This is an optimization exercise on Yosys and OpenROAD, whose aim is small area, a short achievable clock period and few clock cycles per item, not a production implementation. Function was checked by simulation only, so behaviour that the tests miss may differ from the original. Not every run is shown, and edits may drop behaviour that the tests do not exercise.

[flow/design.v]
module multiplier
(
    input          clk_i,
    input          rst_i,
    input          en_pipe_i,
    input  [15:0]  A_i,
    input  [15:0]  B_i,
    input sigA_i,
    input sigB_i,
    output [32:0]  result_o
);
    wire [3:0] A3_s;
    wire [3:0] A2_s;
    wire [3:0] A1_s;
    wire [3:0] A0_s;
    wire [3:0] B3_s;
    wire [3:0] B2_s;
    wire [3:0] B1_s;
    wire [3:0] B0_s;
    wire [8:0] A3_ext_s;
    wire [8:0] A2_ext_s;
    wire [8:0] A1_ext_s;
    wire [8:0] A0_ext_s;
    wire [8:0] B3_ext_s;
    wire [8:0] B2_ext_s;
    wire [8:0] B1_ext_s;
    wire [8:0] B0_ext_s;
    wire [8:0] A0B0_s;
    wire [8:0] A0B1_s;
    wire [8:0] A0B2_s;
    wire [8:0] A0B3_s;
    wire [8:0] A1B0_s;
    wire [8:0] A1B1_s;
    wire [8:0] A1B2_s;
    wire [8:0] A1B3_s;
    wire [8:0] A2B0_s;
    wire [8:0] A2B1_s;
    wire [8:0] A2B2_s;
    wire [8:0] A2B3_s;
    wire [8:0] A3B0_s;
    wire [8:0] A3B1_s;
    wire [8:0] A3B2_s;
    wire [8:0] A3B3_s;
    wire [32:0] A0B0_ext_s;
    wire [32:0] A0B1_ext_s;
    wire [32:0] A0B2_ext_s;
    wire [32:0] A0B3_ext_s;
    wire [32:0] A1B0_ext_s;
    wire [32:0] A1B1_ext_s;
    wire [32:0] A1B2_ext_s;
    wire [32:0] A1B3_ext_s;
    wire [32:0] A2B0_ext_s;
    wire [32:0] A2B1_ext_s;
    wire [32:0] A2B2_ext_s;
    wire [32:0] A2B3_ext_s;
    wire [32:0] A3B0_ext_s;
    wire [32:0] A3B1_ext_s;
    wire [32:0] A3B2_ext_s;
    wire [32:0] A3B3_ext_s;
    wire [32:0] A0B0_sft_s;
    wire [32:0] A0B1_sft_s;
    wire [32:0] A0B2_sft_s;
    wire [32:0] A0B3_sft_s;
    wire [32:0] A1B0_sft_s;
    wire [32:0] A1B1_sft_s;
    wire [32:0] A1B2_sft_s;
    wire [32:0] A1B3_sft_s;
    wire [32:0] A2B0_sft_s;
    wire [32:0] A2B1_sft_s;
    wire [32:0] A2B2_sft_s;
    wire [32:0] A2B3_sft_s;
    wire [32:0] A3B0_sft_s;
    wire [32:0] A3B1_sft_s;
    wire [32:0] A3B2_sft_s;
    wire [32:0] A3B3_sft_s;
    assign A3_s = A_i[15:12];
    assign A2_s = A_i[11:8];
    assign A1_s = A_i[7:4];
    assign A0_s = A_i[3:0];
    assign B3_s = B_i[15:12];
    assign B2_s = B_i[11:8];
    assign B1_s = B_i[7:4];
    assign B0_s = B_i[3:0];
    assign A3_ext_s = (sigA_i) ? {{5{A3_s[3]}},A3_s} : {5'b00000, A3_s};
    assign A2_ext_s = {5'b00000, A2_s};
    assign A1_ext_s = {5'b00000, A1_s};
    assign A0_ext_s = {5'b00000, A0_s};
    assign B3_ext_s = (sigB_i) ? {{5{B3_s[3]}},B3_s} : {5'b00000, B3_s};
    assign B2_ext_s = {5'b00000, B2_s};
    assign B1_ext_s = {5'b00000, B1_s};
    assign B0_ext_s = {5'b00000, B0_s};
    assign A0B0_s = A0_ext_s*B0_ext_s;
    assign A0B1_s = A0_ext_s*B1_ext_s;
    assign A0B2_s = A0_ext_s*B2_ext_s;
    assign A0B3_s = A0_ext_s*B3_ext_s;
    assign A1B0_s = A1_ext_s*B0_ext_s;
    assign A1B1_s = A1_ext_s*B1_ext_s;
    assign A1B2_s = A1_ext_s*B2_ext_s;
    assign A1B3_s = A1_ext_s*B3_ext_s;
    assign A2B0_s = A2_ext_s*B0_ext_s;
    assign A2B1_s = A2_ext_s*B1_ext_s;
    assign A2B2_s = A2_ext_s*B2_ext_s;
    assign A2B3_s = A2_ext_s*B3_ext_s;
    assign A3B0_s = A3_ext_s*B0_ext_s;
    assign A3B1_s = A3_ext_s*B1_ext_s;
    assign A3B2_s = A3_ext_s*B2_ext_s;
    assign A3B3_s = A3_ext_s*B3_ext_s;
    reg [8:0] reg_pipe_AB_s [15:0];
    always@(posedge clk_i, posedge rst_i) begin
        if (rst_i) begin
            reg_pipe_AB_s[0] <= 9'b000000000;
            reg_pipe_AB_s[1] <= 9'b000000000;
            reg_pipe_AB_s[2] <= 9'b000000000;
            reg_pipe_AB_s[3] <= 9'b000000000;
            reg_pipe_AB_s[4] <= 9'b000000000;
            reg_pipe_AB_s[5] <= 9'b000000000;
            reg_pipe_AB_s[6] <= 9'b000000000;
            reg_pipe_AB_s[7] <= 9'b000000000;
            reg_pipe_AB_s[8] <= 9'b000000000;
            reg_pipe_AB_s[9] <= 9'b000000000;
            reg_pipe_AB_s[10] <= 9'b000000000;
            reg_pipe_AB_s[11] <= 9'b000000000;
            reg_pipe_AB_s[12] <= 9'b000000000;
            reg_pipe_AB_s[13] <= 9'b000000000;
            reg_pipe_AB_s[14] <= 9'b000000000;
            reg_pipe_AB_s[15] <= 9'b000000000;
        end
            else if(en_pipe_i) begin
                reg_pipe_AB_s[0] <= A0B0_s;
                reg_pipe_AB_s[1] <= A0B1_s;
                reg_pipe_AB_s[2] <= A0B2_s;
                reg_pipe_AB_s[3] <= A0B3_s;
                reg_pipe_AB_s[4] <= A1B0_s;
                reg_pipe_AB_s[5] <= A1B1_s;
                reg_pipe_AB_s[6] <= A1B2_s;
                reg_pipe_AB_s[7] <= A1B3_s;
                reg_pipe_AB_s[8] <= A2B0_s;
                reg_pipe_AB_s[9] <= A2B1_s;
                reg_pipe_AB_s[10] <= A2B2_s;
                reg_pipe_AB_s[11] <= A2B3_s;
                reg_pipe_AB_s[12] <= A3B0_s;
                reg_pipe_AB_s[13] <= A3B1_s;
                reg_pipe_AB_s[14] <= A3B2_s;
                reg_pipe_AB_s[15] <= A3B3_s;
            end
        end
    assign A0B0_ext_s = {{24{reg_pipe_AB_s[0][8]}}, reg_pipe_AB_s[0]};
    assign A0B1_ext_s = {{24{reg_pipe_AB_s[1][8]}}, reg_pipe_AB_s[1]};
    assign A0B2_ext_s = {{24{reg_pipe_AB_s[2][8]}}, reg_pipe_AB_s[2]};
    assign A0B3_ext_s = {{24{reg_pipe_AB_s[3][8]}}, reg_pipe_AB_s[3]};
    assign A1B0_ext_s = {{24{reg_pipe_AB_s[4][8]}}, reg_pipe_AB_s[4]};
    assign A1B1_ext_s = {{24{reg_pipe_AB_s[5][8]}}, reg_pipe_AB_s[5]};
    assign A1B2_ext_s = {{24{reg_pipe_AB_s[6][8]}}, reg_pipe_AB_s[6]};
    assign A1B3_ext_s = {{24{reg_pipe_AB_s[7][8]}}, reg_pipe_AB_s[7]};
    assign A2B0_ext_s = {{24{reg_pipe_AB_s[8][8]}}, reg_pipe_AB_s[8]};
    assign A2B1_ext_s = {{24{reg_pipe_AB_s[9][8]}}, reg_pipe_AB_s[9]};
    assign A2B2_ext_s = {{24{reg_pipe_AB_s[10][8]}}, reg_pipe_AB_s[10]};
    assign A2B3_ext_s = {{24{reg_pipe_AB_s[11][8]}}, reg_pipe_AB_s[11]};
    assign A3B0_ext_s = {{24{reg_pipe_AB_s[12][8]}}, reg_pipe_AB_s[12]};
    assign A3B1_ext_s = {{24{reg_pipe_AB_s[13][8]}}, reg_pipe_AB_s[13]};
    assign A3B2_ext_s = {{24{reg_pipe_AB_s[14][8]}}, reg_pipe_AB_s[14]};
    assign A3B3_ext_s = {{24{reg_pipe_AB_s[15][8]}}, reg_pipe_AB_s[15]};
    assign A0B0_sft_s = A0B0_ext_s;
    assign A0B1_sft_s = A0B1_ext_s<<4;
    assign A0B2_sft_s = A0B2_ext_s<<8;
    assign A0B3_sft_s = A0B3_ext_s<<12;
    assign A1B0_sft_s = A1B0_ext_s<<4;
    assign A1B1_sft_s = A1B1_ext_s<<8;
    assign A1B2_sft_s = A1B2_ext_s<<12;
    assign A1B3_sft_s = A1B3_ext_s<<16;
    assign A2B0_sft_s = A2B0_ext_s<<8;
    assign A2B1_sft_s = A2B1_ext_s<<12;
    assign A2B2_sft_s = A2B2_ext_s<<16;
    assign A2B3_sft_s = A2B3_ext_s<<20;
    assign A3B0_sft_s = A3B0_ext_s<<12;
    assign A3B1_sft_s = A3B1_ext_s<<16;
    assign A3B2_sft_s = A3B2_ext_s<<20;
    assign A3B3_sft_s = A3B3_ext_s<<24;
    assign result_o = {A0B0_sft_s[32:4] + A0B1_sft_s[32:4] + A0B2_sft_s[32:4] + A0B3_sft_s[32:4] +
                               A1B0_sft_s[32:4] + A1B1_sft_s[32:4] + A1B2_sft_s[32:4] + A1B3_sft_s[32:4] +
                               A2B0_sft_s[32:4] + A2B1_sft_s[32:4] + A2B2_sft_s[32:4] + A2B3_sft_s[32:4] +
                               A3B0_sft_s[32:4] + A3B1_sft_s[32:4] + A3B2_sft_s[32:4] + A3B3_sft_s[32:4], A0B0_sft_s[3:0]};
endmodule
module multiplier_DP ( 
    input wire        clk_i,
    input wire        rst_i,
    input wire        upper_i,
    input wire        signed_A_i,      
    input wire        signed_B_i,      
    input wire [31:0] op_A_i,
    input wire [31:0] op_B_i,
    input wire       init_i,           
    input wire       reg_B_en_i,       
    input wire       AC_en_i,          
    input wire       en_pipe_i,        
    input wire       rst_AC_i,         
    input wire       shift_amount_i,   
    output wire [31:0] result_o
);
    reg  [31:0] reg_A_s;               
    reg  [31:0] reg_B_s;               
    reg         reg_upper_s;           
    reg         reg_sigA_s;            
    reg  [1:0]  reg_sigB_s;            
    wire [31:0] mux_B_s;               
    wire [3:0]  mux_sigB_s;            
    wire [3:0] B0_s [3:0];            
    wire [3:0] B1_s [3:0];            
    reg  [32:0] pipe_S2_A0xB0_s;      
    reg  [32:0] pipe_S2_A1xB1_s;
    wire [63:0] A0_x_B0_64_s;         
    wire [63:0] A1_x_B1_64_s;         
    reg  [63:0] A0_x_B0_sft_s;         
    reg  [63:0] A1_x_B1_sft_s;         
    wire [47:0] partial_result_1_s;      
    wire [47:0] acumulated_result_s;
    wire rst_AC_s;
    reg  [47:0] pipe_S3_AC_s;                  
    reg  [15:0] pipe_S3_answr_low_s;
    wire [63:0] final_full_answer_s;
    assign mux_sigB_s = (init_i == 1'b1) ? {signed_B_i, 1'b0} : {reg_sigB_s[0], reg_sigB_s[1]};
    assign mux_B_s = (init_i == 1'b1) ? op_B_i : {reg_B_s[15:0], reg_B_s[31:16]};
    always @(posedge clk_i, posedge rst_i) begin
        if (rst_i) begin
            reg_A_s           <= 32'h00000000;
            reg_B_s           <= 32'h00000000;
            reg_upper_s       <= 1'b0;
            reg_sigA_s        <= 1'b0;
            reg_sigB_s        <= 2'b00;
        end
        else begin
            if (init_i) begin
                reg_A_s           <= op_A_i;
                reg_upper_s       <= upper_i;
                reg_sigA_s        <= signed_A_i;
            end
            if (reg_B_en_i) begin
                reg_B_s           <= mux_B_s;
                reg_sigB_s        <= mux_sigB_s; 
            end
        end
    end
    wire [32:0] temp_mult1, temp_mult2;
    multiplier mult1 (
        .clk_i     ( clk_i         ),
        .rst_i     ( rst_i         ),
        .A_i       ( reg_A_s[15:0] ),
        .B_i       ( reg_B_s[15:0] ),
        .en_pipe_i ( en_pipe_i     ),
        .sigA_i    ( 1'b0          ),
        .sigB_i    ( reg_sigB_s[0] ),
        .result_o  ( temp_mult1    )
    );
    multiplier mult2 (
        .clk_i     ( clk_i          ),
        .rst_i     ( rst_i          ),
        .A_i       ( reg_A_s[31:16] ),
        .B_i       ( reg_B_s[31:16] ),
        .en_pipe_i ( en_pipe_i      ),
        .sigA_i    ( reg_sigA_s     ),
        .sigB_i    ( reg_sigB_s[1]  ),
        .result_o  ( temp_mult2     )
    );
    always@(posedge clk_i, posedge rst_i) begin
        if (rst_i) begin
            pipe_S2_A0xB0_s   <= 33'h00000;
            pipe_S2_A1xB1_s   <= 33'h00000;
        end
        else if ( en_pipe_i ) begin
            pipe_S2_A0xB0_s   <= temp_mult1;
            pipe_S2_A1xB1_s   <= temp_mult2;
        end
    end
    assign A0_x_B0_64_s = {{31{pipe_S2_A0xB0_s[32]}}, pipe_S2_A0xB0_s};
    assign A1_x_B1_64_s = {{31{pipe_S2_A1xB1_s[32]}}, pipe_S2_A1xB1_s};
    always@* begin
        case (shift_amount_i)
            1'b1 : begin
                A0_x_B0_sft_s = A0_x_B0_64_s;
                A1_x_B1_sft_s = A1_x_B1_64_s << 32;
            end
            1'b0 : begin
                A0_x_B0_sft_s = A0_x_B0_64_s << 16;
                A1_x_B1_sft_s = A1_x_B1_64_s << 16;
            end
        endcase
    end
    assign partial_result_1_s = A0_x_B0_sft_s[63:16] + A1_x_B1_sft_s[63:16];
    assign acumulated_result_s = partial_result_1_s + pipe_S3_AC_s;
    reg pipe_S3_upper_s;
    assign rst_AC_s = rst_AC_i;
    always@(posedge clk_i, posedge rst_i) begin
        if (rst_i) begin
            pipe_S3_AC_s    <= 48'h000000000000;
            pipe_S3_upper_s <= 1'b0; 
        end
        else if (rst_AC_s) begin
            pipe_S3_AC_s    <= 48'h000000000000;
            pipe_S3_upper_s <= 1'b0; 
        end
        else if (AC_en_i) begin
            pipe_S3_AC_s    <= acumulated_result_s;
            pipe_S3_upper_s <= reg_upper_s;
        end
    end
    always@(posedge clk_i, posedge rst_i) begin
        if (rst_i) begin
            pipe_S3_answr_low_s <= 16'h0000; 
        end
        else if (rst_AC_s) begin
            pipe_S3_answr_low_s <= 16'h0000; 
        end
        else if (shift_amount_i) begin
            pipe_S3_answr_low_s <= A0_x_B0_sft_s[15:0];
        end
    end
    assign final_full_answer_s = {pipe_S3_AC_s, pipe_S3_answr_low_s};
    assign result_o = pipe_S3_upper_s ? final_full_answer_s[63:32] : final_full_answer_s[31:0];
endmodule
module multiplier_CP (
    input wire clk_i,
    input wire rst_i,
    input wire mult_en_i,              
    output reg       init_o,       
    output reg       reg_B_en_o,       
    output reg       AC_en_o,          
    output reg       en_pipe_o,        
    output reg       shift_amount_o,   
    output reg       rst_AC_o,
    output reg       stall_o       
);
    localparam INIT   = 3'b000;
    localparam MULT_1 = 3'b001;
    localparam MULT_2 = 3'b011;
    localparam WAIT   = 3'b010;
    localparam DONE   = 3'b110;
    reg [2:0] Current_State_s;
    reg [2:0] Next_State_s;
    always@* begin
        case(Current_State_s)
            INIT    : begin Next_State_s = (mult_en_i) ? MULT_1 : INIT; end
            MULT_1  : begin Next_State_s = MULT_2; end
            MULT_2  : begin Next_State_s = WAIT; end
            WAIT    : begin Next_State_s = DONE; end
            DONE    : begin Next_State_s = INIT; end
            default : begin Next_State_s = INIT; end
        endcase
    end
    always@(posedge clk_i, posedge rst_i) begin
        if (rst_i) begin
            Current_State_s <= INIT;
        end
        else begin
            Current_State_s <= Next_State_s;
        end
    end
    always@* begin
        case (Current_State_s)
            INIT : begin
                init_o         = 1'b1;
                reg_B_en_o     = 1'b1;
                en_pipe_o      = 1'b0;
                shift_amount_o = 1'b0;
                AC_en_o        = 1'b0;
                rst_AC_o       = 1'b0;
                stall_o        = 1'b0;
            end
            MULT_1 : begin
                init_o         = 1'b0;
                reg_B_en_o     = 1'b1;
                en_pipe_o      = 1'b1;
                shift_amount_o = 1'b0;
                AC_en_o        = 1'b0;
                rst_AC_o       = 1'b1;
                stall_o        = 1'b1;
            end
            MULT_2 : begin
                init_o         = 1'b0;
                reg_B_en_o     = 1'b1;
                en_pipe_o      = 1'b1;
                shift_amount_o = 1'b0;
                AC_en_o        = 1'b0;
                rst_AC_o       = 1'b0;
                stall_o        = 1'b1;
            end
            WAIT : begin
                init_o         = 1'b0;
                reg_B_en_o     = 1'b0;
                en_pipe_o      = 1'b1;
                shift_amount_o = 1'b1;
                AC_en_o        = 1'b1;
                rst_AC_o       = 1'b0;
                stall_o        = 1'b1;
            end
            DONE : begin
                init_o         = 1'b0;
                reg_B_en_o     = 1'b0;
                en_pipe_o      = 1'b1;
                shift_amount_o = 1'b0;
                AC_en_o        = 1'b1;
                rst_AC_o       = 1'b0;
                stall_o        = 1'b1;
            end
            default : begin
                init_o         = 1'b0;
                reg_B_en_o     = 1'b0;
                en_pipe_o      = 1'b0;
                shift_amount_o = 1'b0;
                AC_en_o        = 1'b0;
                rst_AC_o       = 1'b0;
                stall_o        = 1'b0;
            end
        endcase
    end
endmodule
module multiplier_top (
    input wire clk_i,
    input wire rst_i,
    input wire mult_en_i,
    input wire [31:0] op_A_i,
    input wire [31:0] op_B_i,
    input wire signed_A_i,
    input wire signed_B_i,
    input wire upper_i,
    output wire [31:0] result_o,
    output wire stall_o
);
    wire       init_s;
    wire       reg_B_en_s;
    wire       AC_en_s;
    wire       rst_AC_s;
    wire       rst_internal_s;
    wire       en_pipe_s;
    wire       mux_B_sel_s;
    wire       shift_amount_s;
    multiplier_CP MULT_CP_inst(
        .clk_i          ( clk_i          ),
        .rst_i          ( rst_i          ),
        .mult_en_i      ( mult_en_i      ),
        .init_o         ( init_s         ),
        .reg_B_en_o     ( reg_B_en_s     ),
        .AC_en_o        ( AC_en_s        ),
        .rst_AC_o       ( rst_AC_s       ),
        .en_pipe_o      ( en_pipe_s      ),
        .shift_amount_o ( shift_amount_s ),
        .stall_o        ( stall_o        )
    );
    multiplier_DP MULT_DP_inst ( 
        .clk_i          ( clk_i          ),
        .rst_i          ( rst_i          ),
        .signed_A_i     ( signed_A_i     ),
        .signed_B_i     ( signed_B_i     ),
        .upper_i        ( upper_i        ),
        .op_A_i         ( op_A_i         ),
        .op_B_i         ( op_B_i         ),
        .init_i         ( init_s         ),
        .reg_B_en_i     ( reg_B_en_s     ),
        .AC_en_i        ( AC_en_s        ),
        .rst_AC_i       ( rst_AC_s       ),
        .en_pipe_i      ( en_pipe_s      ),
        .shift_amount_i ( shift_amount_s ),
        .result_o       ( result_o       )
    );
endmodule
module divider
(
     input           clk_i
    ,input           rst_i
    ,input           div_on_i        
    ,input           signed_A_i      
    ,input           signed_B_i      
    ,input           upper_rem_i     
    ,input  [ 31:0]  operand_a_i
    ,input  [ 31:0]  operand_b_i  
    ,output          writeback_stall_o
    ,output [ 31:0]  writeback_value_o
    ,output          div_by_zero_o
);
reg          valid_q;
reg  [31:0]  wb_result_q;
reg          div_by_zero_q;
reg [31:0] dividend_q;
reg [62:0] divisor_q;
reg [31:0] quotient_q;
reg [31:0] q_mask_q;
reg        is_quotient_q;
reg        div_busy_q;
reg        invert_res_q;
reg        div_calc_clz_q; 
reg        div_prepare_q;  
reg [5:0]  saved_shift_amt_q;
reg [31:0] saved_op_b_abs_q;
wire div_start_w    =  div_on_i;
wire div_complete_w = (!(|q_mask_q) || !(|dividend_q))
                    & div_busy_q 
                    & !div_prepare_q 
                    & !div_calc_clz_q;
wire [31:0] op_a_abs_w;
wire [31:0] op_b_abs_w;
assign op_a_abs_w = (signed_A_i && operand_a_i[31])
                  ? -operand_a_i
                  : operand_a_i;
assign op_b_abs_w = (signed_B_i && operand_b_i[31])
                  ? -operand_b_i
                  : operand_b_i;
function [5:0] clz;
    input [31:0] data;
    integer i;
    begin
        clz = 32;
        for (i = 31; i >= 0; i = i - 1) begin
            if (data[i] && (clz == 32)) 
                clz = 31 - i;
        end
    end
endfunction
wire [5:0] lz_a_w;
wire [5:0] lz_b_w;
wire [5:0] diff_lz_w;
assign lz_a_w    = clz(dividend_q);       
assign lz_b_w    = clz(saved_op_b_abs_q); 
assign diff_lz_w = (lz_b_w > lz_a_w)
                 ? (lz_b_w - lz_a_w)
                 : 6'b0;
wire [32:0] sub_res_w = {1'b0, dividend_q} - {1'b0, divisor_q[31:0]};
wire divisor_high_is_zero = (divisor_q[62:32] == 31'b0);
wire can_subtract_w = divisor_high_is_zero && !sub_res_w[32];
always @(posedge clk_i or posedge rst_i)
if (rst_i)
begin
    div_busy_q        <= 1'b0;
    div_calc_clz_q    <= 1'b0; 
    div_prepare_q     <= 1'b0;
    dividend_q        <= 32'b0;
    divisor_q         <= 63'b0;
    invert_res_q      <= 1'b0;
    quotient_q        <= 32'b0;
    q_mask_q          <= 32'b0;
    is_quotient_q     <= 1'b0;
    div_by_zero_q     <= 1'b0;
    saved_shift_amt_q <= 6'b0;
    saved_op_b_abs_q  <= 32'b0;
end
else if (div_start_w && !div_busy_q && !div_prepare_q && !div_calc_clz_q)
begin
    is_quotient_q <= !upper_rem_i;
    invert_res_q <= (!upper_rem_i && signed_A_i && signed_B_i && (operand_a_i[31] != operand_b_i[31]) && |operand_b_i) || 
                    ( upper_rem_i && signed_A_i && operand_a_i[31]);
    if (op_b_abs_w == 32'b0)
    begin
        div_by_zero_q  <= 1'b1;
        dividend_q     <= operand_a_i; 
        quotient_q     <= 32'hFFFFFFFF;
        q_mask_q       <= 32'b0; 
        div_calc_clz_q <= 1'b0; 
        div_busy_q     <= 1'b1; 
    end
    else
    begin
        div_by_zero_q    <= 1'b0;
        dividend_q       <= op_a_abs_w;
        saved_op_b_abs_q <= op_b_abs_w;
        quotient_q       <= 32'b0;
        div_calc_clz_q   <= 1'b1; 
        div_busy_q       <= 1'b1; 
    end
end
else if (div_calc_clz_q) 
begin
    saved_shift_amt_q <= diff_lz_w;
    if (saved_op_b_abs_q > dividend_q)
    begin
        q_mask_q <= 32'b0;
    end
    div_calc_clz_q <= 1'b0;
    div_prepare_q  <= 1'b1;
end
else if (div_prepare_q)
begin
    if (q_mask_q != 32'b0 || (saved_op_b_abs_q <= dividend_q)) 
    begin
        q_mask_q      <= 32'h1 << saved_shift_amt_q;
        divisor_q     <= {31'b0, saved_op_b_abs_q} << saved_shift_amt_q;
        if (saved_op_b_abs_q > dividend_q) 
             q_mask_q <= 32'b0;
    end
    else
    begin
        divisor_q     <= {31'b0, saved_op_b_abs_q};
    end
    div_prepare_q <= 1'b0;
end
else if (div_complete_w)
begin
    div_busy_q <= 1'b0;
end
else if (div_busy_q)
begin
    if (can_subtract_w)
    begin
        dividend_q <= sub_res_w[31:0];
        quotient_q <= quotient_q | q_mask_q;
    end
    divisor_q <= {1'b0, divisor_q[62:1]};
    q_mask_q  <= {1'b0, q_mask_q[31:1]};
end
reg [31:0] div_result_r;
always @ *
begin
    div_result_r = 32'b0;
    if (div_by_zero_q)
    begin
        if (is_quotient_q)
            div_result_r = 32'hFFFFFFFF; 
        else
            div_result_r = dividend_q;   
    end
    else
    begin
        if (is_quotient_q)
            div_result_r = invert_res_q ? -quotient_q : quotient_q;
        else
            div_result_r = invert_res_q ? -dividend_q : dividend_q;
    end
end
always @(posedge clk_i or posedge rst_i)
if (rst_i)
    valid_q <= 1'b0;
else
    valid_q <= div_complete_w;
always @(posedge clk_i or posedge rst_i)
if (rst_i)
    wb_result_q <= 32'b0;
else if (div_complete_w)
    wb_result_q <= div_result_r;
assign writeback_stall_o = div_busy_q;
assign writeback_value_o = wb_result_q;
assign div_by_zero_o     = valid_q & div_by_zero_q;
endmodule
module decoder (
    input wire [6:0] opcode_i,
    input wire [2:0] funct3_i,
    input wire [6:0] funct7_i,
    output reg mult_on_o,
    output reg div_on_o,
    output reg signed_A_o,
    output reg signed_B_o,
    output reg upper_rem_o
);
    localparam opcode_M      = 7'b0110011;
    localparam funct7_M      = 7'b0000001;
    localparam funct3_MUL    = 3'b000;
    localparam funct3_MULH   = 3'b001;
    localparam funct3_MULHSU = 3'b010;
    localparam funct3_MULHU  = 3'b011;
    localparam funct3_DIV    = 3'b100;
    localparam funct3_DIVU   = 3'b101;
    localparam funct3_REM    = 3'b110;
    localparam funct3_REMU   = 3'b111;
    reg active_accelerator_s;
    always@* begin
        if (opcode_i == opcode_M && funct7_i == funct7_M) begin
            active_accelerator_s = 1'b1;
        end
        else begin
            active_accelerator_s = 1'b0;
        end
        if (active_accelerator_s == 1'b1 && funct3_i[2] == 1'b0) begin
            mult_on_o = 1'b1;
            div_on_o  = 1'b0;
        end
        else if (active_accelerator_s == 1'b1 && funct3_i[2] == 1'b1) begin
            mult_on_o = 1'b0;
            div_on_o  = 1'b1;
        end
        else begin
            mult_on_o = 1'b0;
            div_on_o  = 1'b0;
        end
        case (funct3_i)
            funct3_MUL : begin
                signed_A_o  = 1'b1;
                signed_B_o  = 1'b1;
                upper_rem_o = 1'b0;
            end
            funct3_MULH : begin
                signed_A_o  = 1'b1;
                signed_B_o  = 1'b1;
                upper_rem_o = 1'b1;
            end
            funct3_MULHU : begin
                signed_A_o  = 1'b0;
                signed_B_o  = 1'b0;
                upper_rem_o = 1'b1;
            end
            funct3_MULHSU : begin
                signed_A_o  = 1'b1;
                signed_B_o  = 1'b0;
                upper_rem_o = 1'b1;
            end
            funct3_DIV : begin
                signed_A_o  = 1'b1;
                signed_B_o  = 1'b1;
                upper_rem_o = 1'b0;
            end
            funct3_DIVU : begin
                signed_A_o  = 1'b0;
                signed_B_o  = 1'b0;
                upper_rem_o = 1'b0;
            end
            funct3_REM : begin
                signed_A_o  = 1'b1;
                signed_B_o  = 1'b1;
                upper_rem_o = 1'b1;
            end
            funct3_REMU : begin
                signed_A_o  = 1'b0;
                signed_B_o  = 1'b0;
                upper_rem_o = 1'b1;
            end
        endcase
    end
endmodule
module M_accelerator_wrapper (
    input  wire clk_i,
    input  wire rst_i,
    input  wire [6:0]  opcode_i,
    input  wire [2:0]  funct3_i,
    input  wire [6:0]  funct7_i,
    input  wire [31:0] op_A_i,
    input  wire [31:0] op_B_i,
    output wire  [31:0] result_o,
    output wire  stall_o,
    output wire  division_by_zero_o
);
    wire mult_on_s;
    wire div_on_s;
    wire signed_A_s;
    wire signed_B_s;
    wire upper_rem_s;
    wire [31:0] mult_result_s;
    wire        mult_stall_s;
    wire [31:0] div_result_s;
    wire        div_stall_s;
    wire mult_clk_s;
    wire div_clk_s;
    wire core_clk_s;
    reg mux_selector_s;
    wire stall_s;
    decoder DECODER_INST (
        .opcode_i    ( opcode_i    ),
        .funct3_i    ( funct3_i    ),
        .funct7_i    ( funct7_i    ),
        .mult_on_o   ( mult_on_s   ),
        .div_on_o    ( div_on_s    ),
        .signed_A_o  ( signed_A_s  ),
        .signed_B_o  ( signed_B_s  ),
        .upper_rem_o ( upper_rem_s )
    );
    multiplier_top MULTIPLIER_INST (
        .clk_i      ( clk_i    ),
        .rst_i      ( rst_i         ),
        .mult_en_i  ( mult_on_s     ),
        .op_A_i     ( op_A_i        ),
        .op_B_i     ( op_B_i        ),
        .signed_A_i ( signed_A_s    ),
        .signed_B_i ( signed_B_s    ),
        .upper_i    ( upper_rem_s   ),
        .result_o   ( mult_result_s ),
        .stall_o    ( mult_stall_s  )
    );
    divider DIVIDER_INST (
        .clk_i       ( clk_i   ),
        .rst_i       ( rst_i       ),
        .div_on_i    ( div_on_s    ),
        .signed_A_i  ( signed_A_s  ),
        .signed_B_i  ( signed_B_s  ),
        .upper_rem_i ( upper_rem_s ),
        .operand_a_i ( op_A_i      ),
        .operand_b_i ( op_B_i      ),
        .writeback_stall_o ( div_stall_s   ),
        .writeback_value_o ( div_result_s  ),
        .div_by_zero_o     ( division_by_zero_o )
    );
    always@(posedge clk_i, posedge rst_i) begin
        if (rst_i)
            mux_selector_s <= 1'b0;
        else if (!stall_s)
            mux_selector_s <= div_on_s;
    end
    assign result_o = (mux_selector_s==1'b1) ? div_result_s : mult_result_s;
    assign stall_s = div_stall_s || mult_stall_s;
    assign stall_o = stall_s;
endmodule
[flow/run.sh]
#!/bin/bash
# synth_recipe.tcl (not shown) runs the flow's synth.tcl, then flattens the netlist and writes it again
# the make line also repeats each setting of config.mk as NAME=value (left out here)
make -C /OpenROAD-flow-scripts/flow DESIGN_CONFIG=/design/flow/config.mk WORK_HOME=/design/flow/orfs CLKGATE_MAP_FILE= SYNTH_SCRIPT=/design/flow/synth_recipe.tcl finish
[flow/config.mk]
export PLATFORM = sky130hd
export DESIGN_NAME = M_accelerator_wrapper
export DESIGN_NICKNAME = M_accelerator_wrapper
export VERILOG_FILES = /design/flow/design.v
export SDC_FILE = /design/flow/constraint.sdc
export NUM_CORES = 4
export LEC_CHECK = 0
export CAP_MARGIN = 20
export CORE_MARGIN = 2
export CORE_UTILIZATION = 40
export SLEW_MARGIN = 20
[flow/constraint.sdc]
create_clock -name core_clock -period 10.0 [get_ports {clk_i}]
set_input_delay 2.0000 -clock core_clock [delete_from_list [all_inputs] [get_ports {clk_i}]]
set_output_delay 2.0000 -clock core_clock [all_outputs]
set_load 0.01 [all_outputs]
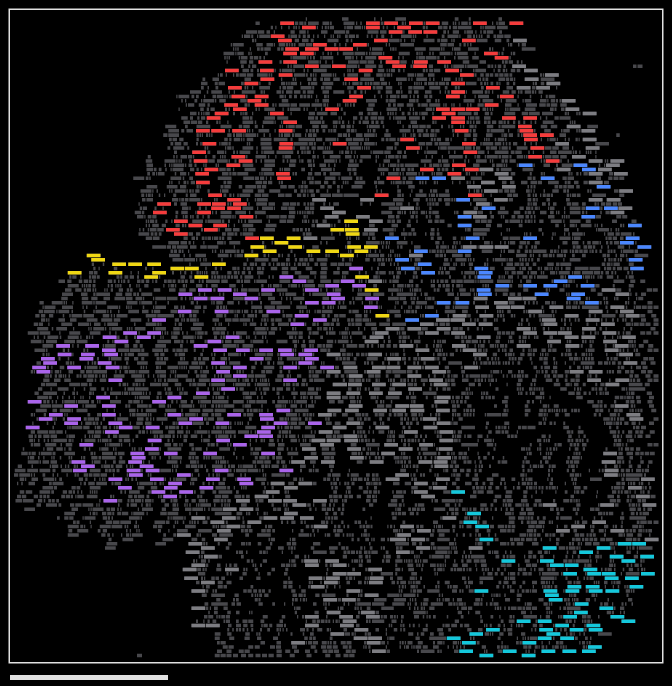
*Where the registers sit, run 1*
Scale bar: 100 µm.
Purple is MULTIPLIER_INST.MULT_DP_inst.mult2.reg_pipe_AB_s, flops 135. Cyan is DIVIDER_INST.divisor_q, flops 63, where bottom right. Yellow is MULTIPLIER_INST.MULT_DP_inst.pipe_S2_A1xB1_s, flops 33. Blue is MULTIPLIER_INST.MULT_DP_inst.pipe_S3_AC_s, flops 48. Red is MULTIPLIER_INST.MULT_DP_inst.mult1.reg_pipe_AB_s, flops 132, where top middle.
Another 295 sequential cells are not coloured.
Register Area: 0.0177 mm²
fraction of standard cell area that is sequential: 0.241
core occupancy in the finished layout: 0.443

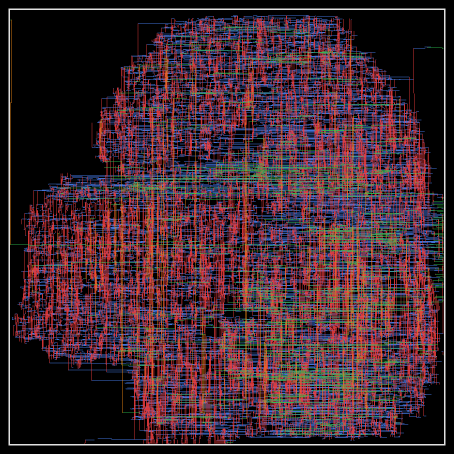
*Metal layers overlaid, run 1*
Orange is M4, wire length 7,990 µm. Blue is M1, wire length 101 mm. Red is M2, wire length 97.1 mm. Green is M3, wire length 16,400 µm.
total routed wirelength: 222 mm
post-detailed-route wirelength per cell: 22.4 µm
Total Routing Usage GR: 0.262

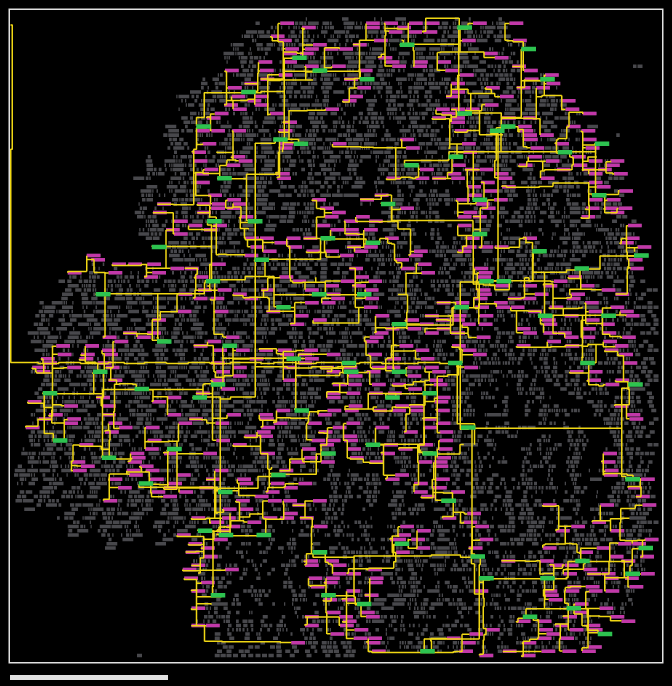
*Clock wires, drivers and flops, run 1*
Scale bar: 100 µm.
Magenta is flip-flops, count 706. Yellow is clock wires, length 12,400 µm. Green is clock-net drivers, count 90.
Position of the flops: all over the die.
clock network latency to the later pin of the worst-skew pair: 740 ps

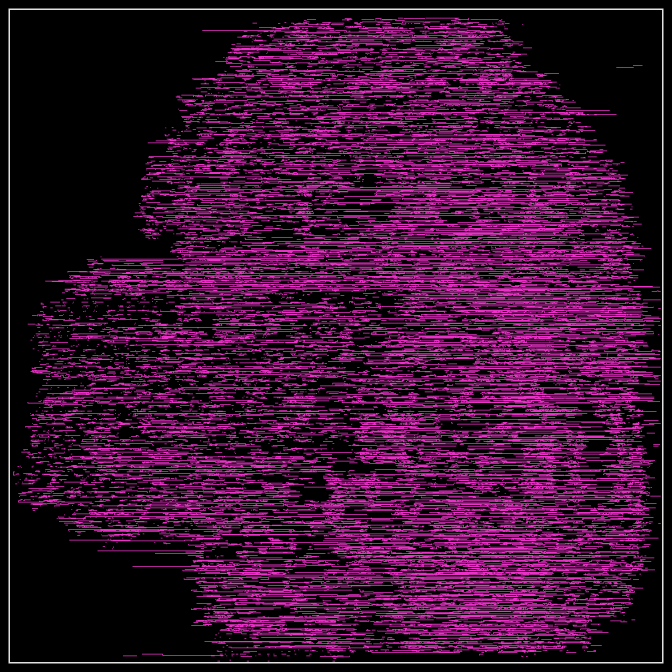
*M1 wires, run 1*
The wires run mostly horizontal. The longest straight run is 230 µm. The layer carries 101 mm of wire. The layer holds 45% of the routed length.
met1 global-route usage: 0.377
vias after detailed routing: 55,900

==> metrics.log, run 1 <==
INFO  metric post_dp_cell_area = 0.0700 mm²
INFO  metric gpl.final_weighted_congestion = 0.966
INFO  metric syn_avg_cell_area = 8.61 µm²
INFO  metric muxShareOfSynthArea = 0.0387
INFO  metric floorplan.die.width = 412 µm
INFO  metric endpoint_kind = flip-flop
INFO  metric grt_max_degree = 218
INFO  metric drtIter0Drc = 5,233
INFO  metric synthesis.yosys.warnings = 7
INFO  metric period_share = 0.767
INFO  metric route.layer.met1.wl = 101 mm
INFO  metric skew = 46.1 ps
INFO  metric max_cap_violations = 0
INFO  metric numPortBuffers = 116
INFO  metric vias_in_the_first_global_route = 55,100
INFO  metric detail_route.vias_per_cell = 5.63
INFO  metric areaGrowthSynthToFinish = 9.92%
INFO  metric number_of_antenna_violating_nets_in_the_routed_design = 0
INFO  metric max_flop_register = MULTIPLIER_INST.MULT_DP_inst.mult2.reg_pipe_AB_s
INFO  metric final-nonclk-buf-share = 0.0287
INFO  metric simple_gate_share_of_the_synthesized_area = 0.171
INFO  metric detailroute.wirelength.met3 = 16.4 mm
INFO  metric endpoint = MULTIPLIER_INST.MULT_DP_inst.pipe_S3_AC_s[46]
INFO  metric dp_cells = 9,750
INFO  metric crit_slowest_cell = sky130_fd_sc_hd__a2111oi_0
INFO  metric yosysUniqueCellTypes = 96
INFO  metric largest_register_ffs = 135
INFO  metric hold_buffers = 0
INFO  metric multiInputGateArea = 0.0446 mm²
INFO  metric synth_edf_count = 0
INFO  metric post_route_setup_slack = 2330 ps
INFO  metric synth_top_family_by_area = adder cells
INFO  metric yosys-top-cells-count = 1,248 x sky130_fd_sc_hd__nand2_1, 785 x sky130_fd_sc_hd__inv_1, 706 x sky130_fd_sc_hd__dfrtp_1
INFO  metric syn-num-nets = 8,901
INFO  metric worst_setup_path_startpoint = MULTIPLIER_INST.MULT_CP_inst.Current_State_s[1]
INFO  metric fraction_of_the_mapped_netlist_area_in_adder_cells = 0.254
INFO  metric preCtsSetupSlack = 2170 ps
INFO  metric critical_path.max_fanout = 34
INFO  metric outcome = complete, no violations
Testbench counts for the RTL of run 1, summed over its fixed seeds: cycles 22,421, ops 3,200.
==> run 2: a larger rewrite; changed files in full <==
==> flow/design.v <==
module M_accelerator_wrapper (
    input  wire        clk_i,
    input  wire        rst_i,
    input  wire [6:0]  opcode_i,
    input  wire [2:0]  funct3_i,
    input  wire [6:0]  funct7_i,
    input  wire [31:0] op_A_i,
    input  wire [31:0] op_B_i,
    output wire [31:0] result_o,
    output wire        stall_o,
    output wire        division_by_zero_o
);
    localparam ST_MUL  = 2'd0;
    localparam ST_PREP = 2'd1;
    localparam ST_STEP = 2'd2;
    localparam ST_FIX  = 2'd3;
    localparam OS_LO = 2'd0;
    localparam OS_HI = 2'd1;
    localparam OS_R  = 2'd2;
    function [5:0] bitlen;
        input [31:0] x;
        integer i;
        begin
            bitlen = 6'd0;
            for (i = 0; i < 32; i = i + 1)
                if (x[i]) bitlen = i + 1;
        end
    endfunction
    reg        busy_q;
    reg [1:0]  st_q;
    reg [3:0]  cnt_q;
    reg        first_q;
    reg        msgn_q;
    reg        frem_q;
    reg        fneg_q;
    reg        dbz_q;
    reg [1:0]  osel_q;
    reg [32:0] a_q;      
    reg [32:0] b_q;      
    reg [63:0] p_q;      
    wire       is_m   = (opcode_i == 7'b0110011) && (funct7_i == 7'b0000001);
    wire       is_mul = ~funct3_i[2];
    wire       s_a    = is_mul ? (funct3_i[1:0] != 2'b11) : ~funct3_i[0];
    wire       s_b    = is_mul ? ~funct3_i[1]             : ~funct3_i[0];
    wire       a_neg  = s_a & op_A_i[31];
    wire       b_neg  = s_b & op_B_i[31];
    wire [31:0] va    = op_A_i ^ {32{a_neg}};
    wire [31:0] vb    = op_B_i ^ {32{b_neg}};
    wire [5:0] bl_a   = bitlen(va);
    wire [5:0] bl_b   = bitlen(vb);
    wire       b_zero = (op_B_i == 32'd0);
    wire [5:0] bl_a_m1 = bl_a - 6'd1;
    wire [5:0] bl_b_m1 = bl_b - 6'd1;
    wire [1:0] dig_a  = s_a ? bl_a[4:3] : ((bl_a == 6'd0) ? 2'd0 : bl_a_m1[4:3]);
    wire [1:0] dig_b  = s_b ? bl_b[4:3] : ((bl_b == 6'd0) ? 2'd0 : bl_b_m1[4:3]);
    wire       swap   = dig_b > dig_a;
    wire [5:0] bl_a_ub = bl_a + {5'd0, a_neg};
    wire       early  = b_zero | (bl_a_ub < bl_b);
    wire       fixing = busy_q & (st_q == ST_FIX);
    wire [31:0] neg_src = fixing ? (frem_q ? a_q[31:0] : p_q[31:0]) : op_A_i;
    wire [31:0] neg_val = -neg_src;
    wire [31:0] abs_a   = a_neg ? neg_val : op_A_i;
    wire [31:0] abs_b   = b_neg ? -op_B_i : op_B_i;
    wire [7:0]  digit   = b_q[cnt_q[1:0]*8 +: 8];
    wire        dtop    = first_q & msgn_q & digit[7];
    wire signed [32:0] mcand = a_q;
    wire signed [8:0]  mdig  = {dtop, digit};
    wire signed [41:0] prod  = mcand * mdig;
    wire [63:0] p_mul   = {p_q[55:0], 8'd0} + {{22{prod[41]}}, prod};
    wire        lt      = a_q[31:0] < b_q[31:0];
    wire [4:0]  dsh     = bitlen(a_q[31:0]) - bitlen(b_q[31:0]);
    wire [4:0]  dsh1    = dsh | 5'd1;
    wire [32:0] b_align = {1'b0, b_q[31:0]} << dsh1;
    wire [33:0] t1 = {2'b00, a_q[31:0]} - {1'b0, b_q};
    wire        q1 = ~t1[33];
    wire [31:0] r1 = q1 ? t1[31:0] : a_q[31:0];
    wire [32:0] t2 = {1'b0, r1} - {1'b0, b_q[32:1]};
    wire        q2 = ~t2[32];
    wire [31:0] r2 = q2 ? t2[31:0] : r1;
    always @(posedge clk_i or posedge rst_i) begin
        if (rst_i) begin
            busy_q <= 1'b0;
        end else if (!busy_q) begin
            busy_q <= is_m & (is_mul | ~early);
        end else begin
            case (st_q)
                ST_MUL:  if (cnt_q[1:0] == 2'd0) busy_q <= 1'b0;
                ST_PREP: if (lt) busy_q <= 1'b0;
                ST_STEP: if (cnt_q == 4'd0 && !fneg_q) busy_q <= 1'b0;
                default: busy_q <= 1'b0;
            endcase
        end
    end
    always @(posedge clk_i) begin
        if (!busy_q) begin
            st_q    <= is_mul ? ST_MUL : ST_PREP;
            first_q <= 1'b1;
            frem_q  <= funct3_i[1];
            fneg_q  <= funct3_i[1] ? a_neg : (a_neg ^ b_neg);
            dbz_q   <= ~is_mul & b_zero;
            if (is_mul) begin
                osel_q <= (funct3_i[1:0] == 2'b00) ? OS_LO : OS_HI;
                a_q    <= swap ? {s_b & op_B_i[31], op_B_i} : {s_a & op_A_i[31], op_A_i};
                b_q    <= {1'b0, swap ? op_A_i : op_B_i};
                msgn_q <= swap ? s_a : s_b;
                cnt_q  <= {2'b00, swap ? dig_a : dig_b};
                p_q    <= 64'd0;
            end else begin
                osel_q <= funct3_i[1] ? OS_HI : OS_LO;
                a_q    <= {1'b0, abs_a};
                b_q    <= {1'b0, abs_b};
                p_q    <= {op_A_i, {32{b_zero}}};
            end
        end else begin
            case (st_q)
                ST_MUL: begin
                    first_q <= 1'b0;
                    cnt_q   <= cnt_q - 4'd1;
                    p_q     <= p_mul;
                end
                ST_PREP: begin
                    if (!lt) begin
                        st_q   <= ST_STEP;
                        b_q    <= b_align;
                        cnt_q  <= dsh1[4:1];
                        osel_q <= frem_q ? OS_R : OS_LO;
                    end
                end
                ST_STEP: begin
                    a_q          <= {1'b0, r2};
                    b_q          <= {2'b00, b_q[32:2]};
                    p_q[31:0]    <= {p_q[29:0], q1, q2};
                    cnt_q        <= cnt_q - 4'd1;
                    if (cnt_q == 4'd0) st_q <= ST_FIX;
                end
                default: begin
                    if (frem_q) a_q[31:0] <= neg_val;
                    else        p_q[31:0] <= neg_val;
                end
            endcase
        end
    end
    assign stall_o            = busy_q;
    assign division_by_zero_o = dbz_q;
    assign result_o           = (osel_q == OS_LO) ? p_q[31:0] :
                                (osel_q == OS_HI) ? p_q[63:32] : a_q[31:0];
endmodule
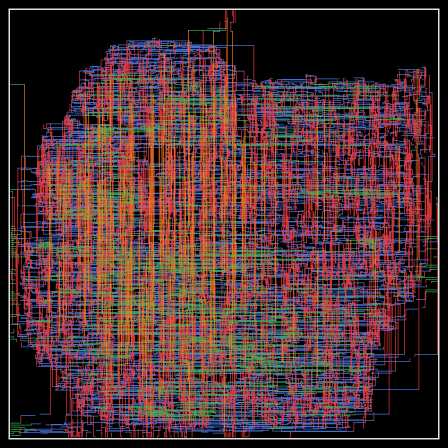
*Metal layers overlaid, run 2*
Blue is M1, wire length 54.4 mm. Green is M3, wire length 13,100 µm. Orange is M4, wire length 9,640 µm. Red is M2, wire length 53.5 mm.
vias after detailed routing: 31,100
Total Routing Usage GR: 0.316

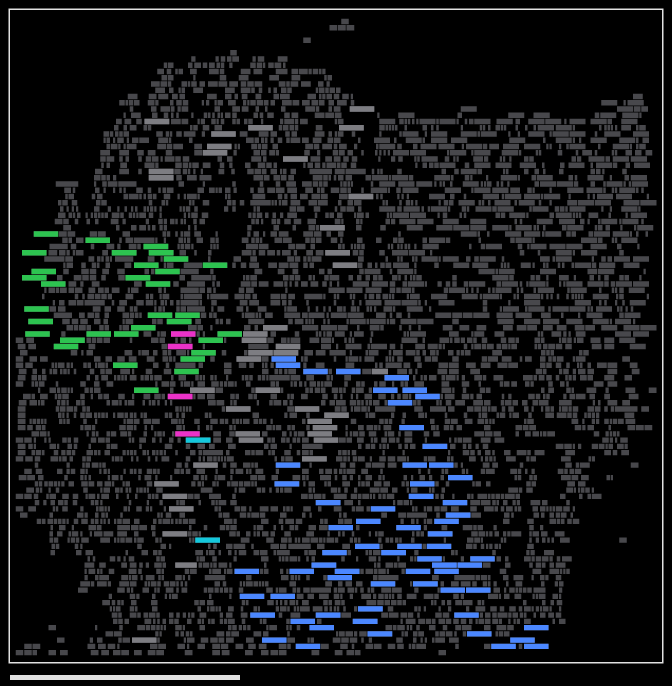
*Where the registers sit, run 2*
Scale bar: 100 µm.
Cyan is osel_q, flops 2. Magenta is cnt_q, flops 4, where left middle. Green is b_q, flops 33, where left middle. Blue is p_q, flops 64.
Register Area: 0.00431 mm²

==> metrics.log, run 2 <==
INFO  metric layout.cells.most_common = sky130_fd_sc_hd__nand2_1
INFO  metric hold_buffers = 0
INFO  metric crit_slowest_cell = sky130_fd_sc_hd__mux4_2
INFO  metric preCtsSetupSlack = 415 ps
INFO  metric seq-cell-share = 0.126
INFO  metric worst_setup_path_startpoint = cnt_q[1]
INFO  metric yosysUniqueCellTypes = 102
INFO  metric post_route_setup_slack = 381 ps
INFO  metric unrepaired_setup_endpoints_after_global_routing = false
INFO  metric areaGrowthSynthToFinish = 9.23%
INFO  metric simple_gate_share_of_the_synthesized_area = 0.191
INFO  metric post-cts-setup-buffer-count = 0
INFO  metric grt_max_degree = 66
INFO  metric critical_path.max_fanout = 14
INFO  metric dp_cells = 4,967
INFO  metric timing.reg2reg.worst_path_depth = 33
INFO  metric floorplan.die.width = 284 µm
INFO  metric tritoncts = built
INFO  metric filler_cell_count = 7,805
INFO  metric number_of_antenna_violating_nets_in_the_routed_design = 0
INFO  metric detail_route.vias_per_cell = 6.22
INFO  metric dominant_kind_of_cell = multi-input gates
INFO  metric fraction_of_the_mapped_netlist_area_in_adder_cells = 0.243
INFO  metric final-nonclk-buf-share = 0.0568
INFO  metric syn-num-nets = 4,512
INFO  metric endpoint = p_q[62]
INFO  metric max_cap_violations = 0
INFO  metric endpoint_kind = flip-flop
INFO  metric die_area = 0.0805 mm²
INFO  metric drtIter0Drc = 3,754
INFO  metric syn_avg_cell_area = 7.89 µm²
INFO  metric yosys.area_share.xor_xnor = 0.0607
INFO  metric synth_edf_count = 142
INFO  metric detailroute.wirelength.met3 = 13.1 mm
INFO  metric largest_register_ffs = 64
INFO  metric route.layer.met1.wl = 54.4 mm
INFO  metric synthesis.yosys.warnings = 1
INFO  metric worstSkewPairLatency = 500 ps
INFO  metric outcome = complete, no violations
INFO  metric multiInputGateArea = 0.0250 mm²
INFO  metric gpl.final_weighted_congestion = 1.00
INFO  metric yosys-top-cells-count = 544 x sky130_fd_sc_hd__nand2_1, 307 x sky130_fd_sc_hd__a21oi_1, 287 x sky130_fd_sc_hd__inv_1, 287 x sky130_fd_sc_hd__o21ai_0, 245 x sky130_fd_sc_hd__nor2_1
INFO  metric synth_top_family_by_area = adder cells
INFO  metric post_dp_cell_area = 0.0336 mm²
INFO  metric skew = 10.3 ps
INFO  metric grt.busiest_layer = met2
INFO  metric numPortBuffers = 116
INFO  metric muxShareOfSynthArea = 0.0725
INFO  metric max_flop_register = p_q
INFO  metric critical_path.top_delay_family = compound AO/OA/AOI/OAI gates
INFO  metric detail_route.wl_per_cell = 26.1 µm
INFO  metric utilization = 0.441
INFO  metric period_share = 0.962
INFO  metric vias_in_the_first_global_route = 28,900
INFO  metric crit-reg2reg-capture = p_q[62]
Testbench counts for the RTL of run 2, summed over its fixed seeds: cycles 11,772, ops 3,200.
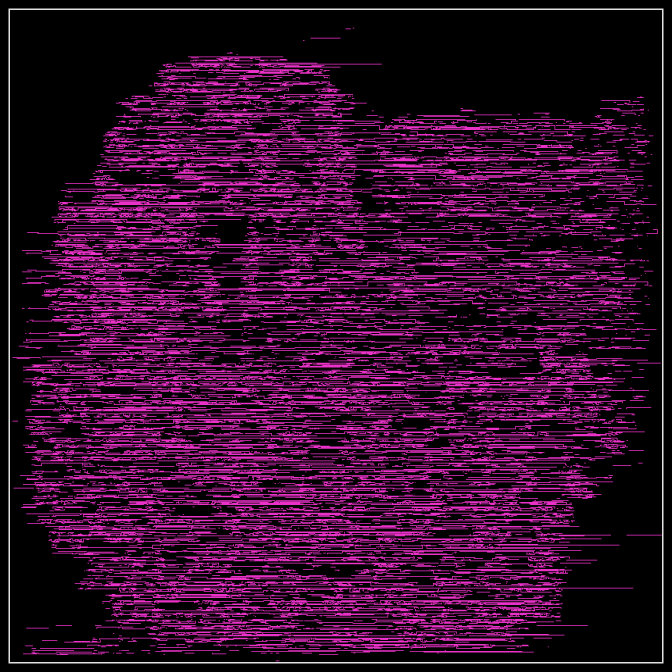
*M1 wires, run 2*
The wires run mostly horizontal. The layer holds 42% of the routed length. The longest straight run is 61.2 µm.
total routed wirelength: 131 mm
met1 global-route usage: 0.441

### Clock wires, drivers and flops, run 2

Scale bar: 100 µm.
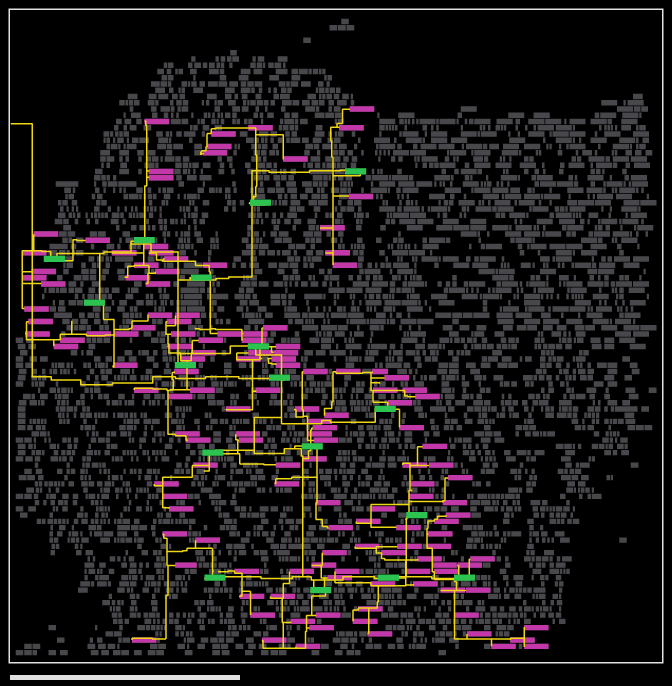

--- run 3 (changed files replaced; the others as in run 2) ---
==> flow/design.v <==
module M_accelerator_wrapper (
    input  wire        clk_i,
    input  wire        rst_i,
    input  wire [6:0]  opcode_i,
    input  wire [2:0]  funct3_i,
    input  wire [6:0]  funct7_i,
    input  wire [31:0] op_A_i,
    input  wire [31:0] op_B_i,
    output wire [31:0] result_o,
    output wire        stall_o,
    output wire        division_by_zero_o
);
    localparam ST_MUL  = 2'd0;
    localparam ST_PREP = 2'd1;
    localparam ST_STEP = 2'd2;
    localparam ST_FIX  = 2'd3;
    localparam OS_LO = 2'd0;
    localparam OS_HI = 2'd1;
    localparam OS_R  = 2'd2;
    function [5:0] bitlen;
        input [31:0] x;
        integer i;
        begin
            bitlen = 6'd0;
            for (i = 0; i < 32; i = i + 1)
                if (x[i]) bitlen = i + 1;
        end
    endfunction
    reg        busy_q;
    reg [1:0]  st_q;
    reg [7:0]  oh_q;     
    reg [3:0]  cnt_q;    
    reg [4:0]  dsh_q;    
    reg        first_q;
    reg        msgn_q;
    reg        frem_q;
    reg        fneg_q;
    reg        dbz_q;
    reg [1:0]  osel_q;
    reg [32:0] a_q;      
    reg [33:0] b_q;      
    reg [63:0] p_q;      
    wire       is_m   = (opcode_i == 7'b0110011) && (funct7_i == 7'b0000001);
    wire       is_mul = ~funct3_i[2];
    wire       s_a    = is_mul ? (funct3_i[1:0] != 2'b11) : ~funct3_i[0];
    wire       s_b    = is_mul ? ~funct3_i[1]             : ~funct3_i[0];
    wire       a_neg  = s_a & op_A_i[31];
    wire       b_neg  = s_b & op_B_i[31];
    wire [31:0] va    = op_A_i ^ {32{a_neg}};
    wire [31:0] vb    = op_B_i ^ {32{b_neg}};
    wire [5:0] bl_a   = bitlen(va);
    wire [5:0] bl_b   = bitlen(vb);
    wire       b_zero = (op_B_i == 32'd0);
    wire [5:0] bl_a_m1 = bl_a - 6'd1;
    wire [5:0] bl_b_m1 = bl_b - 6'd1;
    wire [2:0] dig_a  = s_a ? bl_a[4:2] : ((bl_a == 6'd0) ? 3'd0 : bl_a_m1[4:2]);
    wire [2:0] dig_b  = s_b ? bl_b[4:2] : ((bl_b == 6'd0) ? 3'd0 : bl_b_m1[4:2]);
    wire       swap   = dig_b > dig_a;
    wire [2:0] dig_m  = swap ? dig_a : dig_b;
    wire [6:0] ldiff  = {1'b0, bl_a} + {6'd0, a_neg} - {1'b0, bl_b};
    wire       early  = b_zero | ldiff[6];
    wire       fixing = busy_q & (st_q == ST_FIX);
    wire [31:0] neg_src = fixing ? (frem_q ? a_q[31:0] : p_q[31:0]) : op_A_i;
    wire [31:0] neg_val = -neg_src;
    wire [31:0] abs_a   = a_neg ? neg_val : op_A_i;
    wire [31:0] abs_b   = b_neg ? -op_B_i : op_B_i;
    wire [3:0] digit = ({4{oh_q[7]}} & b_q[31:28]) | ({4{oh_q[6]}} & b_q[27:24]) |
                       ({4{oh_q[5]}} & b_q[23:20]) | ({4{oh_q[4]}} & b_q[19:16]) |
                       ({4{oh_q[3]}} & b_q[15:12]) | ({4{oh_q[2]}} & b_q[11:8])  |
                       ({4{oh_q[1]}} & b_q[7:4])   | ({4{oh_q[0]}} & b_q[3:0]);
    wire        nd  = first_q & msgn_q & digit[3];
    wire [31:0] pp0 = {32{digit[0]}} & a_q[31:0];
    wire [31:0] pp1 = {32{digit[1]}} & a_q[31:0];
    wire [31:0] pp2 = {32{digit[2]}} & a_q[31:0];
    wire [31:0] pp3 = ({32{digit[3]}} & a_q[31:0]) ^ {32{nd}};
    wire        sg0 = digit[0] & a_q[32];
    wire        sg1 = digit[1] & a_q[32];
    wire        sg2 = digit[2] & a_q[32];
    wire        sg3 = digit[3] & a_q[32];
    wire [63:0] r0 = {28'hFFFFFFF, 2'b00, ~sg0, sg0, pp0};
    wire [63:0] r1 = {30'd0, ~sg1, pp1, 1'b0};
    wire [63:0] r2 = {29'd0, ~sg2, pp2, 2'b0};
    wire [63:0] r3 = {28'd0, ~sg3 ^ nd, pp3, 3'b0};
    wire [63:0] rp = {p_q[59:0], nd, 3'b0};
    wire [63:0] s1 = r0 ^ r1 ^ r2;
    wire [63:0] c1 = {((r0 & r1) | (r0 & r2) | (r1 & r2)), 1'b0};
    wire [63:0] s2 = s1 ^ c1 ^ r3;
    wire [63:0] c2 = {((s1 & c1) | (s1 & r3) | (c1 & r3)), 1'b0};
    wire [63:0] s3 = s2 ^ c2 ^ rp;
    wire [63:0] c3 = {((s2 & c2) | (s2 & rp) | (c2 & rp)), 1'b0};
    wire [63:0] p_mul = s3 + c3;
    wire [4:0]  dsh1    = dsh_q | 5'd1;
    wire [33:0] b_align = {2'b00, b_q[31:0]} << dsh1;
    wire [34:0] t1 = {3'b000, a_q[31:0]} - {1'b0, b_q};
    wire        q1 = ~t1[34];
    wire [31:0] r1d = q1 ? t1[31:0] : a_q[31:0];
    wire [33:0] t2 = {2'b00, r1d} - {1'b0, b_q[33:1]};
    wire        q2 = ~t2[33];
    wire [31:0] r2d = q2 ? t2[31:0] : r1d;
    always @(posedge clk_i or posedge rst_i) begin
        if (rst_i) begin
            busy_q <= 1'b0;
        end else if (!busy_q) begin
            busy_q <= is_m & (is_mul | ~early);
        end else begin
            case (st_q)
                ST_MUL:  if (oh_q[0]) busy_q <= 1'b0;
                ST_PREP: ;
                ST_STEP: if (cnt_q == 4'd0 && !fneg_q) busy_q <= 1'b0;
                default: busy_q <= 1'b0;
            endcase
        end
    end
    always @(posedge clk_i) begin
        if (!busy_q) begin
            st_q    <= is_mul ? ST_MUL : ST_PREP;
            first_q <= 1'b1;
            frem_q  <= funct3_i[1];
            fneg_q  <= funct3_i[1] ? a_neg : (a_neg ^ b_neg);
            dbz_q   <= ~is_mul & b_zero;
            dsh_q   <= ldiff[4:0] | {5{ldiff[5]}};
            oh_q    <= 8'd1 << dig_m;
            if (is_mul) begin
                osel_q <= (funct3_i[1:0] == 2'b00) ? OS_LO : OS_HI;
                a_q    <= swap ? {s_b & op_B_i[31], op_B_i} : {s_a & op_A_i[31], op_A_i};
                b_q    <= {2'b00, swap ? op_A_i : op_B_i};
                msgn_q <= swap ? s_a : s_b;
                p_q    <= 64'd0;
            end else begin
                osel_q <= funct3_i[1] ? OS_HI : OS_LO;
                a_q    <= {1'b0, abs_a};
                b_q    <= {2'b00, abs_b};
                p_q    <= {op_A_i, {32{b_zero}}};
            end
        end else begin
            case (st_q)
                ST_MUL: begin
                    first_q <= 1'b0;
                    oh_q    <= {1'b0, oh_q[7:1]};
                    p_q     <= p_mul;
                end
                ST_PREP: begin
                    st_q   <= ST_STEP;
                    b_q    <= b_align;
                    cnt_q  <= dsh1[4:1];
                    osel_q <= frem_q ? OS_R : OS_LO;
                end
                ST_STEP: begin
                    a_q       <= {1'b0, r2d};
                    b_q       <= {2'b00, b_q[33:2]};
                    p_q[31:0] <= {p_q[29:0], q1, q2};
                    cnt_q     <= cnt_q - 4'd1;
                    if (cnt_q == 4'd0) st_q <= ST_FIX;
                end
                default: begin
                    if (frem_q) a_q[31:0] <= neg_val;
                    else        p_q[31:0] <= neg_val;
                end
            endcase
        end
    end
    assign stall_o            = busy_q;
    assign division_by_zero_o = dbz_q;
    assign result_o           = (osel_q == OS_LO) ? p_q[31:0] :
                                (osel_q == OS_HI) ? p_q[63:32] : a_q[31:0];
endmodule
==> flow/config.mk <==
export PLATFORM = sky130hd
export DESIGN_NAME = M_accelerator_wrapper
export DESIGN_NICKNAME = M_accelerator_wrapper
export VERILOG_FILES = /design/flow/design.v
export SDC_FILE = /design/flow/constraint.sdc
export NUM_CORES = 4
export LEC_CHECK = 0
export CAP_MARGIN = 20
export CORE_MARGIN = 2
export CORE_UTILIZATION = 55
export SETUP_SLACK_MARGIN = 5
export SLEW_MARGIN = 20
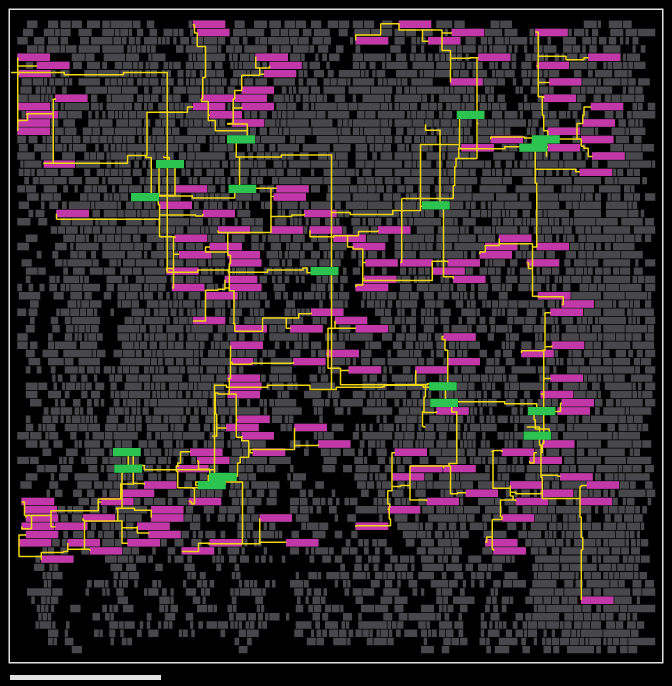
*Clock wires, drivers and flops, run 3*
Scale bar: 50 µm.
Magenta is flip-flops, count 157. Green is clock-net drivers, count 17. Yellow is clock wires, length 2,740 µm.
There are 18 routed clock nets.
worst-case clock skew: 17.4 ps

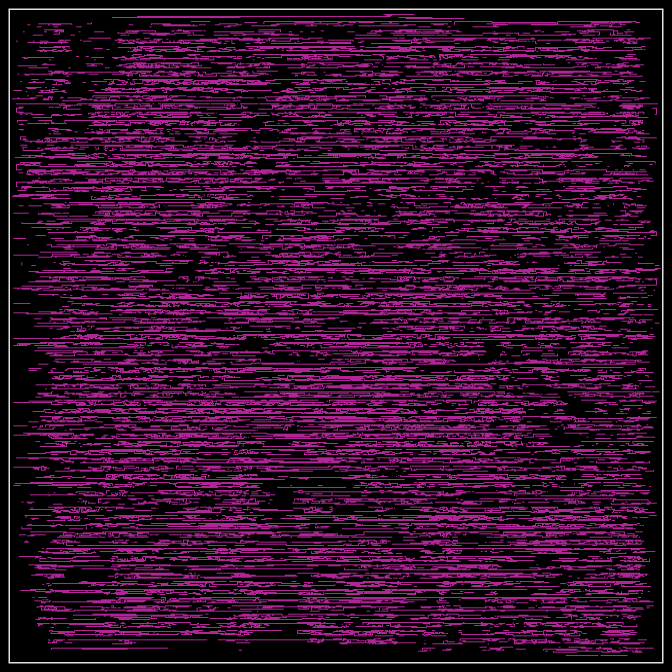
*M1 wires, run 3*
The layer holds 33% of the routed length. 3,611 nets have wire on it. The longest straight run is 86.5 µm.
total routed wirelength: 125 mm
met1 global-route usage: 0.610

==> metrics.log, run 3 <==
INFO  metric critical_path.max_fanout = 4
INFO  metric drc = 0
INFO  metric crit-reg2reg-capture = a_q[2]
INFO  metric gpl.final_weighted_congestion = 1.07
INFO  metric period_share = 0.622
INFO  metric seqCellArea = 0.00470 mm²
INFO  metric tritoncts = built
INFO  metric endpoint_kind = flip-flop
INFO  metric outcome = complete, no violations
INFO  metric synth_edf_count = 155
INFO  metric unrepaired_setup_endpoints_after_global_routing = true
INFO  metric drtIter0Drc = 5,492
INFO  metric max_cap_violations = 0
INFO  metric areaGrowthSynthToFinish = 35.5%
INFO  metric hold_buffers = 0
INFO  metric fraction_of_the_mapped_netlist_area_in_adder_cells = 0.157
INFO  metric preCtsSetupSlack = 1980 ps
INFO  metric syn_avg_cell_area = 7.86 µm²
INFO  metric endpoint = a_q[2]
INFO  metric final-nonclk-buf-share = 0.162
INFO  metric multiInputGateArea = 0.0213 mm²
INFO  metric number_of_antenna_violating_nets_in_the_routed_design = 0
INFO  metric muxShareOfSynthArea = 0.0730
INFO  metric grt_max_degree = 65
INFO  metric seq-cell-share = 0.141
INFO  metric hpwl = 80.0 mm
INFO  metric die_area = 0.0464 mm²
INFO  metric floorplan.die.height = 216 µm
INFO  metric floorplan.die.width = 216 µm
INFO  metric worstSkewPairLatency = 480 ps
INFO  metric max_flop_register = p_q
INFO  metric detail_route.vias_per_cell = 7.24
INFO  metric vias_in_the_first_global_route = 27,800
INFO  metric critical_path.top_delay_family = compound AO/OA/AOI/OAI gates
INFO  metric syn-num-nets = 3,461
INFO  metric largest_register_ffs = 64
INFO  metric route.layer.met1.wl = 41.4 mm
INFO  metric post_route_setup_slack = 3780 ps
INFO  metric yosys_most_used_dff = sky130_fd_sc_hd__edfxtp_1
INFO  metric post-cts-setup-buffer-count = 258
INFO  metric yosys.area_share.xor_xnor = 0.0722
INFO  metric grt.busiest_layer = met2
INFO  metric yosys-top-cells-count = 410 x sky130_fd_sc_hd__nand2_1, 271 x sky130_fd_sc_hd__o21ai_0, 259 x sky130_fd_sc_hd__nor2_1
INFO  metric clock_tree.htree_level_count = 4
INFO  metric synthesis.yosys.warnings = 1
INFO  metric simple_gate_share_of_the_synthesized_area = 0.198
INFO  metric synth_seq_area_share = 0.191
INFO  metric dominant_kind_of_cell = multi-input gates
INFO  metric min_path_type = flip-flop to flip-flop
INFO  metric yosysUniqueCellTypes = 104
INFO  metric filler_cell_count = 3,096
INFO  metric post_dp_cell_area = 0.0266 mm²
INFO  metric worst_setup_path_startpoint = b_q[8]
INFO  metric crit_slowest_cell = sky130_fd_sc_hd__edfxtp_1
INFO  metric layout.cells.most_common = sky130_fd_sc_hd__nand2_1
INFO  metric synth_top_family_by_area = compound AO/OA/AOI/OAI gates
Testbench counts for the RTL of run 3, summed over its fixed seeds: cycles 14,551, ops 3,200.
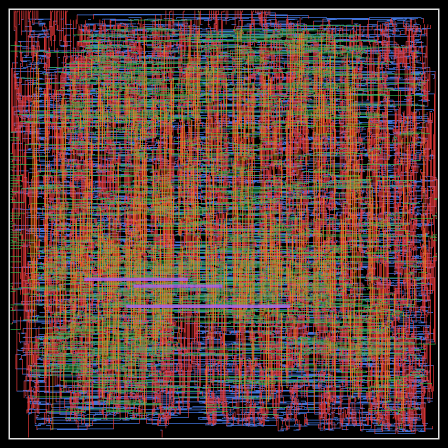
*Metal layers overlaid, run 3*
Blue is M1, wire length 41.4 mm. Green is M3, wire length 19,600 µm. Red is M2, wire length 51.5 mm. Orange is M4, wire length 12,400 µm. Purple is M5, wire length 175 µm.
post-detailed-route wirelength per cell: 30.6 µm
vias after detailed routing: 29,600
Total Routing Usage GR: 0.510

### Where the registers sit, run 3

Scale bar: 50 µm.
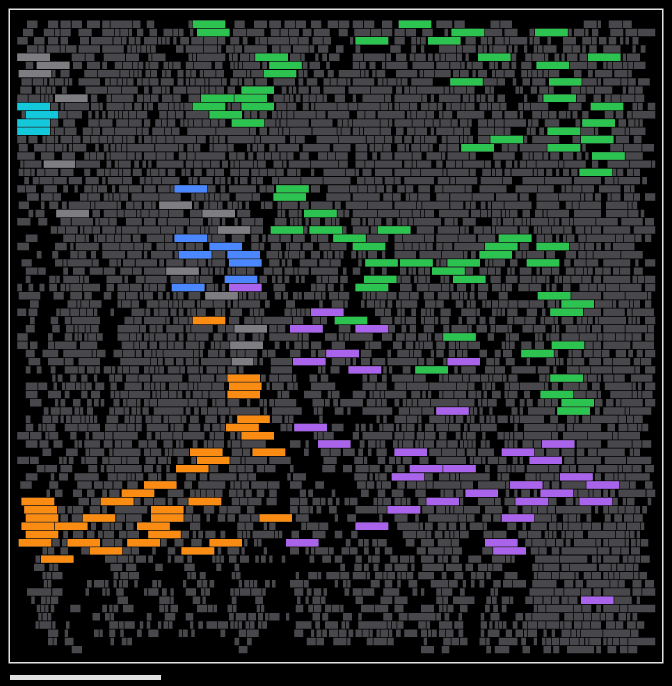

## Run 4: files that changed since run 3, shown whole
==> flow/design.v <==
module m_booth_enc (
    input  wire [8:0] chunk,
    output wire [3:0] one,
    output wire [3:0] two,
    output wire [3:0] neg
);
    genvar gt;
    generate
        for (gt = 0; gt < 4; gt = gt + 1) begin : g_dig
            wire b0 = chunk[2*gt];
            wire b1 = chunk[2*gt+1];
            wire b2 = chunk[2*gt+2];
            assign one[gt] = b1 ^ b0;
            assign two[gt] = (b2 & ~b1 & ~b0) | (~b2 & b1 & b0);
            assign neg[gt] = b2;
        end
    endgenerate
endmodule
module m_mul_step (
    input  wire [32:0] mc,         
    input  wire [3:0]  one,
    input  wire [3:0]  two,
    input  wire [3:0]  neg,
    input  wire [63:0] p_q,
    output wire [63:0] p_mul
);
    wire [33:0] mc1 = {mc[32], mc};
    wire [33:0] mc2 = {mc, 1'b0};
    wire [33:0] bpp [0:3];
    genvar gt;
    generate
        for (gt = 0; gt < 4; gt = gt + 1) begin : g_pp
            assign bpp[gt] = (({34{one[gt]}} & mc1) | ({34{two[gt]}} & mc2)) ^ {34{neg[gt]}};
        end
    endgenerate
    wire [63:0] r0 = {30'd0, ~bpp[0][33], bpp[0][32:0]};
    wire [63:0] r1 = {28'd0, ~bpp[1][33], bpp[1][32:0], 2'b00};
    wire [63:0] r2 = {26'd0, ~bpp[2][33], bpp[2][32:0], 4'b0000};
    wire [63:0] r3 = {24'd0, ~bpp[3][33], bpp[3][32:0], 6'b000000};
    wire [63:0] rp = {p_q[55:0], 1'b0, neg[3], 1'b0, neg[2], 1'b0, neg[1], 1'b0, neg[0]};
    wire [63:0] rk = 64'hFFFFFF5600000000;
    wire [63:0] s1 = r0 ^ r1 ^ r2;
    wire [63:0] c1 = {((r0[62:0] & r1[62:0]) | (r0[62:0] & r2[62:0]) | (r1[62:0] & r2[62:0])), 1'b0};
    wire [63:0] s2 = r3 ^ rp ^ rk;
    wire [63:0] c2 = {((r3[62:0] & rp[62:0]) | (r3[62:0] & rk[62:0]) | (rp[62:0] & rk[62:0])), 1'b0};
    wire [63:0] s3 = s1 ^ c1 ^ s2;
    wire [63:0] c3 = {((s1[62:0] & c1[62:0]) | (s1[62:0] & s2[62:0]) | (c1[62:0] & s2[62:0])), 1'b0};
    wire [63:0] s4 = s3 ^ c3 ^ c2;
    wire [63:0] c4 = {((s3[62:0] & c3[62:0]) | (s3[62:0] & c2[62:0]) | (c3[62:0] & c2[62:0])), 1'b0};
    assign p_mul = s4 + c4;
endmodule
module m_div_align (
    input  wire [31:0] abs_a,
    input  wire [33:0] b_q,        
    output wire [34:0] d_align,
    output wire [3:0]  cnt         
);
    function [5:0] bitlen;
        input [31:0] x;
        integer i;
        begin
            bitlen = 6'd0;
            for (i = 0; i < 32; i = i + 1)
                if (x[i]) bitlen = i + 1;
        end
    endfunction
    wire [6:0] ldiff = {1'b0, bitlen(abs_a)} - {1'b0, bitlen(b_q[31:0] ^ {32{b_q[32]}})};
    wire [4:0] dsh1  = (ldiff[4:0] | 5'd1 | {5{ldiff[5]}}) & {5{~ldiff[6]}} | {4'd0, ldiff[6]};
    assign d_align = {{3{b_q[32]}}, b_q[31:0]} << dsh1;
    assign cnt     = dsh1[4:1];
endmodule
module m_div_step (
    input  wire [31:0] r,
    input  wire [34:0] d,
    output wire [31:0] r_next,
    output wire        q1,
    output wire        q2
);
    wire        dneg = d[34];
    wire [35:0] d1   = {d[34], d} ^ {36{~dneg}};
    wire [35:0] d2   = {d[34], d[34], d[34:1]} ^ {36{~dneg}};
    wire [35:0] t1   = {4'b0000, r} + d1 + {35'd0, ~dneg};
    assign      q1   = ~t1[35];
    wire [31:0] r1   = q1 ? t1[31:0] : r;
    wire [35:0] t2   = {4'b0000, r1} + d2 + {35'd0, ~dneg};
    assign      q2   = ~t2[35];
    assign r_next    = q2 ? t2[31:0] : r1;
endmodule
module m_issue (
    input  wire [6:0]  opcode_i,
    input  wire [2:0]  funct3_i,
    input  wire [6:0]  funct7_i,
    input  wire [31:0] op_A_i,
    input  wire [31:0] op_B_i,
    output wire        is_m,       
    output wire        is_mul,
    output wire        a_neg,      
    output wire        b_neg,
    output wire        b_zero,
    output wire        early,      
    output wire        swap,       
    output wire [4:0]  top_a,      
    output wire [4:0]  top_b
);
    function [31:0] sfx_or;
        input [31:0] x;
        integer i, k;
        reg [31:0] t;
        begin
            t = x;
            for (k = 1; k < 32; k = k * 2)
                for (i = 0; i + k < 32; i = i + 1)
                    t[i] = t[i] | t[i + k];
            sfx_or = t;
        end
    endfunction
    assign is_m   = (opcode_i == 7'b0110011) && (funct7_i == 7'b0000001);
    assign is_mul = ~funct3_i[2];
    wire   s_a    = is_mul ? (funct3_i[1:0] != 2'b11) : ~funct3_i[0];
    wire   s_b    = is_mul ? ~funct3_i[1]             : ~funct3_i[0];
    assign a_neg  = s_a & op_A_i[31];
    assign b_neg  = s_b & op_B_i[31];
    wire [31:0] va = op_A_i ^ {32{a_neg}};
    wire [31:0] vb = op_B_i ^ {32{b_neg}};
    wire [31:0] ta = sfx_or(va);
    wire [31:0] tb = sfx_or(vb);
    assign b_zero = ~tb[0] & ~b_neg;
    wire [4:0] th_a = {ta[31], ta[23], ta[15], ta[7], 1'b1};
    wire [4:0] th_b = {tb[31], tb[23], tb[15], tb[7], 1'b1};
    assign top_a = th_a & ~{1'b0, th_a[4:1]};
    assign top_b = th_b & ~{1'b0, th_b[4:1]};
    assign swap  = |(th_b & ~th_a);
    wire [31:0] ta_ub = a_neg ? {ta[30:0], 1'b1} : ta;
    assign early = b_zero | (|(tb & ~ta_ub));
endmodule
module M_accelerator_wrapper (
    input  wire        clk_i,
    input  wire        rst_i,
    input  wire [6:0]  opcode_i,
    input  wire [2:0]  funct3_i,
    input  wire [6:0]  funct7_i,
    input  wire [31:0] op_A_i,
    input  wire [31:0] op_B_i,
    output wire [31:0] result_o,
    output wire        stall_o,
    output wire        division_by_zero_o
);
    localparam ST_MUL  = 2'd0;
    localparam ST_PREP = 2'd1;
    localparam ST_STEP = 2'd2;
    localparam ST_FIX  = 2'd3;
    localparam OS_LO = 2'd0;
    localparam OS_HI = 2'd1;
    localparam OS_R  = 2'd2;
    reg        busy_q;
    reg [1:0]  st_q;
    reg [4:0]  oh_q;     
    reg [3:0]  bo_q;     
    reg [3:0]  bt_q;
    reg [3:0]  bn_q;
    reg [3:0]  cnt_q;    
    reg        frem_q;
    reg        fneg_q;
    reg        dbz_q;
    reg [1:0]  osel_q;
    reg [32:0] a_q;      
    reg [34:0] b_q;      
    reg [63:0] p_q;      
    wire       is_m, is_mul, a_neg, b_neg, b_zero, early, swap;
    wire [4:0] top_a, top_b;
    m_issue ISSUE (
        .opcode_i (opcode_i),
        .funct3_i (funct3_i),
        .funct7_i (funct7_i),
        .op_A_i   (op_A_i),
        .op_B_i   (op_B_i),
        .is_m     (is_m),
        .is_mul   (is_mul),
        .a_neg    (a_neg),
        .b_neg    (b_neg),
        .b_zero   (b_zero),
        .early    (early),
        .swap     (swap),
        .top_a    (top_a),
        .top_b    (top_b)
    );
    wire [40:0] ax = {{8{a_neg}}, op_A_i, 1'b0};
    wire [40:0] bx = {{8{b_neg}}, op_B_i, 1'b0};
    wire [40:0] mx = {{8{b_q[32]}}, b_q[31:0], 1'b0};
    wire [8:0]  chunk_issue = swap ?
        (({9{top_a[4]}} & ax[40:32]) | ({9{top_a[3]}} & ax[32:24]) | ({9{top_a[2]}} & ax[24:16]) |
         ({9{top_a[1]}} & ax[16:8])  | ({9{top_a[0]}} & ax[8:0])) :
        (({9{top_b[4]}} & bx[40:32]) | ({9{top_b[3]}} & bx[32:24]) | ({9{top_b[2]}} & bx[24:16]) |
         ({9{top_b[1]}} & bx[16:8])  | ({9{top_b[0]}} & bx[8:0]));
    wire [8:0]  chunk_next = ({9{oh_q[4]}} & mx[32:24]) | ({9{oh_q[3]}} & mx[24:16]) |
                             ({9{oh_q[2]}} & mx[16:8])  | ({9{oh_q[1]}} & mx[8:0]);
    wire [8:0]  chunk = busy_q ? chunk_next : chunk_issue;
    wire [3:0]  one, two, neg;
    m_booth_enc BOOTH (
        .chunk (chunk),
        .one   (one),
        .two   (two),
        .neg   (neg)
    );
    wire [63:0] p_mul;
    m_mul_step MUL (
        .mc    (a_q),
        .one   (bo_q),
        .two   (bt_q),
        .neg   (bn_q),
        .p_q   (p_q),
        .p_mul (p_mul)
    );
    wire        fixing  = busy_q & (st_q == ST_FIX);
    wire [31:0] neg_src = fixing ? (frem_q ? a_q[31:0] : p_q[31:0]) : op_A_i;
    wire [31:0] neg_val = -neg_src;
    wire [31:0] abs_a   = a_neg ? neg_val : op_A_i;
    wire [34:0] d_align;
    wire [3:0]  cnt_init;
    m_div_align ALIGN (
        .abs_a   (a_q[31:0]),
        .b_q     (b_q[33:0]),
        .d_align (d_align),
        .cnt     (cnt_init)
    );
    wire [31:0] r2d;
    wire        q1, q2;
    m_div_step STEP (
        .r      (a_q[31:0]),
        .d      (b_q),
        .r_next (r2d),
        .q1     (q1),
        .q2     (q2)
    );
    always @(posedge clk_i or posedge rst_i) begin
        if (rst_i) begin
            busy_q <= 1'b0;
        end else if (!busy_q) begin
            busy_q <= is_m & (is_mul | ~early);
        end else begin
            case (st_q)
                ST_MUL:  if (oh_q[0]) busy_q <= 1'b0;
                ST_PREP: ;
                ST_STEP: if (cnt_q == 4'd0 && !fneg_q) busy_q <= 1'b0;
                default: busy_q <= 1'b0;
            endcase
        end
    end
    always @(posedge clk_i) begin
        if (!busy_q) begin
            st_q    <= is_mul ? ST_MUL : ST_PREP;
            frem_q  <= funct3_i[1];
            fneg_q  <= funct3_i[1] ? a_neg : (a_neg ^ b_neg);
            dbz_q   <= ~is_mul & b_zero;
            oh_q    <= swap ? top_a : top_b;
            bo_q    <= one;
            bt_q    <= two;
            bn_q    <= neg;
            if (is_mul) begin
                osel_q <= (funct3_i[1:0] == 2'b00) ? OS_LO : OS_HI;
                a_q    <= swap ? {b_neg, op_B_i} : {a_neg, op_A_i};
                b_q    <= swap ? {2'b00, a_neg, op_A_i} : {2'b00, b_neg, op_B_i};
                p_q    <= 64'd0;
            end else begin
                osel_q <= funct3_i[1] ? (early ? OS_HI : OS_R) : OS_LO;
                a_q    <= {1'b0, abs_a};
                b_q    <= {2'b00, b_neg, op_B_i};
                p_q    <= {op_A_i, {32{b_zero}}};
            end
        end else begin
            case (st_q)
                ST_MUL: begin
                    oh_q    <= {1'b0, oh_q[4:1]};
                    bo_q    <= one;
                    bt_q    <= two;
                    bn_q    <= neg;
                    p_q     <= p_mul;
                end
                ST_PREP: begin
                    st_q    <= ST_STEP;
                    b_q     <= d_align;
                    cnt_q   <= cnt_init;
                end
                ST_STEP: begin
                    a_q       <= {1'b0, r2d};
                    b_q       <= {b_q[34], b_q[34], b_q[34:2]};
                    p_q[31:0] <= {p_q[29:0], q1, q2};
                    cnt_q     <= cnt_q - 4'd1;
                    if (cnt_q == 4'd0) st_q <= ST_FIX;
                end
                default: begin
                    if (frem_q) a_q[31:0] <= neg_val;
                    else        p_q[31:0] <= neg_val;
                end
            endcase
        end
    end
    assign stall_o            = busy_q;
    assign division_by_zero_o = dbz_q;
    assign result_o           = (osel_q == OS_LO) ? p_q[31:0] :
                                (osel_q == OS_HI) ? p_q[63:32] : a_q[31:0];
endmodule
==> flow/config.mk <==
export PLATFORM = sky130hd
export DESIGN_NAME = M_accelerator_wrapper
export DESIGN_NICKNAME = M_accelerator_wrapper
export VERILOG_FILES = /design/flow/design.v
export SDC_FILE = /design/flow/constraint.sdc
export NUM_CORES = 4
export LEC_CHECK = 0
export CAP_MARGIN = 20
export CORE_MARGIN = 2
export CORE_UTILIZATION = 45
export SETUP_SLACK_MARGIN = 5
export SLEW_MARGIN = 20
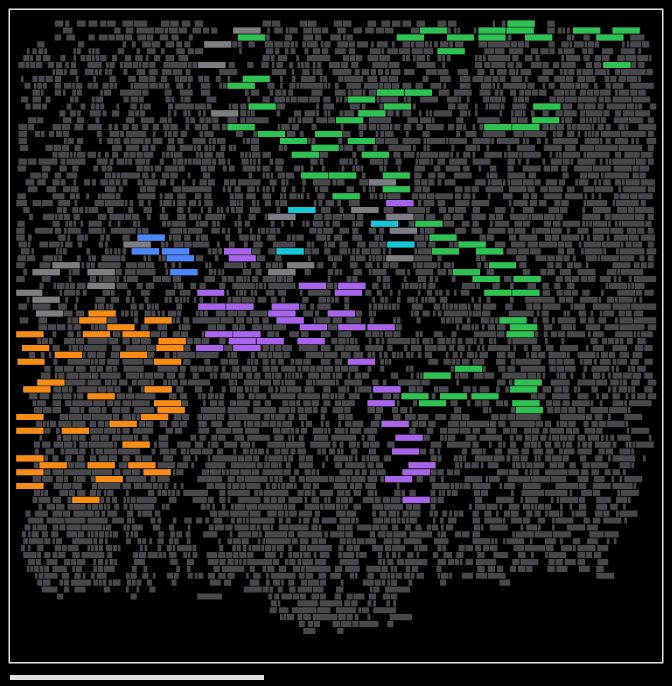
*Where the registers sit, run 4*
Scale bar: 100 µm.
Cyan is bo_q, flops 4. Purple is a_q, flops 33, where middle. Blue is oh_q, flops 5. Green is p_q, flops 64. Orange is b_q, flops 35, where left middle.
Another 20 sequential cells are not coloured.
fraction of standard cell area that is sequential: 0.125
Register Area: 0.00483 mm²
core occupancy in the finished layout: 0.613

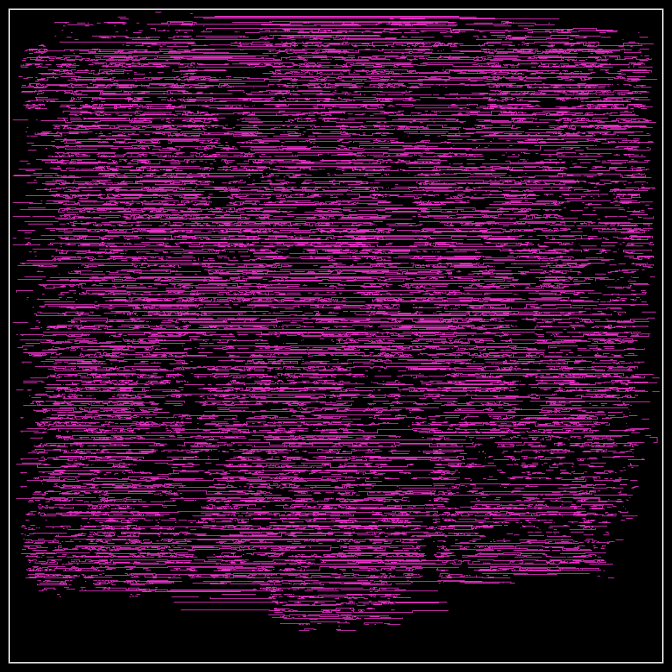
*M1 wires, run 4*
The layer holds 37% of the routed length. The wires run mostly horizontal. 4,089 nets have wire on it. The longest straight run is 115 µm.
met1 global-route usage: 0.519
total routed wirelength: 141 mm
vias after detailed routing: 32,300

==> metrics.log, run 4 <==
INFO  metric route.layer.met1.wl = 52.7 mm
INFO  metric worst_setup_path_startpoint = b_q[34]
INFO  metric yosys.area_share.xor_xnor = 0.0994
INFO  metric grt_max_degree = 74
INFO  metric tritoncts = built
INFO  metric multiInputGateArea = 0.0258 mm²
INFO  metric preCtsSetupSlack = 2560 ps
INFO  metric critical_path.max_fanout = 7
INFO  metric outcome = complete, no violations
INFO  metric hpwl = 92.6 mm
INFO  metric min_path_type = flip-flop to flip-flop
INFO  metric crit-reg2reg-capture = a_q[28]
INFO  metric synth_edf_count = 160
INFO  metric yosysUniqueCellTypes = 106
INFO  metric hold_buffers = 0
INFO  metric synthesis.yosys.warnings = 4
INFO  metric grt.busiest_layer = met2
INFO  metric max_cap_violations = 0
INFO  metric post_route_setup_slack = 3870 ps
INFO  metric filler_cell_count = 5,432
INFO  metric floorplan.die.width = 257 µm
INFO  metric crit_slowest_cell = sky130_fd_sc_hd__edfxtp_1
INFO  metric post-cts-setup-buffer-count = 210
INFO  metric die_area = 0.0660 mm²
INFO  metric largest_register_ffs = 64
INFO  metric number_of_antenna_violating_nets_in_the_routed_design = 0
Testbench counts for the RTL of run 4, summed over its fixed seeds: cycles 11,867, ops 3,200.
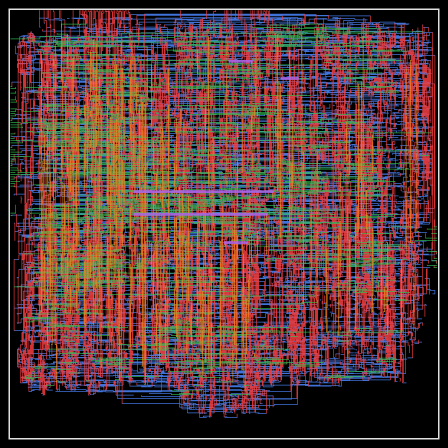
*Metal layers overlaid, run 4*
Green is M3, wire length 18,100 µm. Purple is M5, wire length 197 µm. Red is M2, wire length 58.9 mm. Orange is M4, wire length 11,000 µm. Blue is M1, wire length 52.7 mm.
Total Routing Usage GR: 0.404
post-detailed-route wirelength per cell: 29.3 µm

### Clock wires, drivers and flops, run 4

Scale bar: 100 µm.
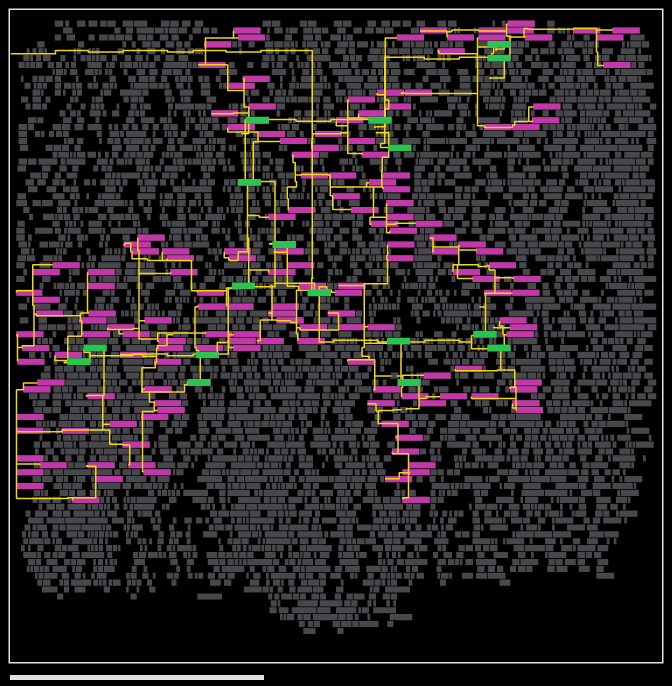

==> run 4 -> run 5 <==
--- a/flow/config.mk
+++ b/flow/config.mk
@@ -6,4 +6,5 @@
 export NUM_CORES = 4
 export LEC_CHECK = 0
+export ABC_AREA = 1
 export CAP_MARGIN = 20
 export CORE_MARGIN = 2
@@ -11,2 +12,3 @@
 export SETUP_SLACK_MARGIN = 5
 export SLEW_MARGIN = 20
+export TNS_END_PERCENT = 0
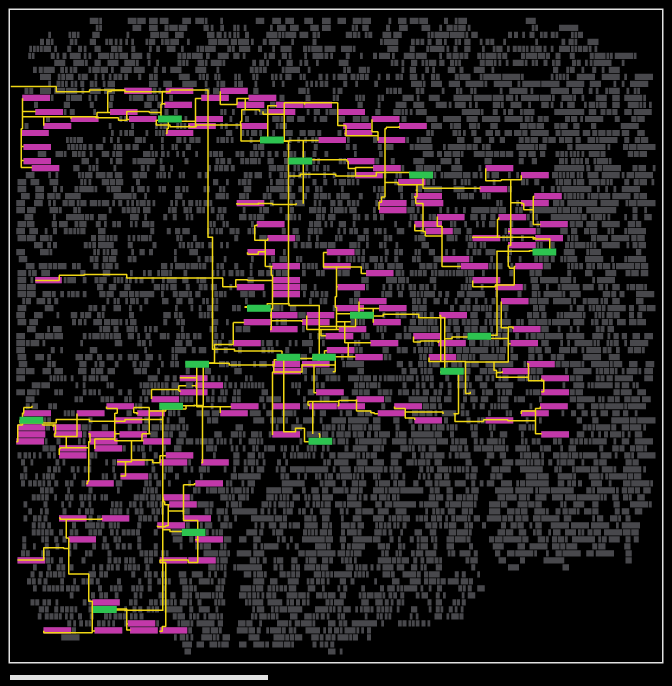
*Clock wires, drivers and flops, run 5*
Scale bar: 100 µm.
Magenta is flip-flops, count 161. Yellow is clock wires, length 2,940 µm. Green is clock-net drivers, count 17.
There are 18 routed clock nets.
worst-case clock skew: 23.1 ps
clock network latency to the later pin of the worst-skew pair: 510 ps

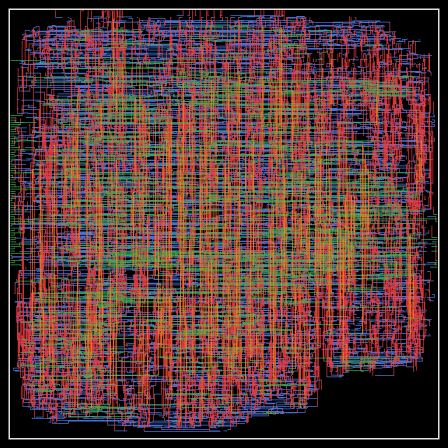
*Metal layers overlaid, run 5*
Red is M2, wire length 55.9 mm. Orange is M4, wire length 9,900 µm. Green is M3, wire length 17,500 µm. Blue is M1, wire length 52.6 mm.
Total Routing Usage GR: 0.410
total routed wirelength: 136 mm

==> metrics.log, run 5 <==
INFO  metric max_flop_register = p_q
INFO  metric gpl.final_weighted_congestion = 1.04
INFO  metric syn-num-nets = 4,489
INFO  metric synth_edf_count = 160
INFO  metric grt_pass1_wl = 193 mm
INFO  metric filler_cell_count = 6,171
INFO  metric floorplan.die.height = 253 µm
INFO  metric detailroute.wirelength.met3 = 17.5 mm
INFO  metric tritoncts = built
INFO  metric numPortBuffers = 116
INFO  metric synth_top_family_by_area = compound AO/OA/AOI/OAI gates
INFO  metric syn_avg_cell_area = 6.81 µm²
INFO  metric period_share = 0.617
INFO  metric yosys-top-cells-count = 670 x sky130_fd_sc_hd__nand2_1, 560 x sky130_fd_sc_hd__inv_1, 363 x sky130_fd_sc_hd__a21oi_1
INFO  metric drtIter0Drc = 4,858
INFO  metric simple_gate_share_of_the_synthesized_area = 0.206
INFO  metric preCtsSetupSlack = 2330 ps
INFO  metric post_dp_cell_area = 0.0296 mm²
INFO  metric detail_route.vias_per_cell = 6.38
INFO  metric critical_path.top_delay_family = buffers and inverters
INFO  metric grtUsageMet1 = 0.548
INFO  metric vias = 32,200
INFO  metric synthesis.yosys.warnings = 4
INFO  metric yosys.area_share.xor_xnor = 0.104
INFO  metric crit_slowest_cell = sky130_fd_sc_hd__clkdlybuf4s50_1
INFO  metric min_path_type = flip-flop to flip-flop
INFO  metric final-nonclk-buf-share = 0.0962
INFO  metric fraction_of_the_mapped_netlist_area_in_adder_cells = 0.162
INFO  metric yosys_most_used_dff = sky130_fd_sc_hd__edfxtp_1
INFO  metric floorplan.die.width = 253 µm
INFO  metric largest_register_ffs = 64
INFO  metric number_of_antenna_violating_nets_in_the_routed_design = 0
INFO  metric unrepaired_setup_endpoints_after_global_routing = true
INFO  metric layout.cells.most_common = sky130_fd_sc_hd__nand2_1
INFO  metric worst_setup_path_startpoint = op_A_i[31]
INFO  metric route.layer.met1.wl = 52.6 mm
INFO  metric dp_cells = 4,856
INFO  metric hpwl = 101 mm
INFO  metric outcome = complete, no violations
INFO  metric critical_path.max_fanout = 58
INFO  metric seqCellArea = 0.00483 mm²
INFO  metric yosysUniqueCellTypes = 67
INFO  metric drc = 0
INFO  metric crit-reg2reg-capture = p_q[31]
INFO  metric clock_tree.htree_level_count = 4
INFO  metric hold_buffers = 0
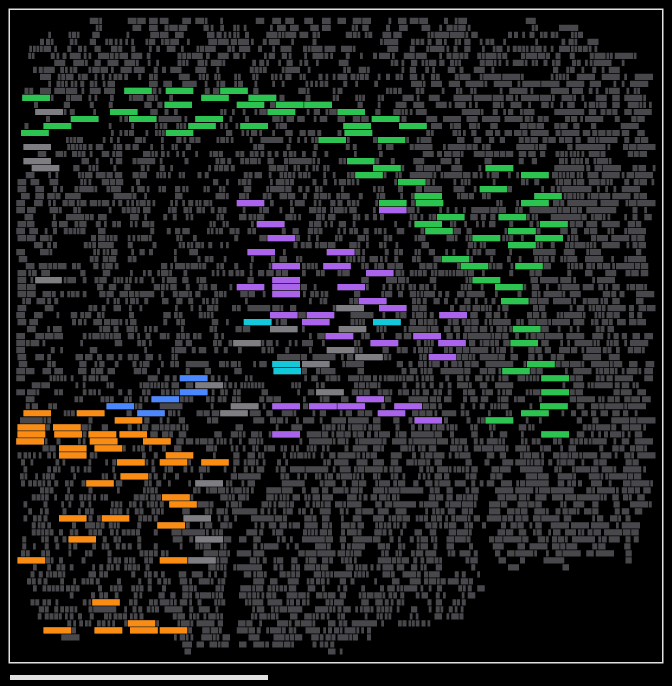
*Where the registers sit, run 5*
Scale bar: 100 µm.
Cyan is bo_q, flops 4, where middle. Blue is oh_q, flops 5, where left middle. Purple is a_q, flops 33, where middle. Orange is b_q, flops 35. Green is p_q, flops 64.
core occupancy in the finished layout: 0.533
fraction of standard cell area that is sequential: 0.147

### M1 wires, run 5

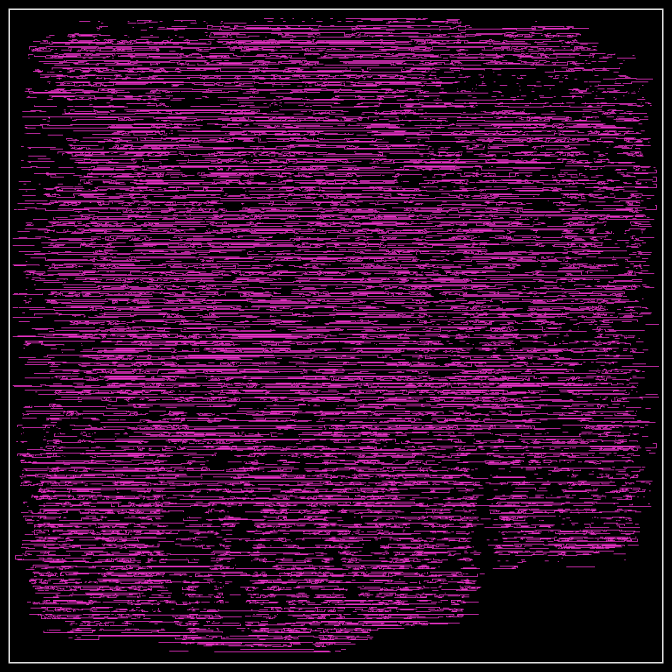

==> run 5 -> run 6 <==
--- a/flow/config.mk
+++ b/flow/config.mk
@@ -9,5 +9,6 @@
 export CAP_MARGIN = 20
 export CORE_MARGIN = 2
-export CORE_UTILIZATION = 45
+export CORE_UTILIZATION = 50
+export PLACE_DENSITY = 0.7
 export SETUP_SLACK_MARGIN = 5
 export SLEW_MARGIN = 20
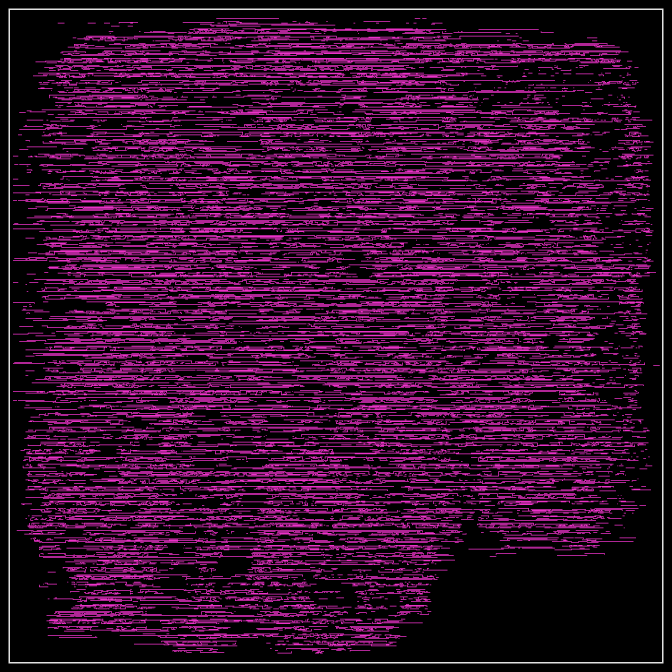
*M1 wires, run 6*
The wires run mostly horizontal. The layer holds 37% of the routed length.
met1 global-route usage: 0.571
vias after detailed routing: 32,400
total routed wirelength: 129 mm

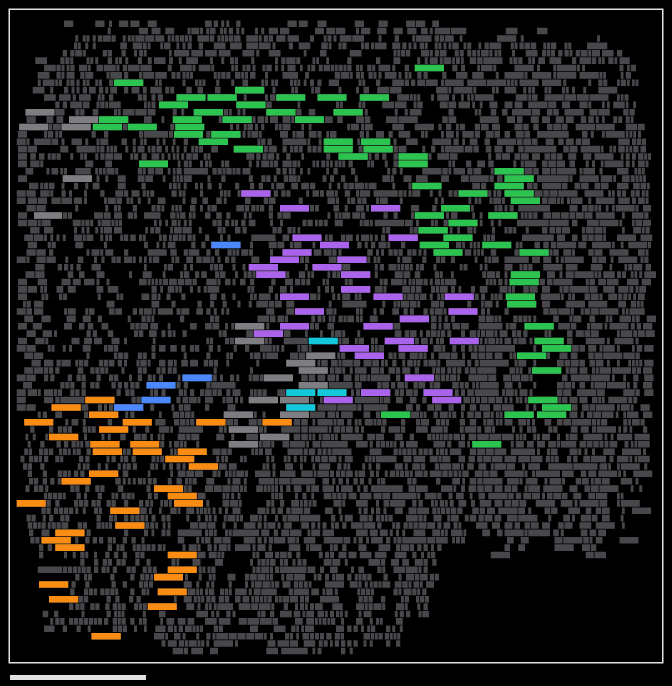
*Where the registers sit, run 6*
Scale bar: 50 µm.
Cyan is bo_q, flops 4, where middle. Blue is oh_q, flops 5, where left middle. Green is p_q, flops 64. Orange is b_q, flops 35. Purple is a_q, flops 33, where middle.
core occupancy in the finished layout: 0.582
fraction of standard cell area that is sequential: 0.150

==> metrics.log, run 6 <==
INFO  metric outcome = complete, no violations
INFO  metric muxShareOfSynthArea = 0
INFO  metric critical_path.top_delay_family = compound AO/OA/AOI/OAI gates
INFO  metric final-nonclk-buf-share = 0.0877
INFO  metric min_path_type = flip-flop to flip-flop
INFO  metric fraction_of_the_mapped_netlist_area_in_adder_cells = 0.162
INFO  metric clock_tree.htree_level_count = 4
INFO  metric die_area = 0.0578 mm²
INFO  metric worstSkewPairLatency = 500 ps
INFO  metric areaGrowthSynthToFinish = 15.0%
INFO  metric floorplan.die.width = 240 µm
INFO  metric post_route_setup_slack = 3490 ps
INFO  metric synth_seq_area_share = 0.173
INFO  metric grt_pass1_wl = 187 mm
INFO  metric vias_in_the_first_global_route = 29,500
INFO  metric detail_route.vias_per_cell = 6.52
INFO  metric period_share = 0.651
INFO  metric worst_setup_path_startpoint = bt_q[0]
INFO  metric endpoint = p_q[60]
INFO  metric crit_slowest_cell = sky130_fd_sc_hd__clkinvlp_2
INFO  metric unrepaired_setup_endpoints_after_global_routing = true
INFO  metric drtIter0Drc = 5,660
INFO  metric syn-num-nets = 4,489
INFO  metric yosys.area_share.xor_xnor = 0.104
INFO  metric endpoint_kind = flip-flop
INFO  metric synth_top_family_by_area = compound AO/OA/AOI/OAI gates
INFO  metric yosys-top-cells-count = 670 x sky130_fd_sc_hd__nand2_1, 560 x sky130_fd_sc_hd__inv_1, 363 x sky130_fd_sc_hd__a21oi_1
INFO  metric largest_register_ffs = 64
INFO  metric number_of_antenna_violating_nets_in_the_routed_design = 0
INFO  metric dominant_kind_of_cell = multi-input gates
INFO  metric skew = 17.8 ps
INFO  metric max_cap_violations = 0
INFO  metric filler_cell_count = 5,359
INFO  metric multiInputGateArea = 0.0206 mm²
INFO  metric route.layer.met1.wl = 48.0 mm
INFO  metric seqCellArea = 0.00483 mm²
INFO  metric critical_path.max_fanout = 16
INFO  metric tritoncts = built
INFO  metric dp_cells = 4,810
INFO  metric max_flop_register = p_q
INFO  metric hpwl = 95.6 mm
INFO  metric simple_gate_share_of_the_synthesized_area = 0.206
INFO  metric hold_buffers = 0
INFO  metric numPortBuffers = 116
INFO  metric drc = 0
INFO  metric synthesis.yosys.warnings = 4
INFO  metric grt.busiest_layer = met2
INFO  metric post-cts-setup-buffer-count = 79
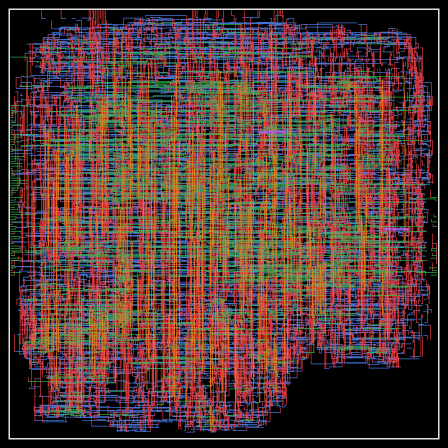
*Metal layers overlaid, run 6*
Blue is M1, wire length 48.0 mm. Green is M3, wire length 18,400 µm. Purple is M5, wire length 25.8 µm. Orange is M4, wire length 10,700 µm. Red is M2, wire length 51.4 mm.
post-detailed-route wirelength per cell: 25.9 µm
Total Routing Usage GR: 0.438

### Clock wires, drivers and flops, run 6

Scale bar: 50 µm.
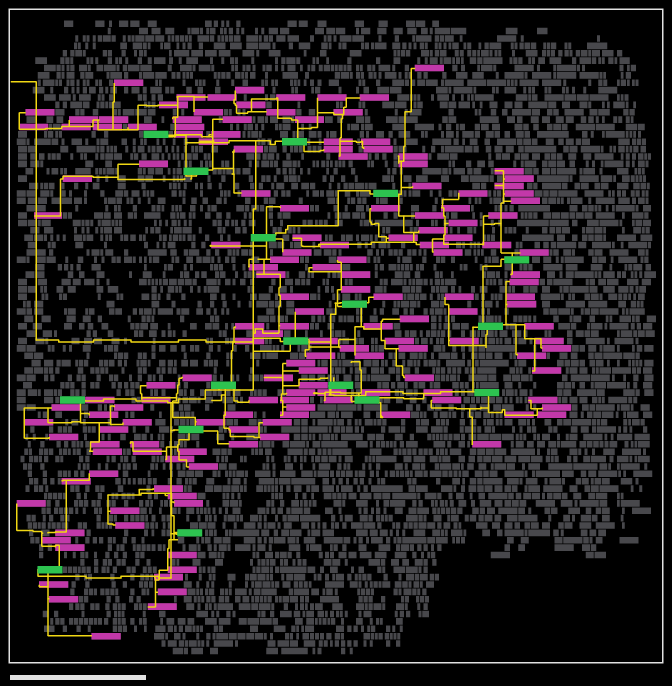

==> run 6 -> run 7 <==
--- a/flow/config.mk
+++ b/flow/config.mk
@@ -9,7 +9,6 @@
 export CAP_MARGIN = 20
 export CORE_MARGIN = 2
-export CORE_UTILIZATION = 50
-export PLACE_DENSITY = 0.7
-export SETUP_SLACK_MARGIN = 5
+export CORE_UTILIZATION = 45
+export SETUP_SLACK_MARGIN = 4
 export SLEW_MARGIN = 20
 export TNS_END_PERCENT = 0
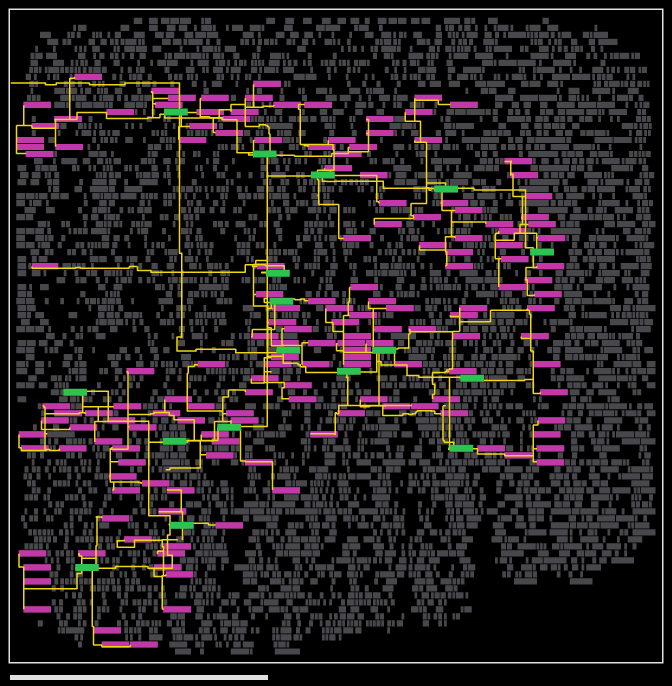
*Clock wires, drivers and flops, run 7*
Scale bar: 100 µm.
Magenta is flip-flops, count 161. Yellow is clock wires, length 3,030 µm. Green is clock-net drivers, count 17.
There are 18 routed clock nets. Position of the flops: all over the die.
clock network latency to the later pin of the worst-skew pair: 500 ps
worst-case clock skew: 21.4 ps

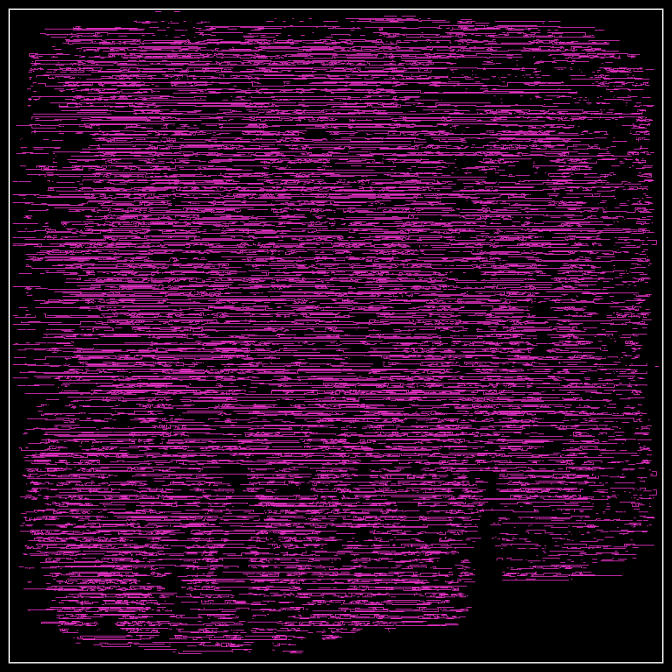
*M1 wires, run 7*
The wires run mostly horizontal. The layer carries 51.3 mm of wire. The layer holds 38% of the routed length. The longest straight run is 86.9 µm.
total routed wirelength: 134 mm
met1 global-route usage: 0.538
vias after detailed routing: 32,100

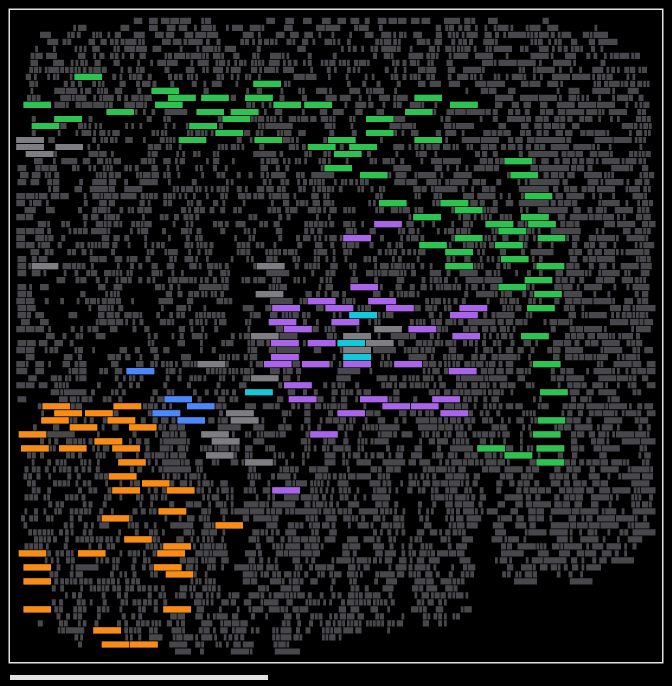
*Where the registers sit, run 7*
Scale bar: 100 µm.
Green is p_q, flops 64. Orange is b_q, flops 35. Blue is oh_q, flops 5, where left middle. Purple is a_q, flops 33, where middle. Cyan is bo_q, flops 4, where middle.
Another 20 sequential cells are not coloured.
fraction of standard cell area that is sequential: 0.148

==> metrics.log, run 7 <==
INFO  metric outcome = complete, no violations
INFO  metric unrepaired_setup_endpoints_after_global_routing = true
INFO  metric utilization = 0.532
INFO  metric critical_path.max_fanout = 5
INFO  metric preCtsSetupSlack = 2100 ps
INFO  metric final-nonclk-buf-share = 0.0924
INFO  metric largest_register_ffs = 64
INFO  metric hpwl = 101 mm
INFO  metric groute.usage.overall = 0.403
INFO  metric yosys.area_share.xor_xnor = 0.104
INFO  metric grt.busiest_layer = met2
INFO  metric critical_path.top_delay_family = simple AND/OR/NAND/NOR gates
INFO  metric yosysUniqueCellTypes = 67
INFO  metric floorplan.die.height = 253 µm
INFO  metric grt_max_degree = 66
INFO  metric crit_slowest_cell = sky130_fd_sc_hd__clkdlybuf4s50_1
INFO  metric floorplan.die.width = 253 µm
INFO  metric max_cap_violations = 0
INFO  metric muxShareOfSynthArea = 0
INFO  metric gpl.final_weighted_congestion = 1.09
INFO  metric dp_cells = 4,856
INFO  metric layout.cells.most_common = sky130_fd_sc_hd__nand2_1
INFO  metric period_share = 0.615
INFO  metric multiInputGateArea = 0.0209 mm²
INFO  metric max_flop_register = p_q
INFO  metric grt_pass1_wl = 190 mm
INFO  metric dominant_kind_of_cell = multi-input gates
INFO  metric syn-num-nets = 4,489
INFO  metric detail_route.wl_per_cell = 26.6 µm
INFO  metric synth_edf_count = 160
INFO  metric drtIter0Drc = 5,065
### Metal layers overlaid, run 7

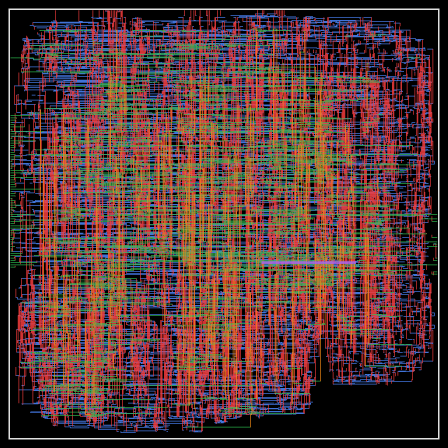

==> run 7 -> run 8 <==
==> flow/flow/run.sh (new file) <==
#!/bin/bash
# The standard layout, with the port buffers made from buf_2 instead of the
# cell buffer_ports picks by default (a slow delay buffer on sky130hd).
set -euo pipefail
bash standard.sh "BUFFER_PORTS_ARGS=-buffer_cell sky130_fd_sc_hd__buf_2" finish > flow_standard.log 2>&1
==> flow/standard.sh (new file) <==
#!/bin/bash
# synth_recipe.tcl (not shown) runs the flow's synth.tcl, then flattens the netlist and writes it again
# the make line also repeats each setting of config.mk as NAME=value (left out here)
make -C /OpenROAD-flow-scripts/flow DESIGN_CONFIG=/design/flow/config.mk WORK_HOME=/design/flow/orfs CLKGATE_MAP_FILE= SYNTH_SCRIPT=/design/flow/synth_recipe.tcl "${@:-finish}"
--- a/flow/config.mk
+++ b/flow/config.mk
@@ -10,5 +10,5 @@
 export CORE_MARGIN = 2
 export CORE_UTILIZATION = 45
-export SETUP_SLACK_MARGIN = 4
+export SETUP_SLACK_MARGIN = 5
 export SLEW_MARGIN = 20
 export TNS_END_PERCENT = 0
removed: flow/run.sh
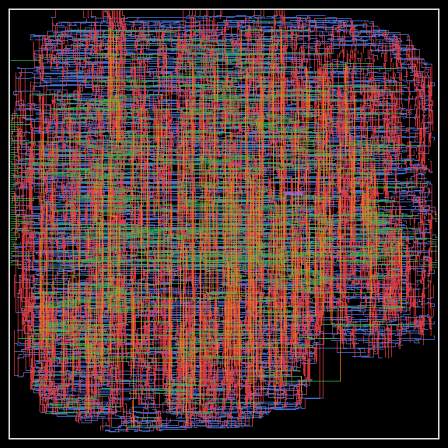
*Metal layers overlaid, run 8*
Red is M2, wire length 54.4 mm. Blue is M1, wire length 52.4 mm. Orange is M4, wire length 10,000 µm. Purple is M5, wire length 9.20 µm. Green is M3, wire length 16,400 µm.
total routed wirelength: 133 mm
post-detailed-route wirelength per cell: 26.6 µm
vias after detailed routing: 31,800

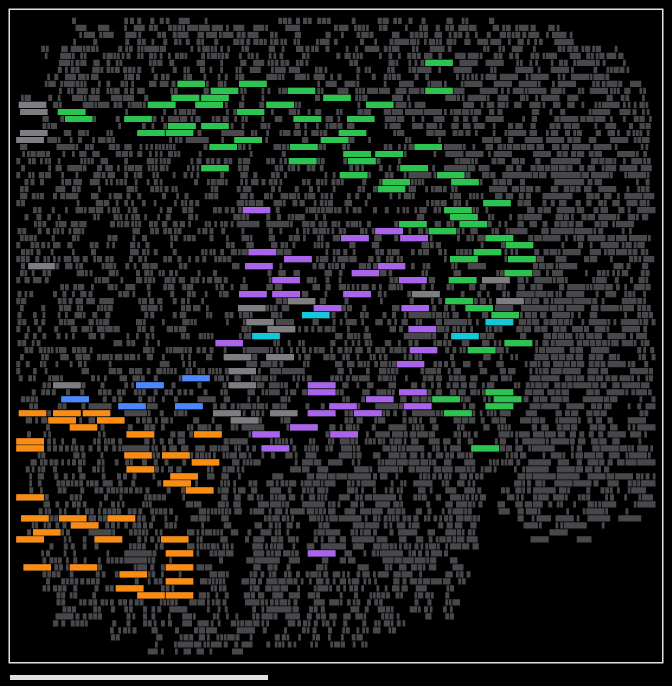
*Where the registers sit, run 8*
Scale bar: 100 µm.
Cyan is bo_q, flops 4. Orange is b_q, flops 35, where bottom left. Blue is oh_q, flops 5, where left middle. Purple is a_q, flops 33, where middle. Green is p_q, flops 64.
Another 20 sequential cells are not coloured.
fraction of standard cell area that is sequential: 0.152
core occupancy in the finished layout: 0.518

==> metrics.log, run 8 <==
INFO  metric drtIter0Drc = 4,676
INFO  metric endpoint = a_q[28]
INFO  metric crit-reg2reg-capture = a_q[28]
INFO  metric yosys.area_share.xor_xnor = 0.104
INFO  metric hpwl = 101 mm
INFO  metric yosysUniqueCellTypes = 67
INFO  metric detailroute.wirelength.met3 = 16.4 mm
INFO  metric dominant_kind_of_cell = multi-input gates
INFO  metric die_area = 0.0641 mm²
INFO  metric grt_max_degree = 66
INFO  metric dp_cells = 4,850
INFO  metric preCtsSetupSlack = 2570 ps
INFO  metric grt_pass1_wl = 189 mm
INFO  metric period_share = 0.629
INFO  metric critical_path.top_delay_family = compound AO/OA/AOI/OAI gates
INFO  metric outcome = complete, no violations
INFO  metric crit_slowest_cell = sky130_fd_sc_hd__ha_2
INFO  metric post-cts-setup-buffer-count = 64
INFO  metric synth_top_family_by_area = compound AO/OA/AOI/OAI gates
INFO  metric hold_buffers = 0
INFO  metric number_of_antenna_violating_nets_in_the_routed_design = 0
INFO  metric post_route_setup_slack = 3710 ps
INFO  metric simple_gate_share_of_the_synthesized_area = 0.206
INFO  metric worstSkewPairLatency = 470 ps
INFO  metric detail_route.vias_per_cell = 6.34
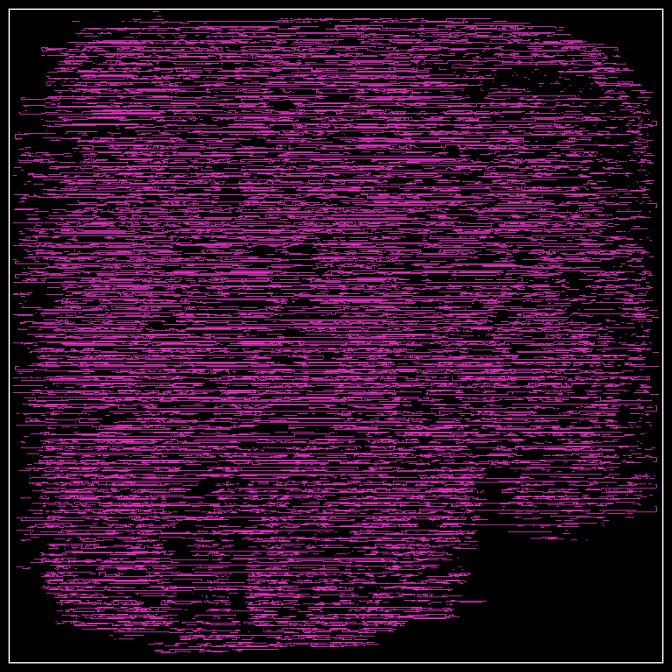
*M1 wires, run 8*
The longest straight run is 117 µm. The wires run mostly horizontal. The layer carries 52.4 mm of wire. The layer holds 39% of the routed length.
met1 global-route usage: 0.544

### Clock wires, drivers and flops, run 8

Scale bar: 100 µm.
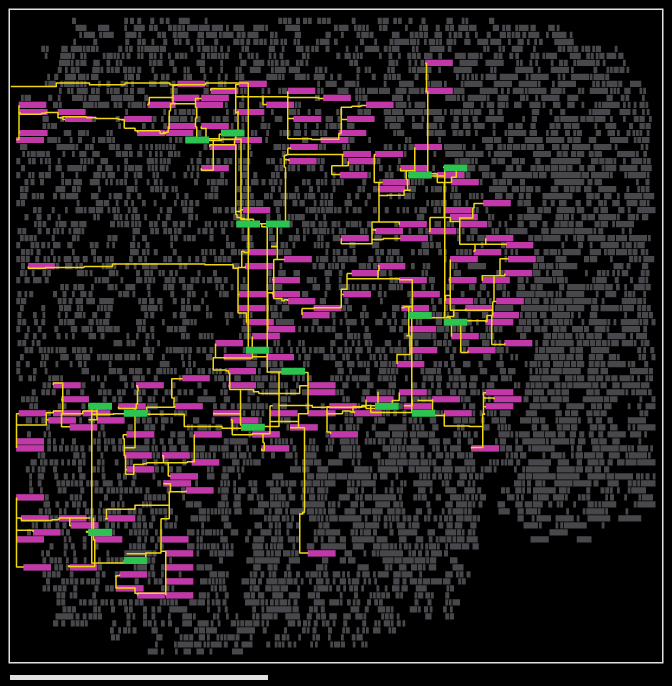

==> run 8 -> run 9 <==
==> flow/flow/run.sh (replaced) <==
#!/bin/bash
# The standard layout with two changes to how it is made: the port buffers
# are buf_2 instead of the slow delay buffer buffer_ports picks by default,
# and synthesis leaves adders to abc instead of mapping them to the
# library's full/half-adder cells (registers are untouched by either).
set -euo pipefail
bash standard.sh "BUFFER_PORTS_ARGS=-buffer_cell sky130_fd_sc_hd__buf_2" "ADDER_MAP_FILE=" finish > flow_standard.log 2>&1
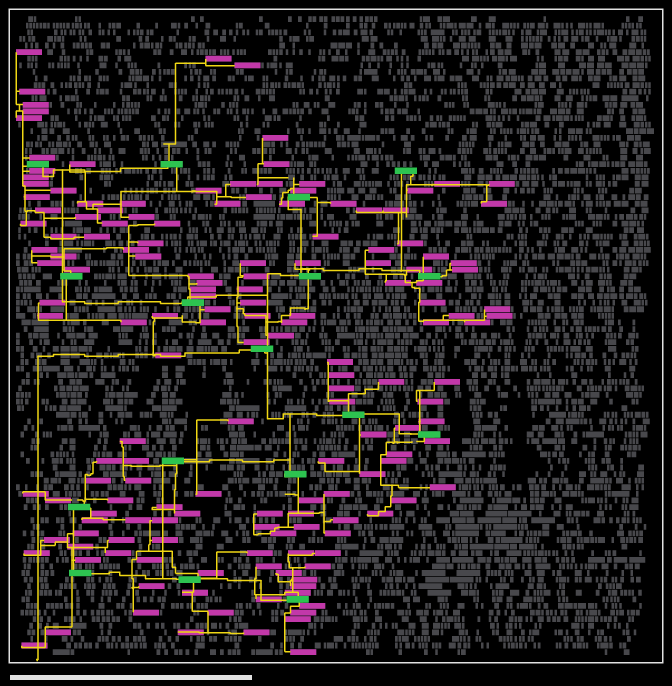
*Clock wires, drivers and flops, run 9*
Scale bar: 100 µm.
Magenta is flip-flops, count 161. Green is clock-net drivers, count 17. Yellow is clock wires, length 3,050 µm.
There are 18 routed clock nets.
worst-case clock skew: 24.0 ps
clock network latency to the later pin of the worst-skew pair: 530 ps

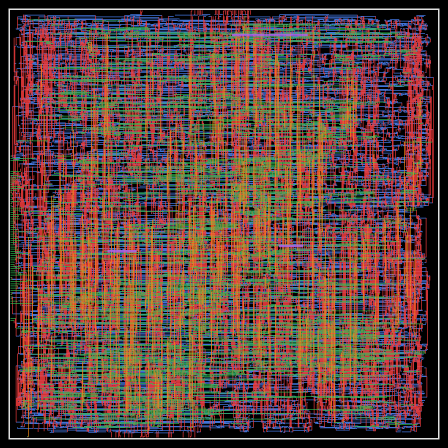
*Metal layers overlaid, run 9*
Blue is M1, wire length 68.6 mm. Red is M2, wire length 68.9 mm. Orange is M4, wire length 12,400 µm. Purple is M5, wire length 76.4 µm. Green is M3, wire length 26.9 mm.
Total Routing Usage GR: 0.469
vias after detailed routing: 41,900
total routed wirelength: 177 mm
post-detailed-route wirelength per cell: 26.1 µm

==> metrics.log, run 9 <==
INFO  metric critical_path.top_delay_family = buffers and inverters
INFO  metric unrepaired_setup_endpoints_after_global_routing = true
INFO  metric yosysUniqueCellTypes = 76
INFO  metric seqCellArea = 0.00483 mm²
INFO  metric post-cts-setup-buffer-count = 136
INFO  metric min_path_type = flip-flop to flip-flop
INFO  metric timing.reg2reg.worst_path_depth = 30
INFO  metric crit-reg2reg-capture = a_q[28]
INFO  metric detailroute.wirelength.met3 = 26.9 mm
INFO  metric syn-num-nets = 5,665
INFO  metric route.layer.met1.wl = 68.6 mm
INFO  metric drc = 0
INFO  metric yosys-top-cells-count = 1,619 x sky130_fd_sc_hd__nand2_1, 684 x sky130_fd_sc_hd__inv_1, 514 x sky130_fd_sc_hd__nor2_1
INFO  metric grt.busiest_layer = met2
INFO  metric largest_register_ffs = 64
INFO  metric simple_gate_share_of_the_synthesized_area = 0.376
INFO  metric preCtsSetupSlack = 2180 ps
INFO  metric period_share = 0.555
INFO  metric synth_seq_area_share = 0.153
INFO  metric outcome = complete, no violations
INFO  metric hold_buffers = 0
INFO  metric max_flop_register = p_q
INFO  metric fraction_of_the_mapped_netlist_area_in_adder_cells = 0
INFO  metric multiInputGateArea = 0.0242 mm²
INFO  metric vias_in_the_first_global_route = 36,200
INFO  metric critical_path.max_fanout = 3
INFO  metric floorplan.die.width = 269 µm
INFO  metric die_area = 0.0723 mm²
INFO  metric areaGrowthSynthToFinish = 18.0%
INFO  metric grt_max_degree = 67
INFO  metric numPortBuffers = 116
INFO  metric endpoint = a_q[1]
INFO  metric detail_route.vias_per_cell = 6.19
INFO  metric hpwl = 133 mm
INFO  metric filler_cell_count = 7,469
INFO  metric synthesis.yosys.warnings = 4
INFO  metric layout.cells.most_common = sky130_fd_sc_hd__nand2_1
INFO  metric yosys_most_used_dff = sky130_fd_sc_hd__edfxtp_1
INFO  metric final-nonclk-buf-share = 0.0962
INFO  metric crit_slowest_cell = sky130_fd_sc_hd__o21bai_1
INFO  metric yosys.area_share.xor_xnor = 0.126
INFO  metric post_route_setup_slack = 4450 ps
INFO  metric gpl.final_weighted_congestion = 1.10
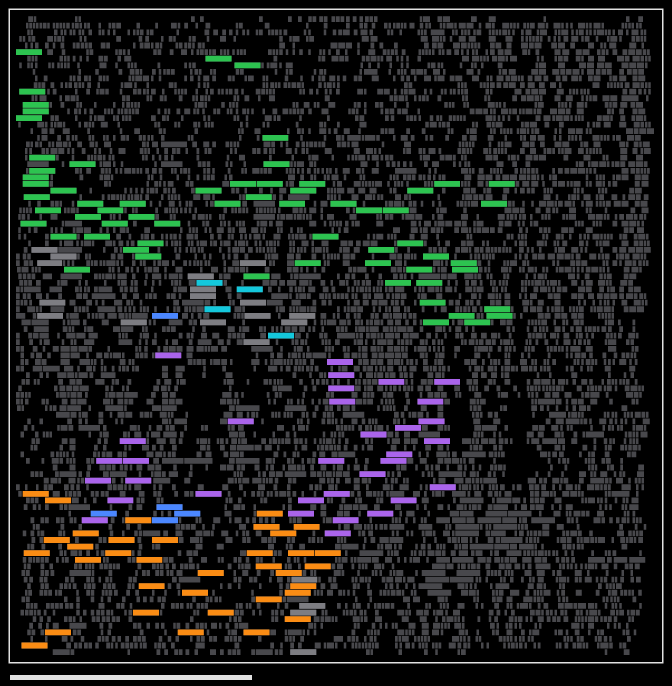
*Where the registers sit, run 9*
Scale bar: 100 µm.
Orange is b_q, flops 35. Blue is oh_q, flops 5, where bottom left. Purple is a_q, flops 33. Cyan is bo_q, flops 4. Green is p_q, flops 64.
Another 20 sequential cells are not coloured.
fraction of standard cell area that is sequential: 0.130
core occupancy in the finished layout: 0.534

## what the ideal ports hide
The flow's constraints put no driver on any port. The routed layouts listed below were extracted and timed again, unchanged, in two steps.
Step 1 assumes that a clkbuf_16 drives the clock port and a buf_2 every other input.
Step 2, shift: input delay + t, output delay - t, t = (earliest + latest rising clock arrival at the registers) / 2. This alone moves slack from input paths to output paths.
Slacks: ideal ports / drivers / drivers and shift; pairs: ideal ports / drivers.
| run | t (ns) | slack for setup (ns) | worst register clock-pin slew, ns |
|---|---|---|---|
| run 1 | 0.794 | 2.331 / 2.331 / 2.107 | 0.07 / 0.07 |
| run 2 | 0.556 | 0.381 / 0.381 / 0.381 | 0.08 / 0.08 |
| run 3 | 0.532 | 3.776 / 3.776 / 3.447 | 0.08 / 0.08 |
| run 4 | 0.536 | 3.869 / 3.869 / 3.869 | 0.09 / 0.09 |
| run 5 | 0.559 | 3.833 / 3.849 / 3.312 | 0.09 / 0.09 |
| run 6 | 0.548 | 3.492 / 3.492 / 3.100 | 0.08 / 0.08 |
| run 7 | 0.555 | 3.848 / 3.863 / 3.326 | 0.09 / 0.09 |
| run 8 | 0.524 | 3.712 / 3.712 / 3.320 | 0.08 / 0.08 |
| run 9 | 0.582 | 4.454 / 4.472 / 3.890 | 0.09 / 0.09 |
After both steps every run listed still meets setup and hold. The setup slack of run 9, which loses most, moves by +0.018 ns with the drivers and by -0.564 ns with both steps.
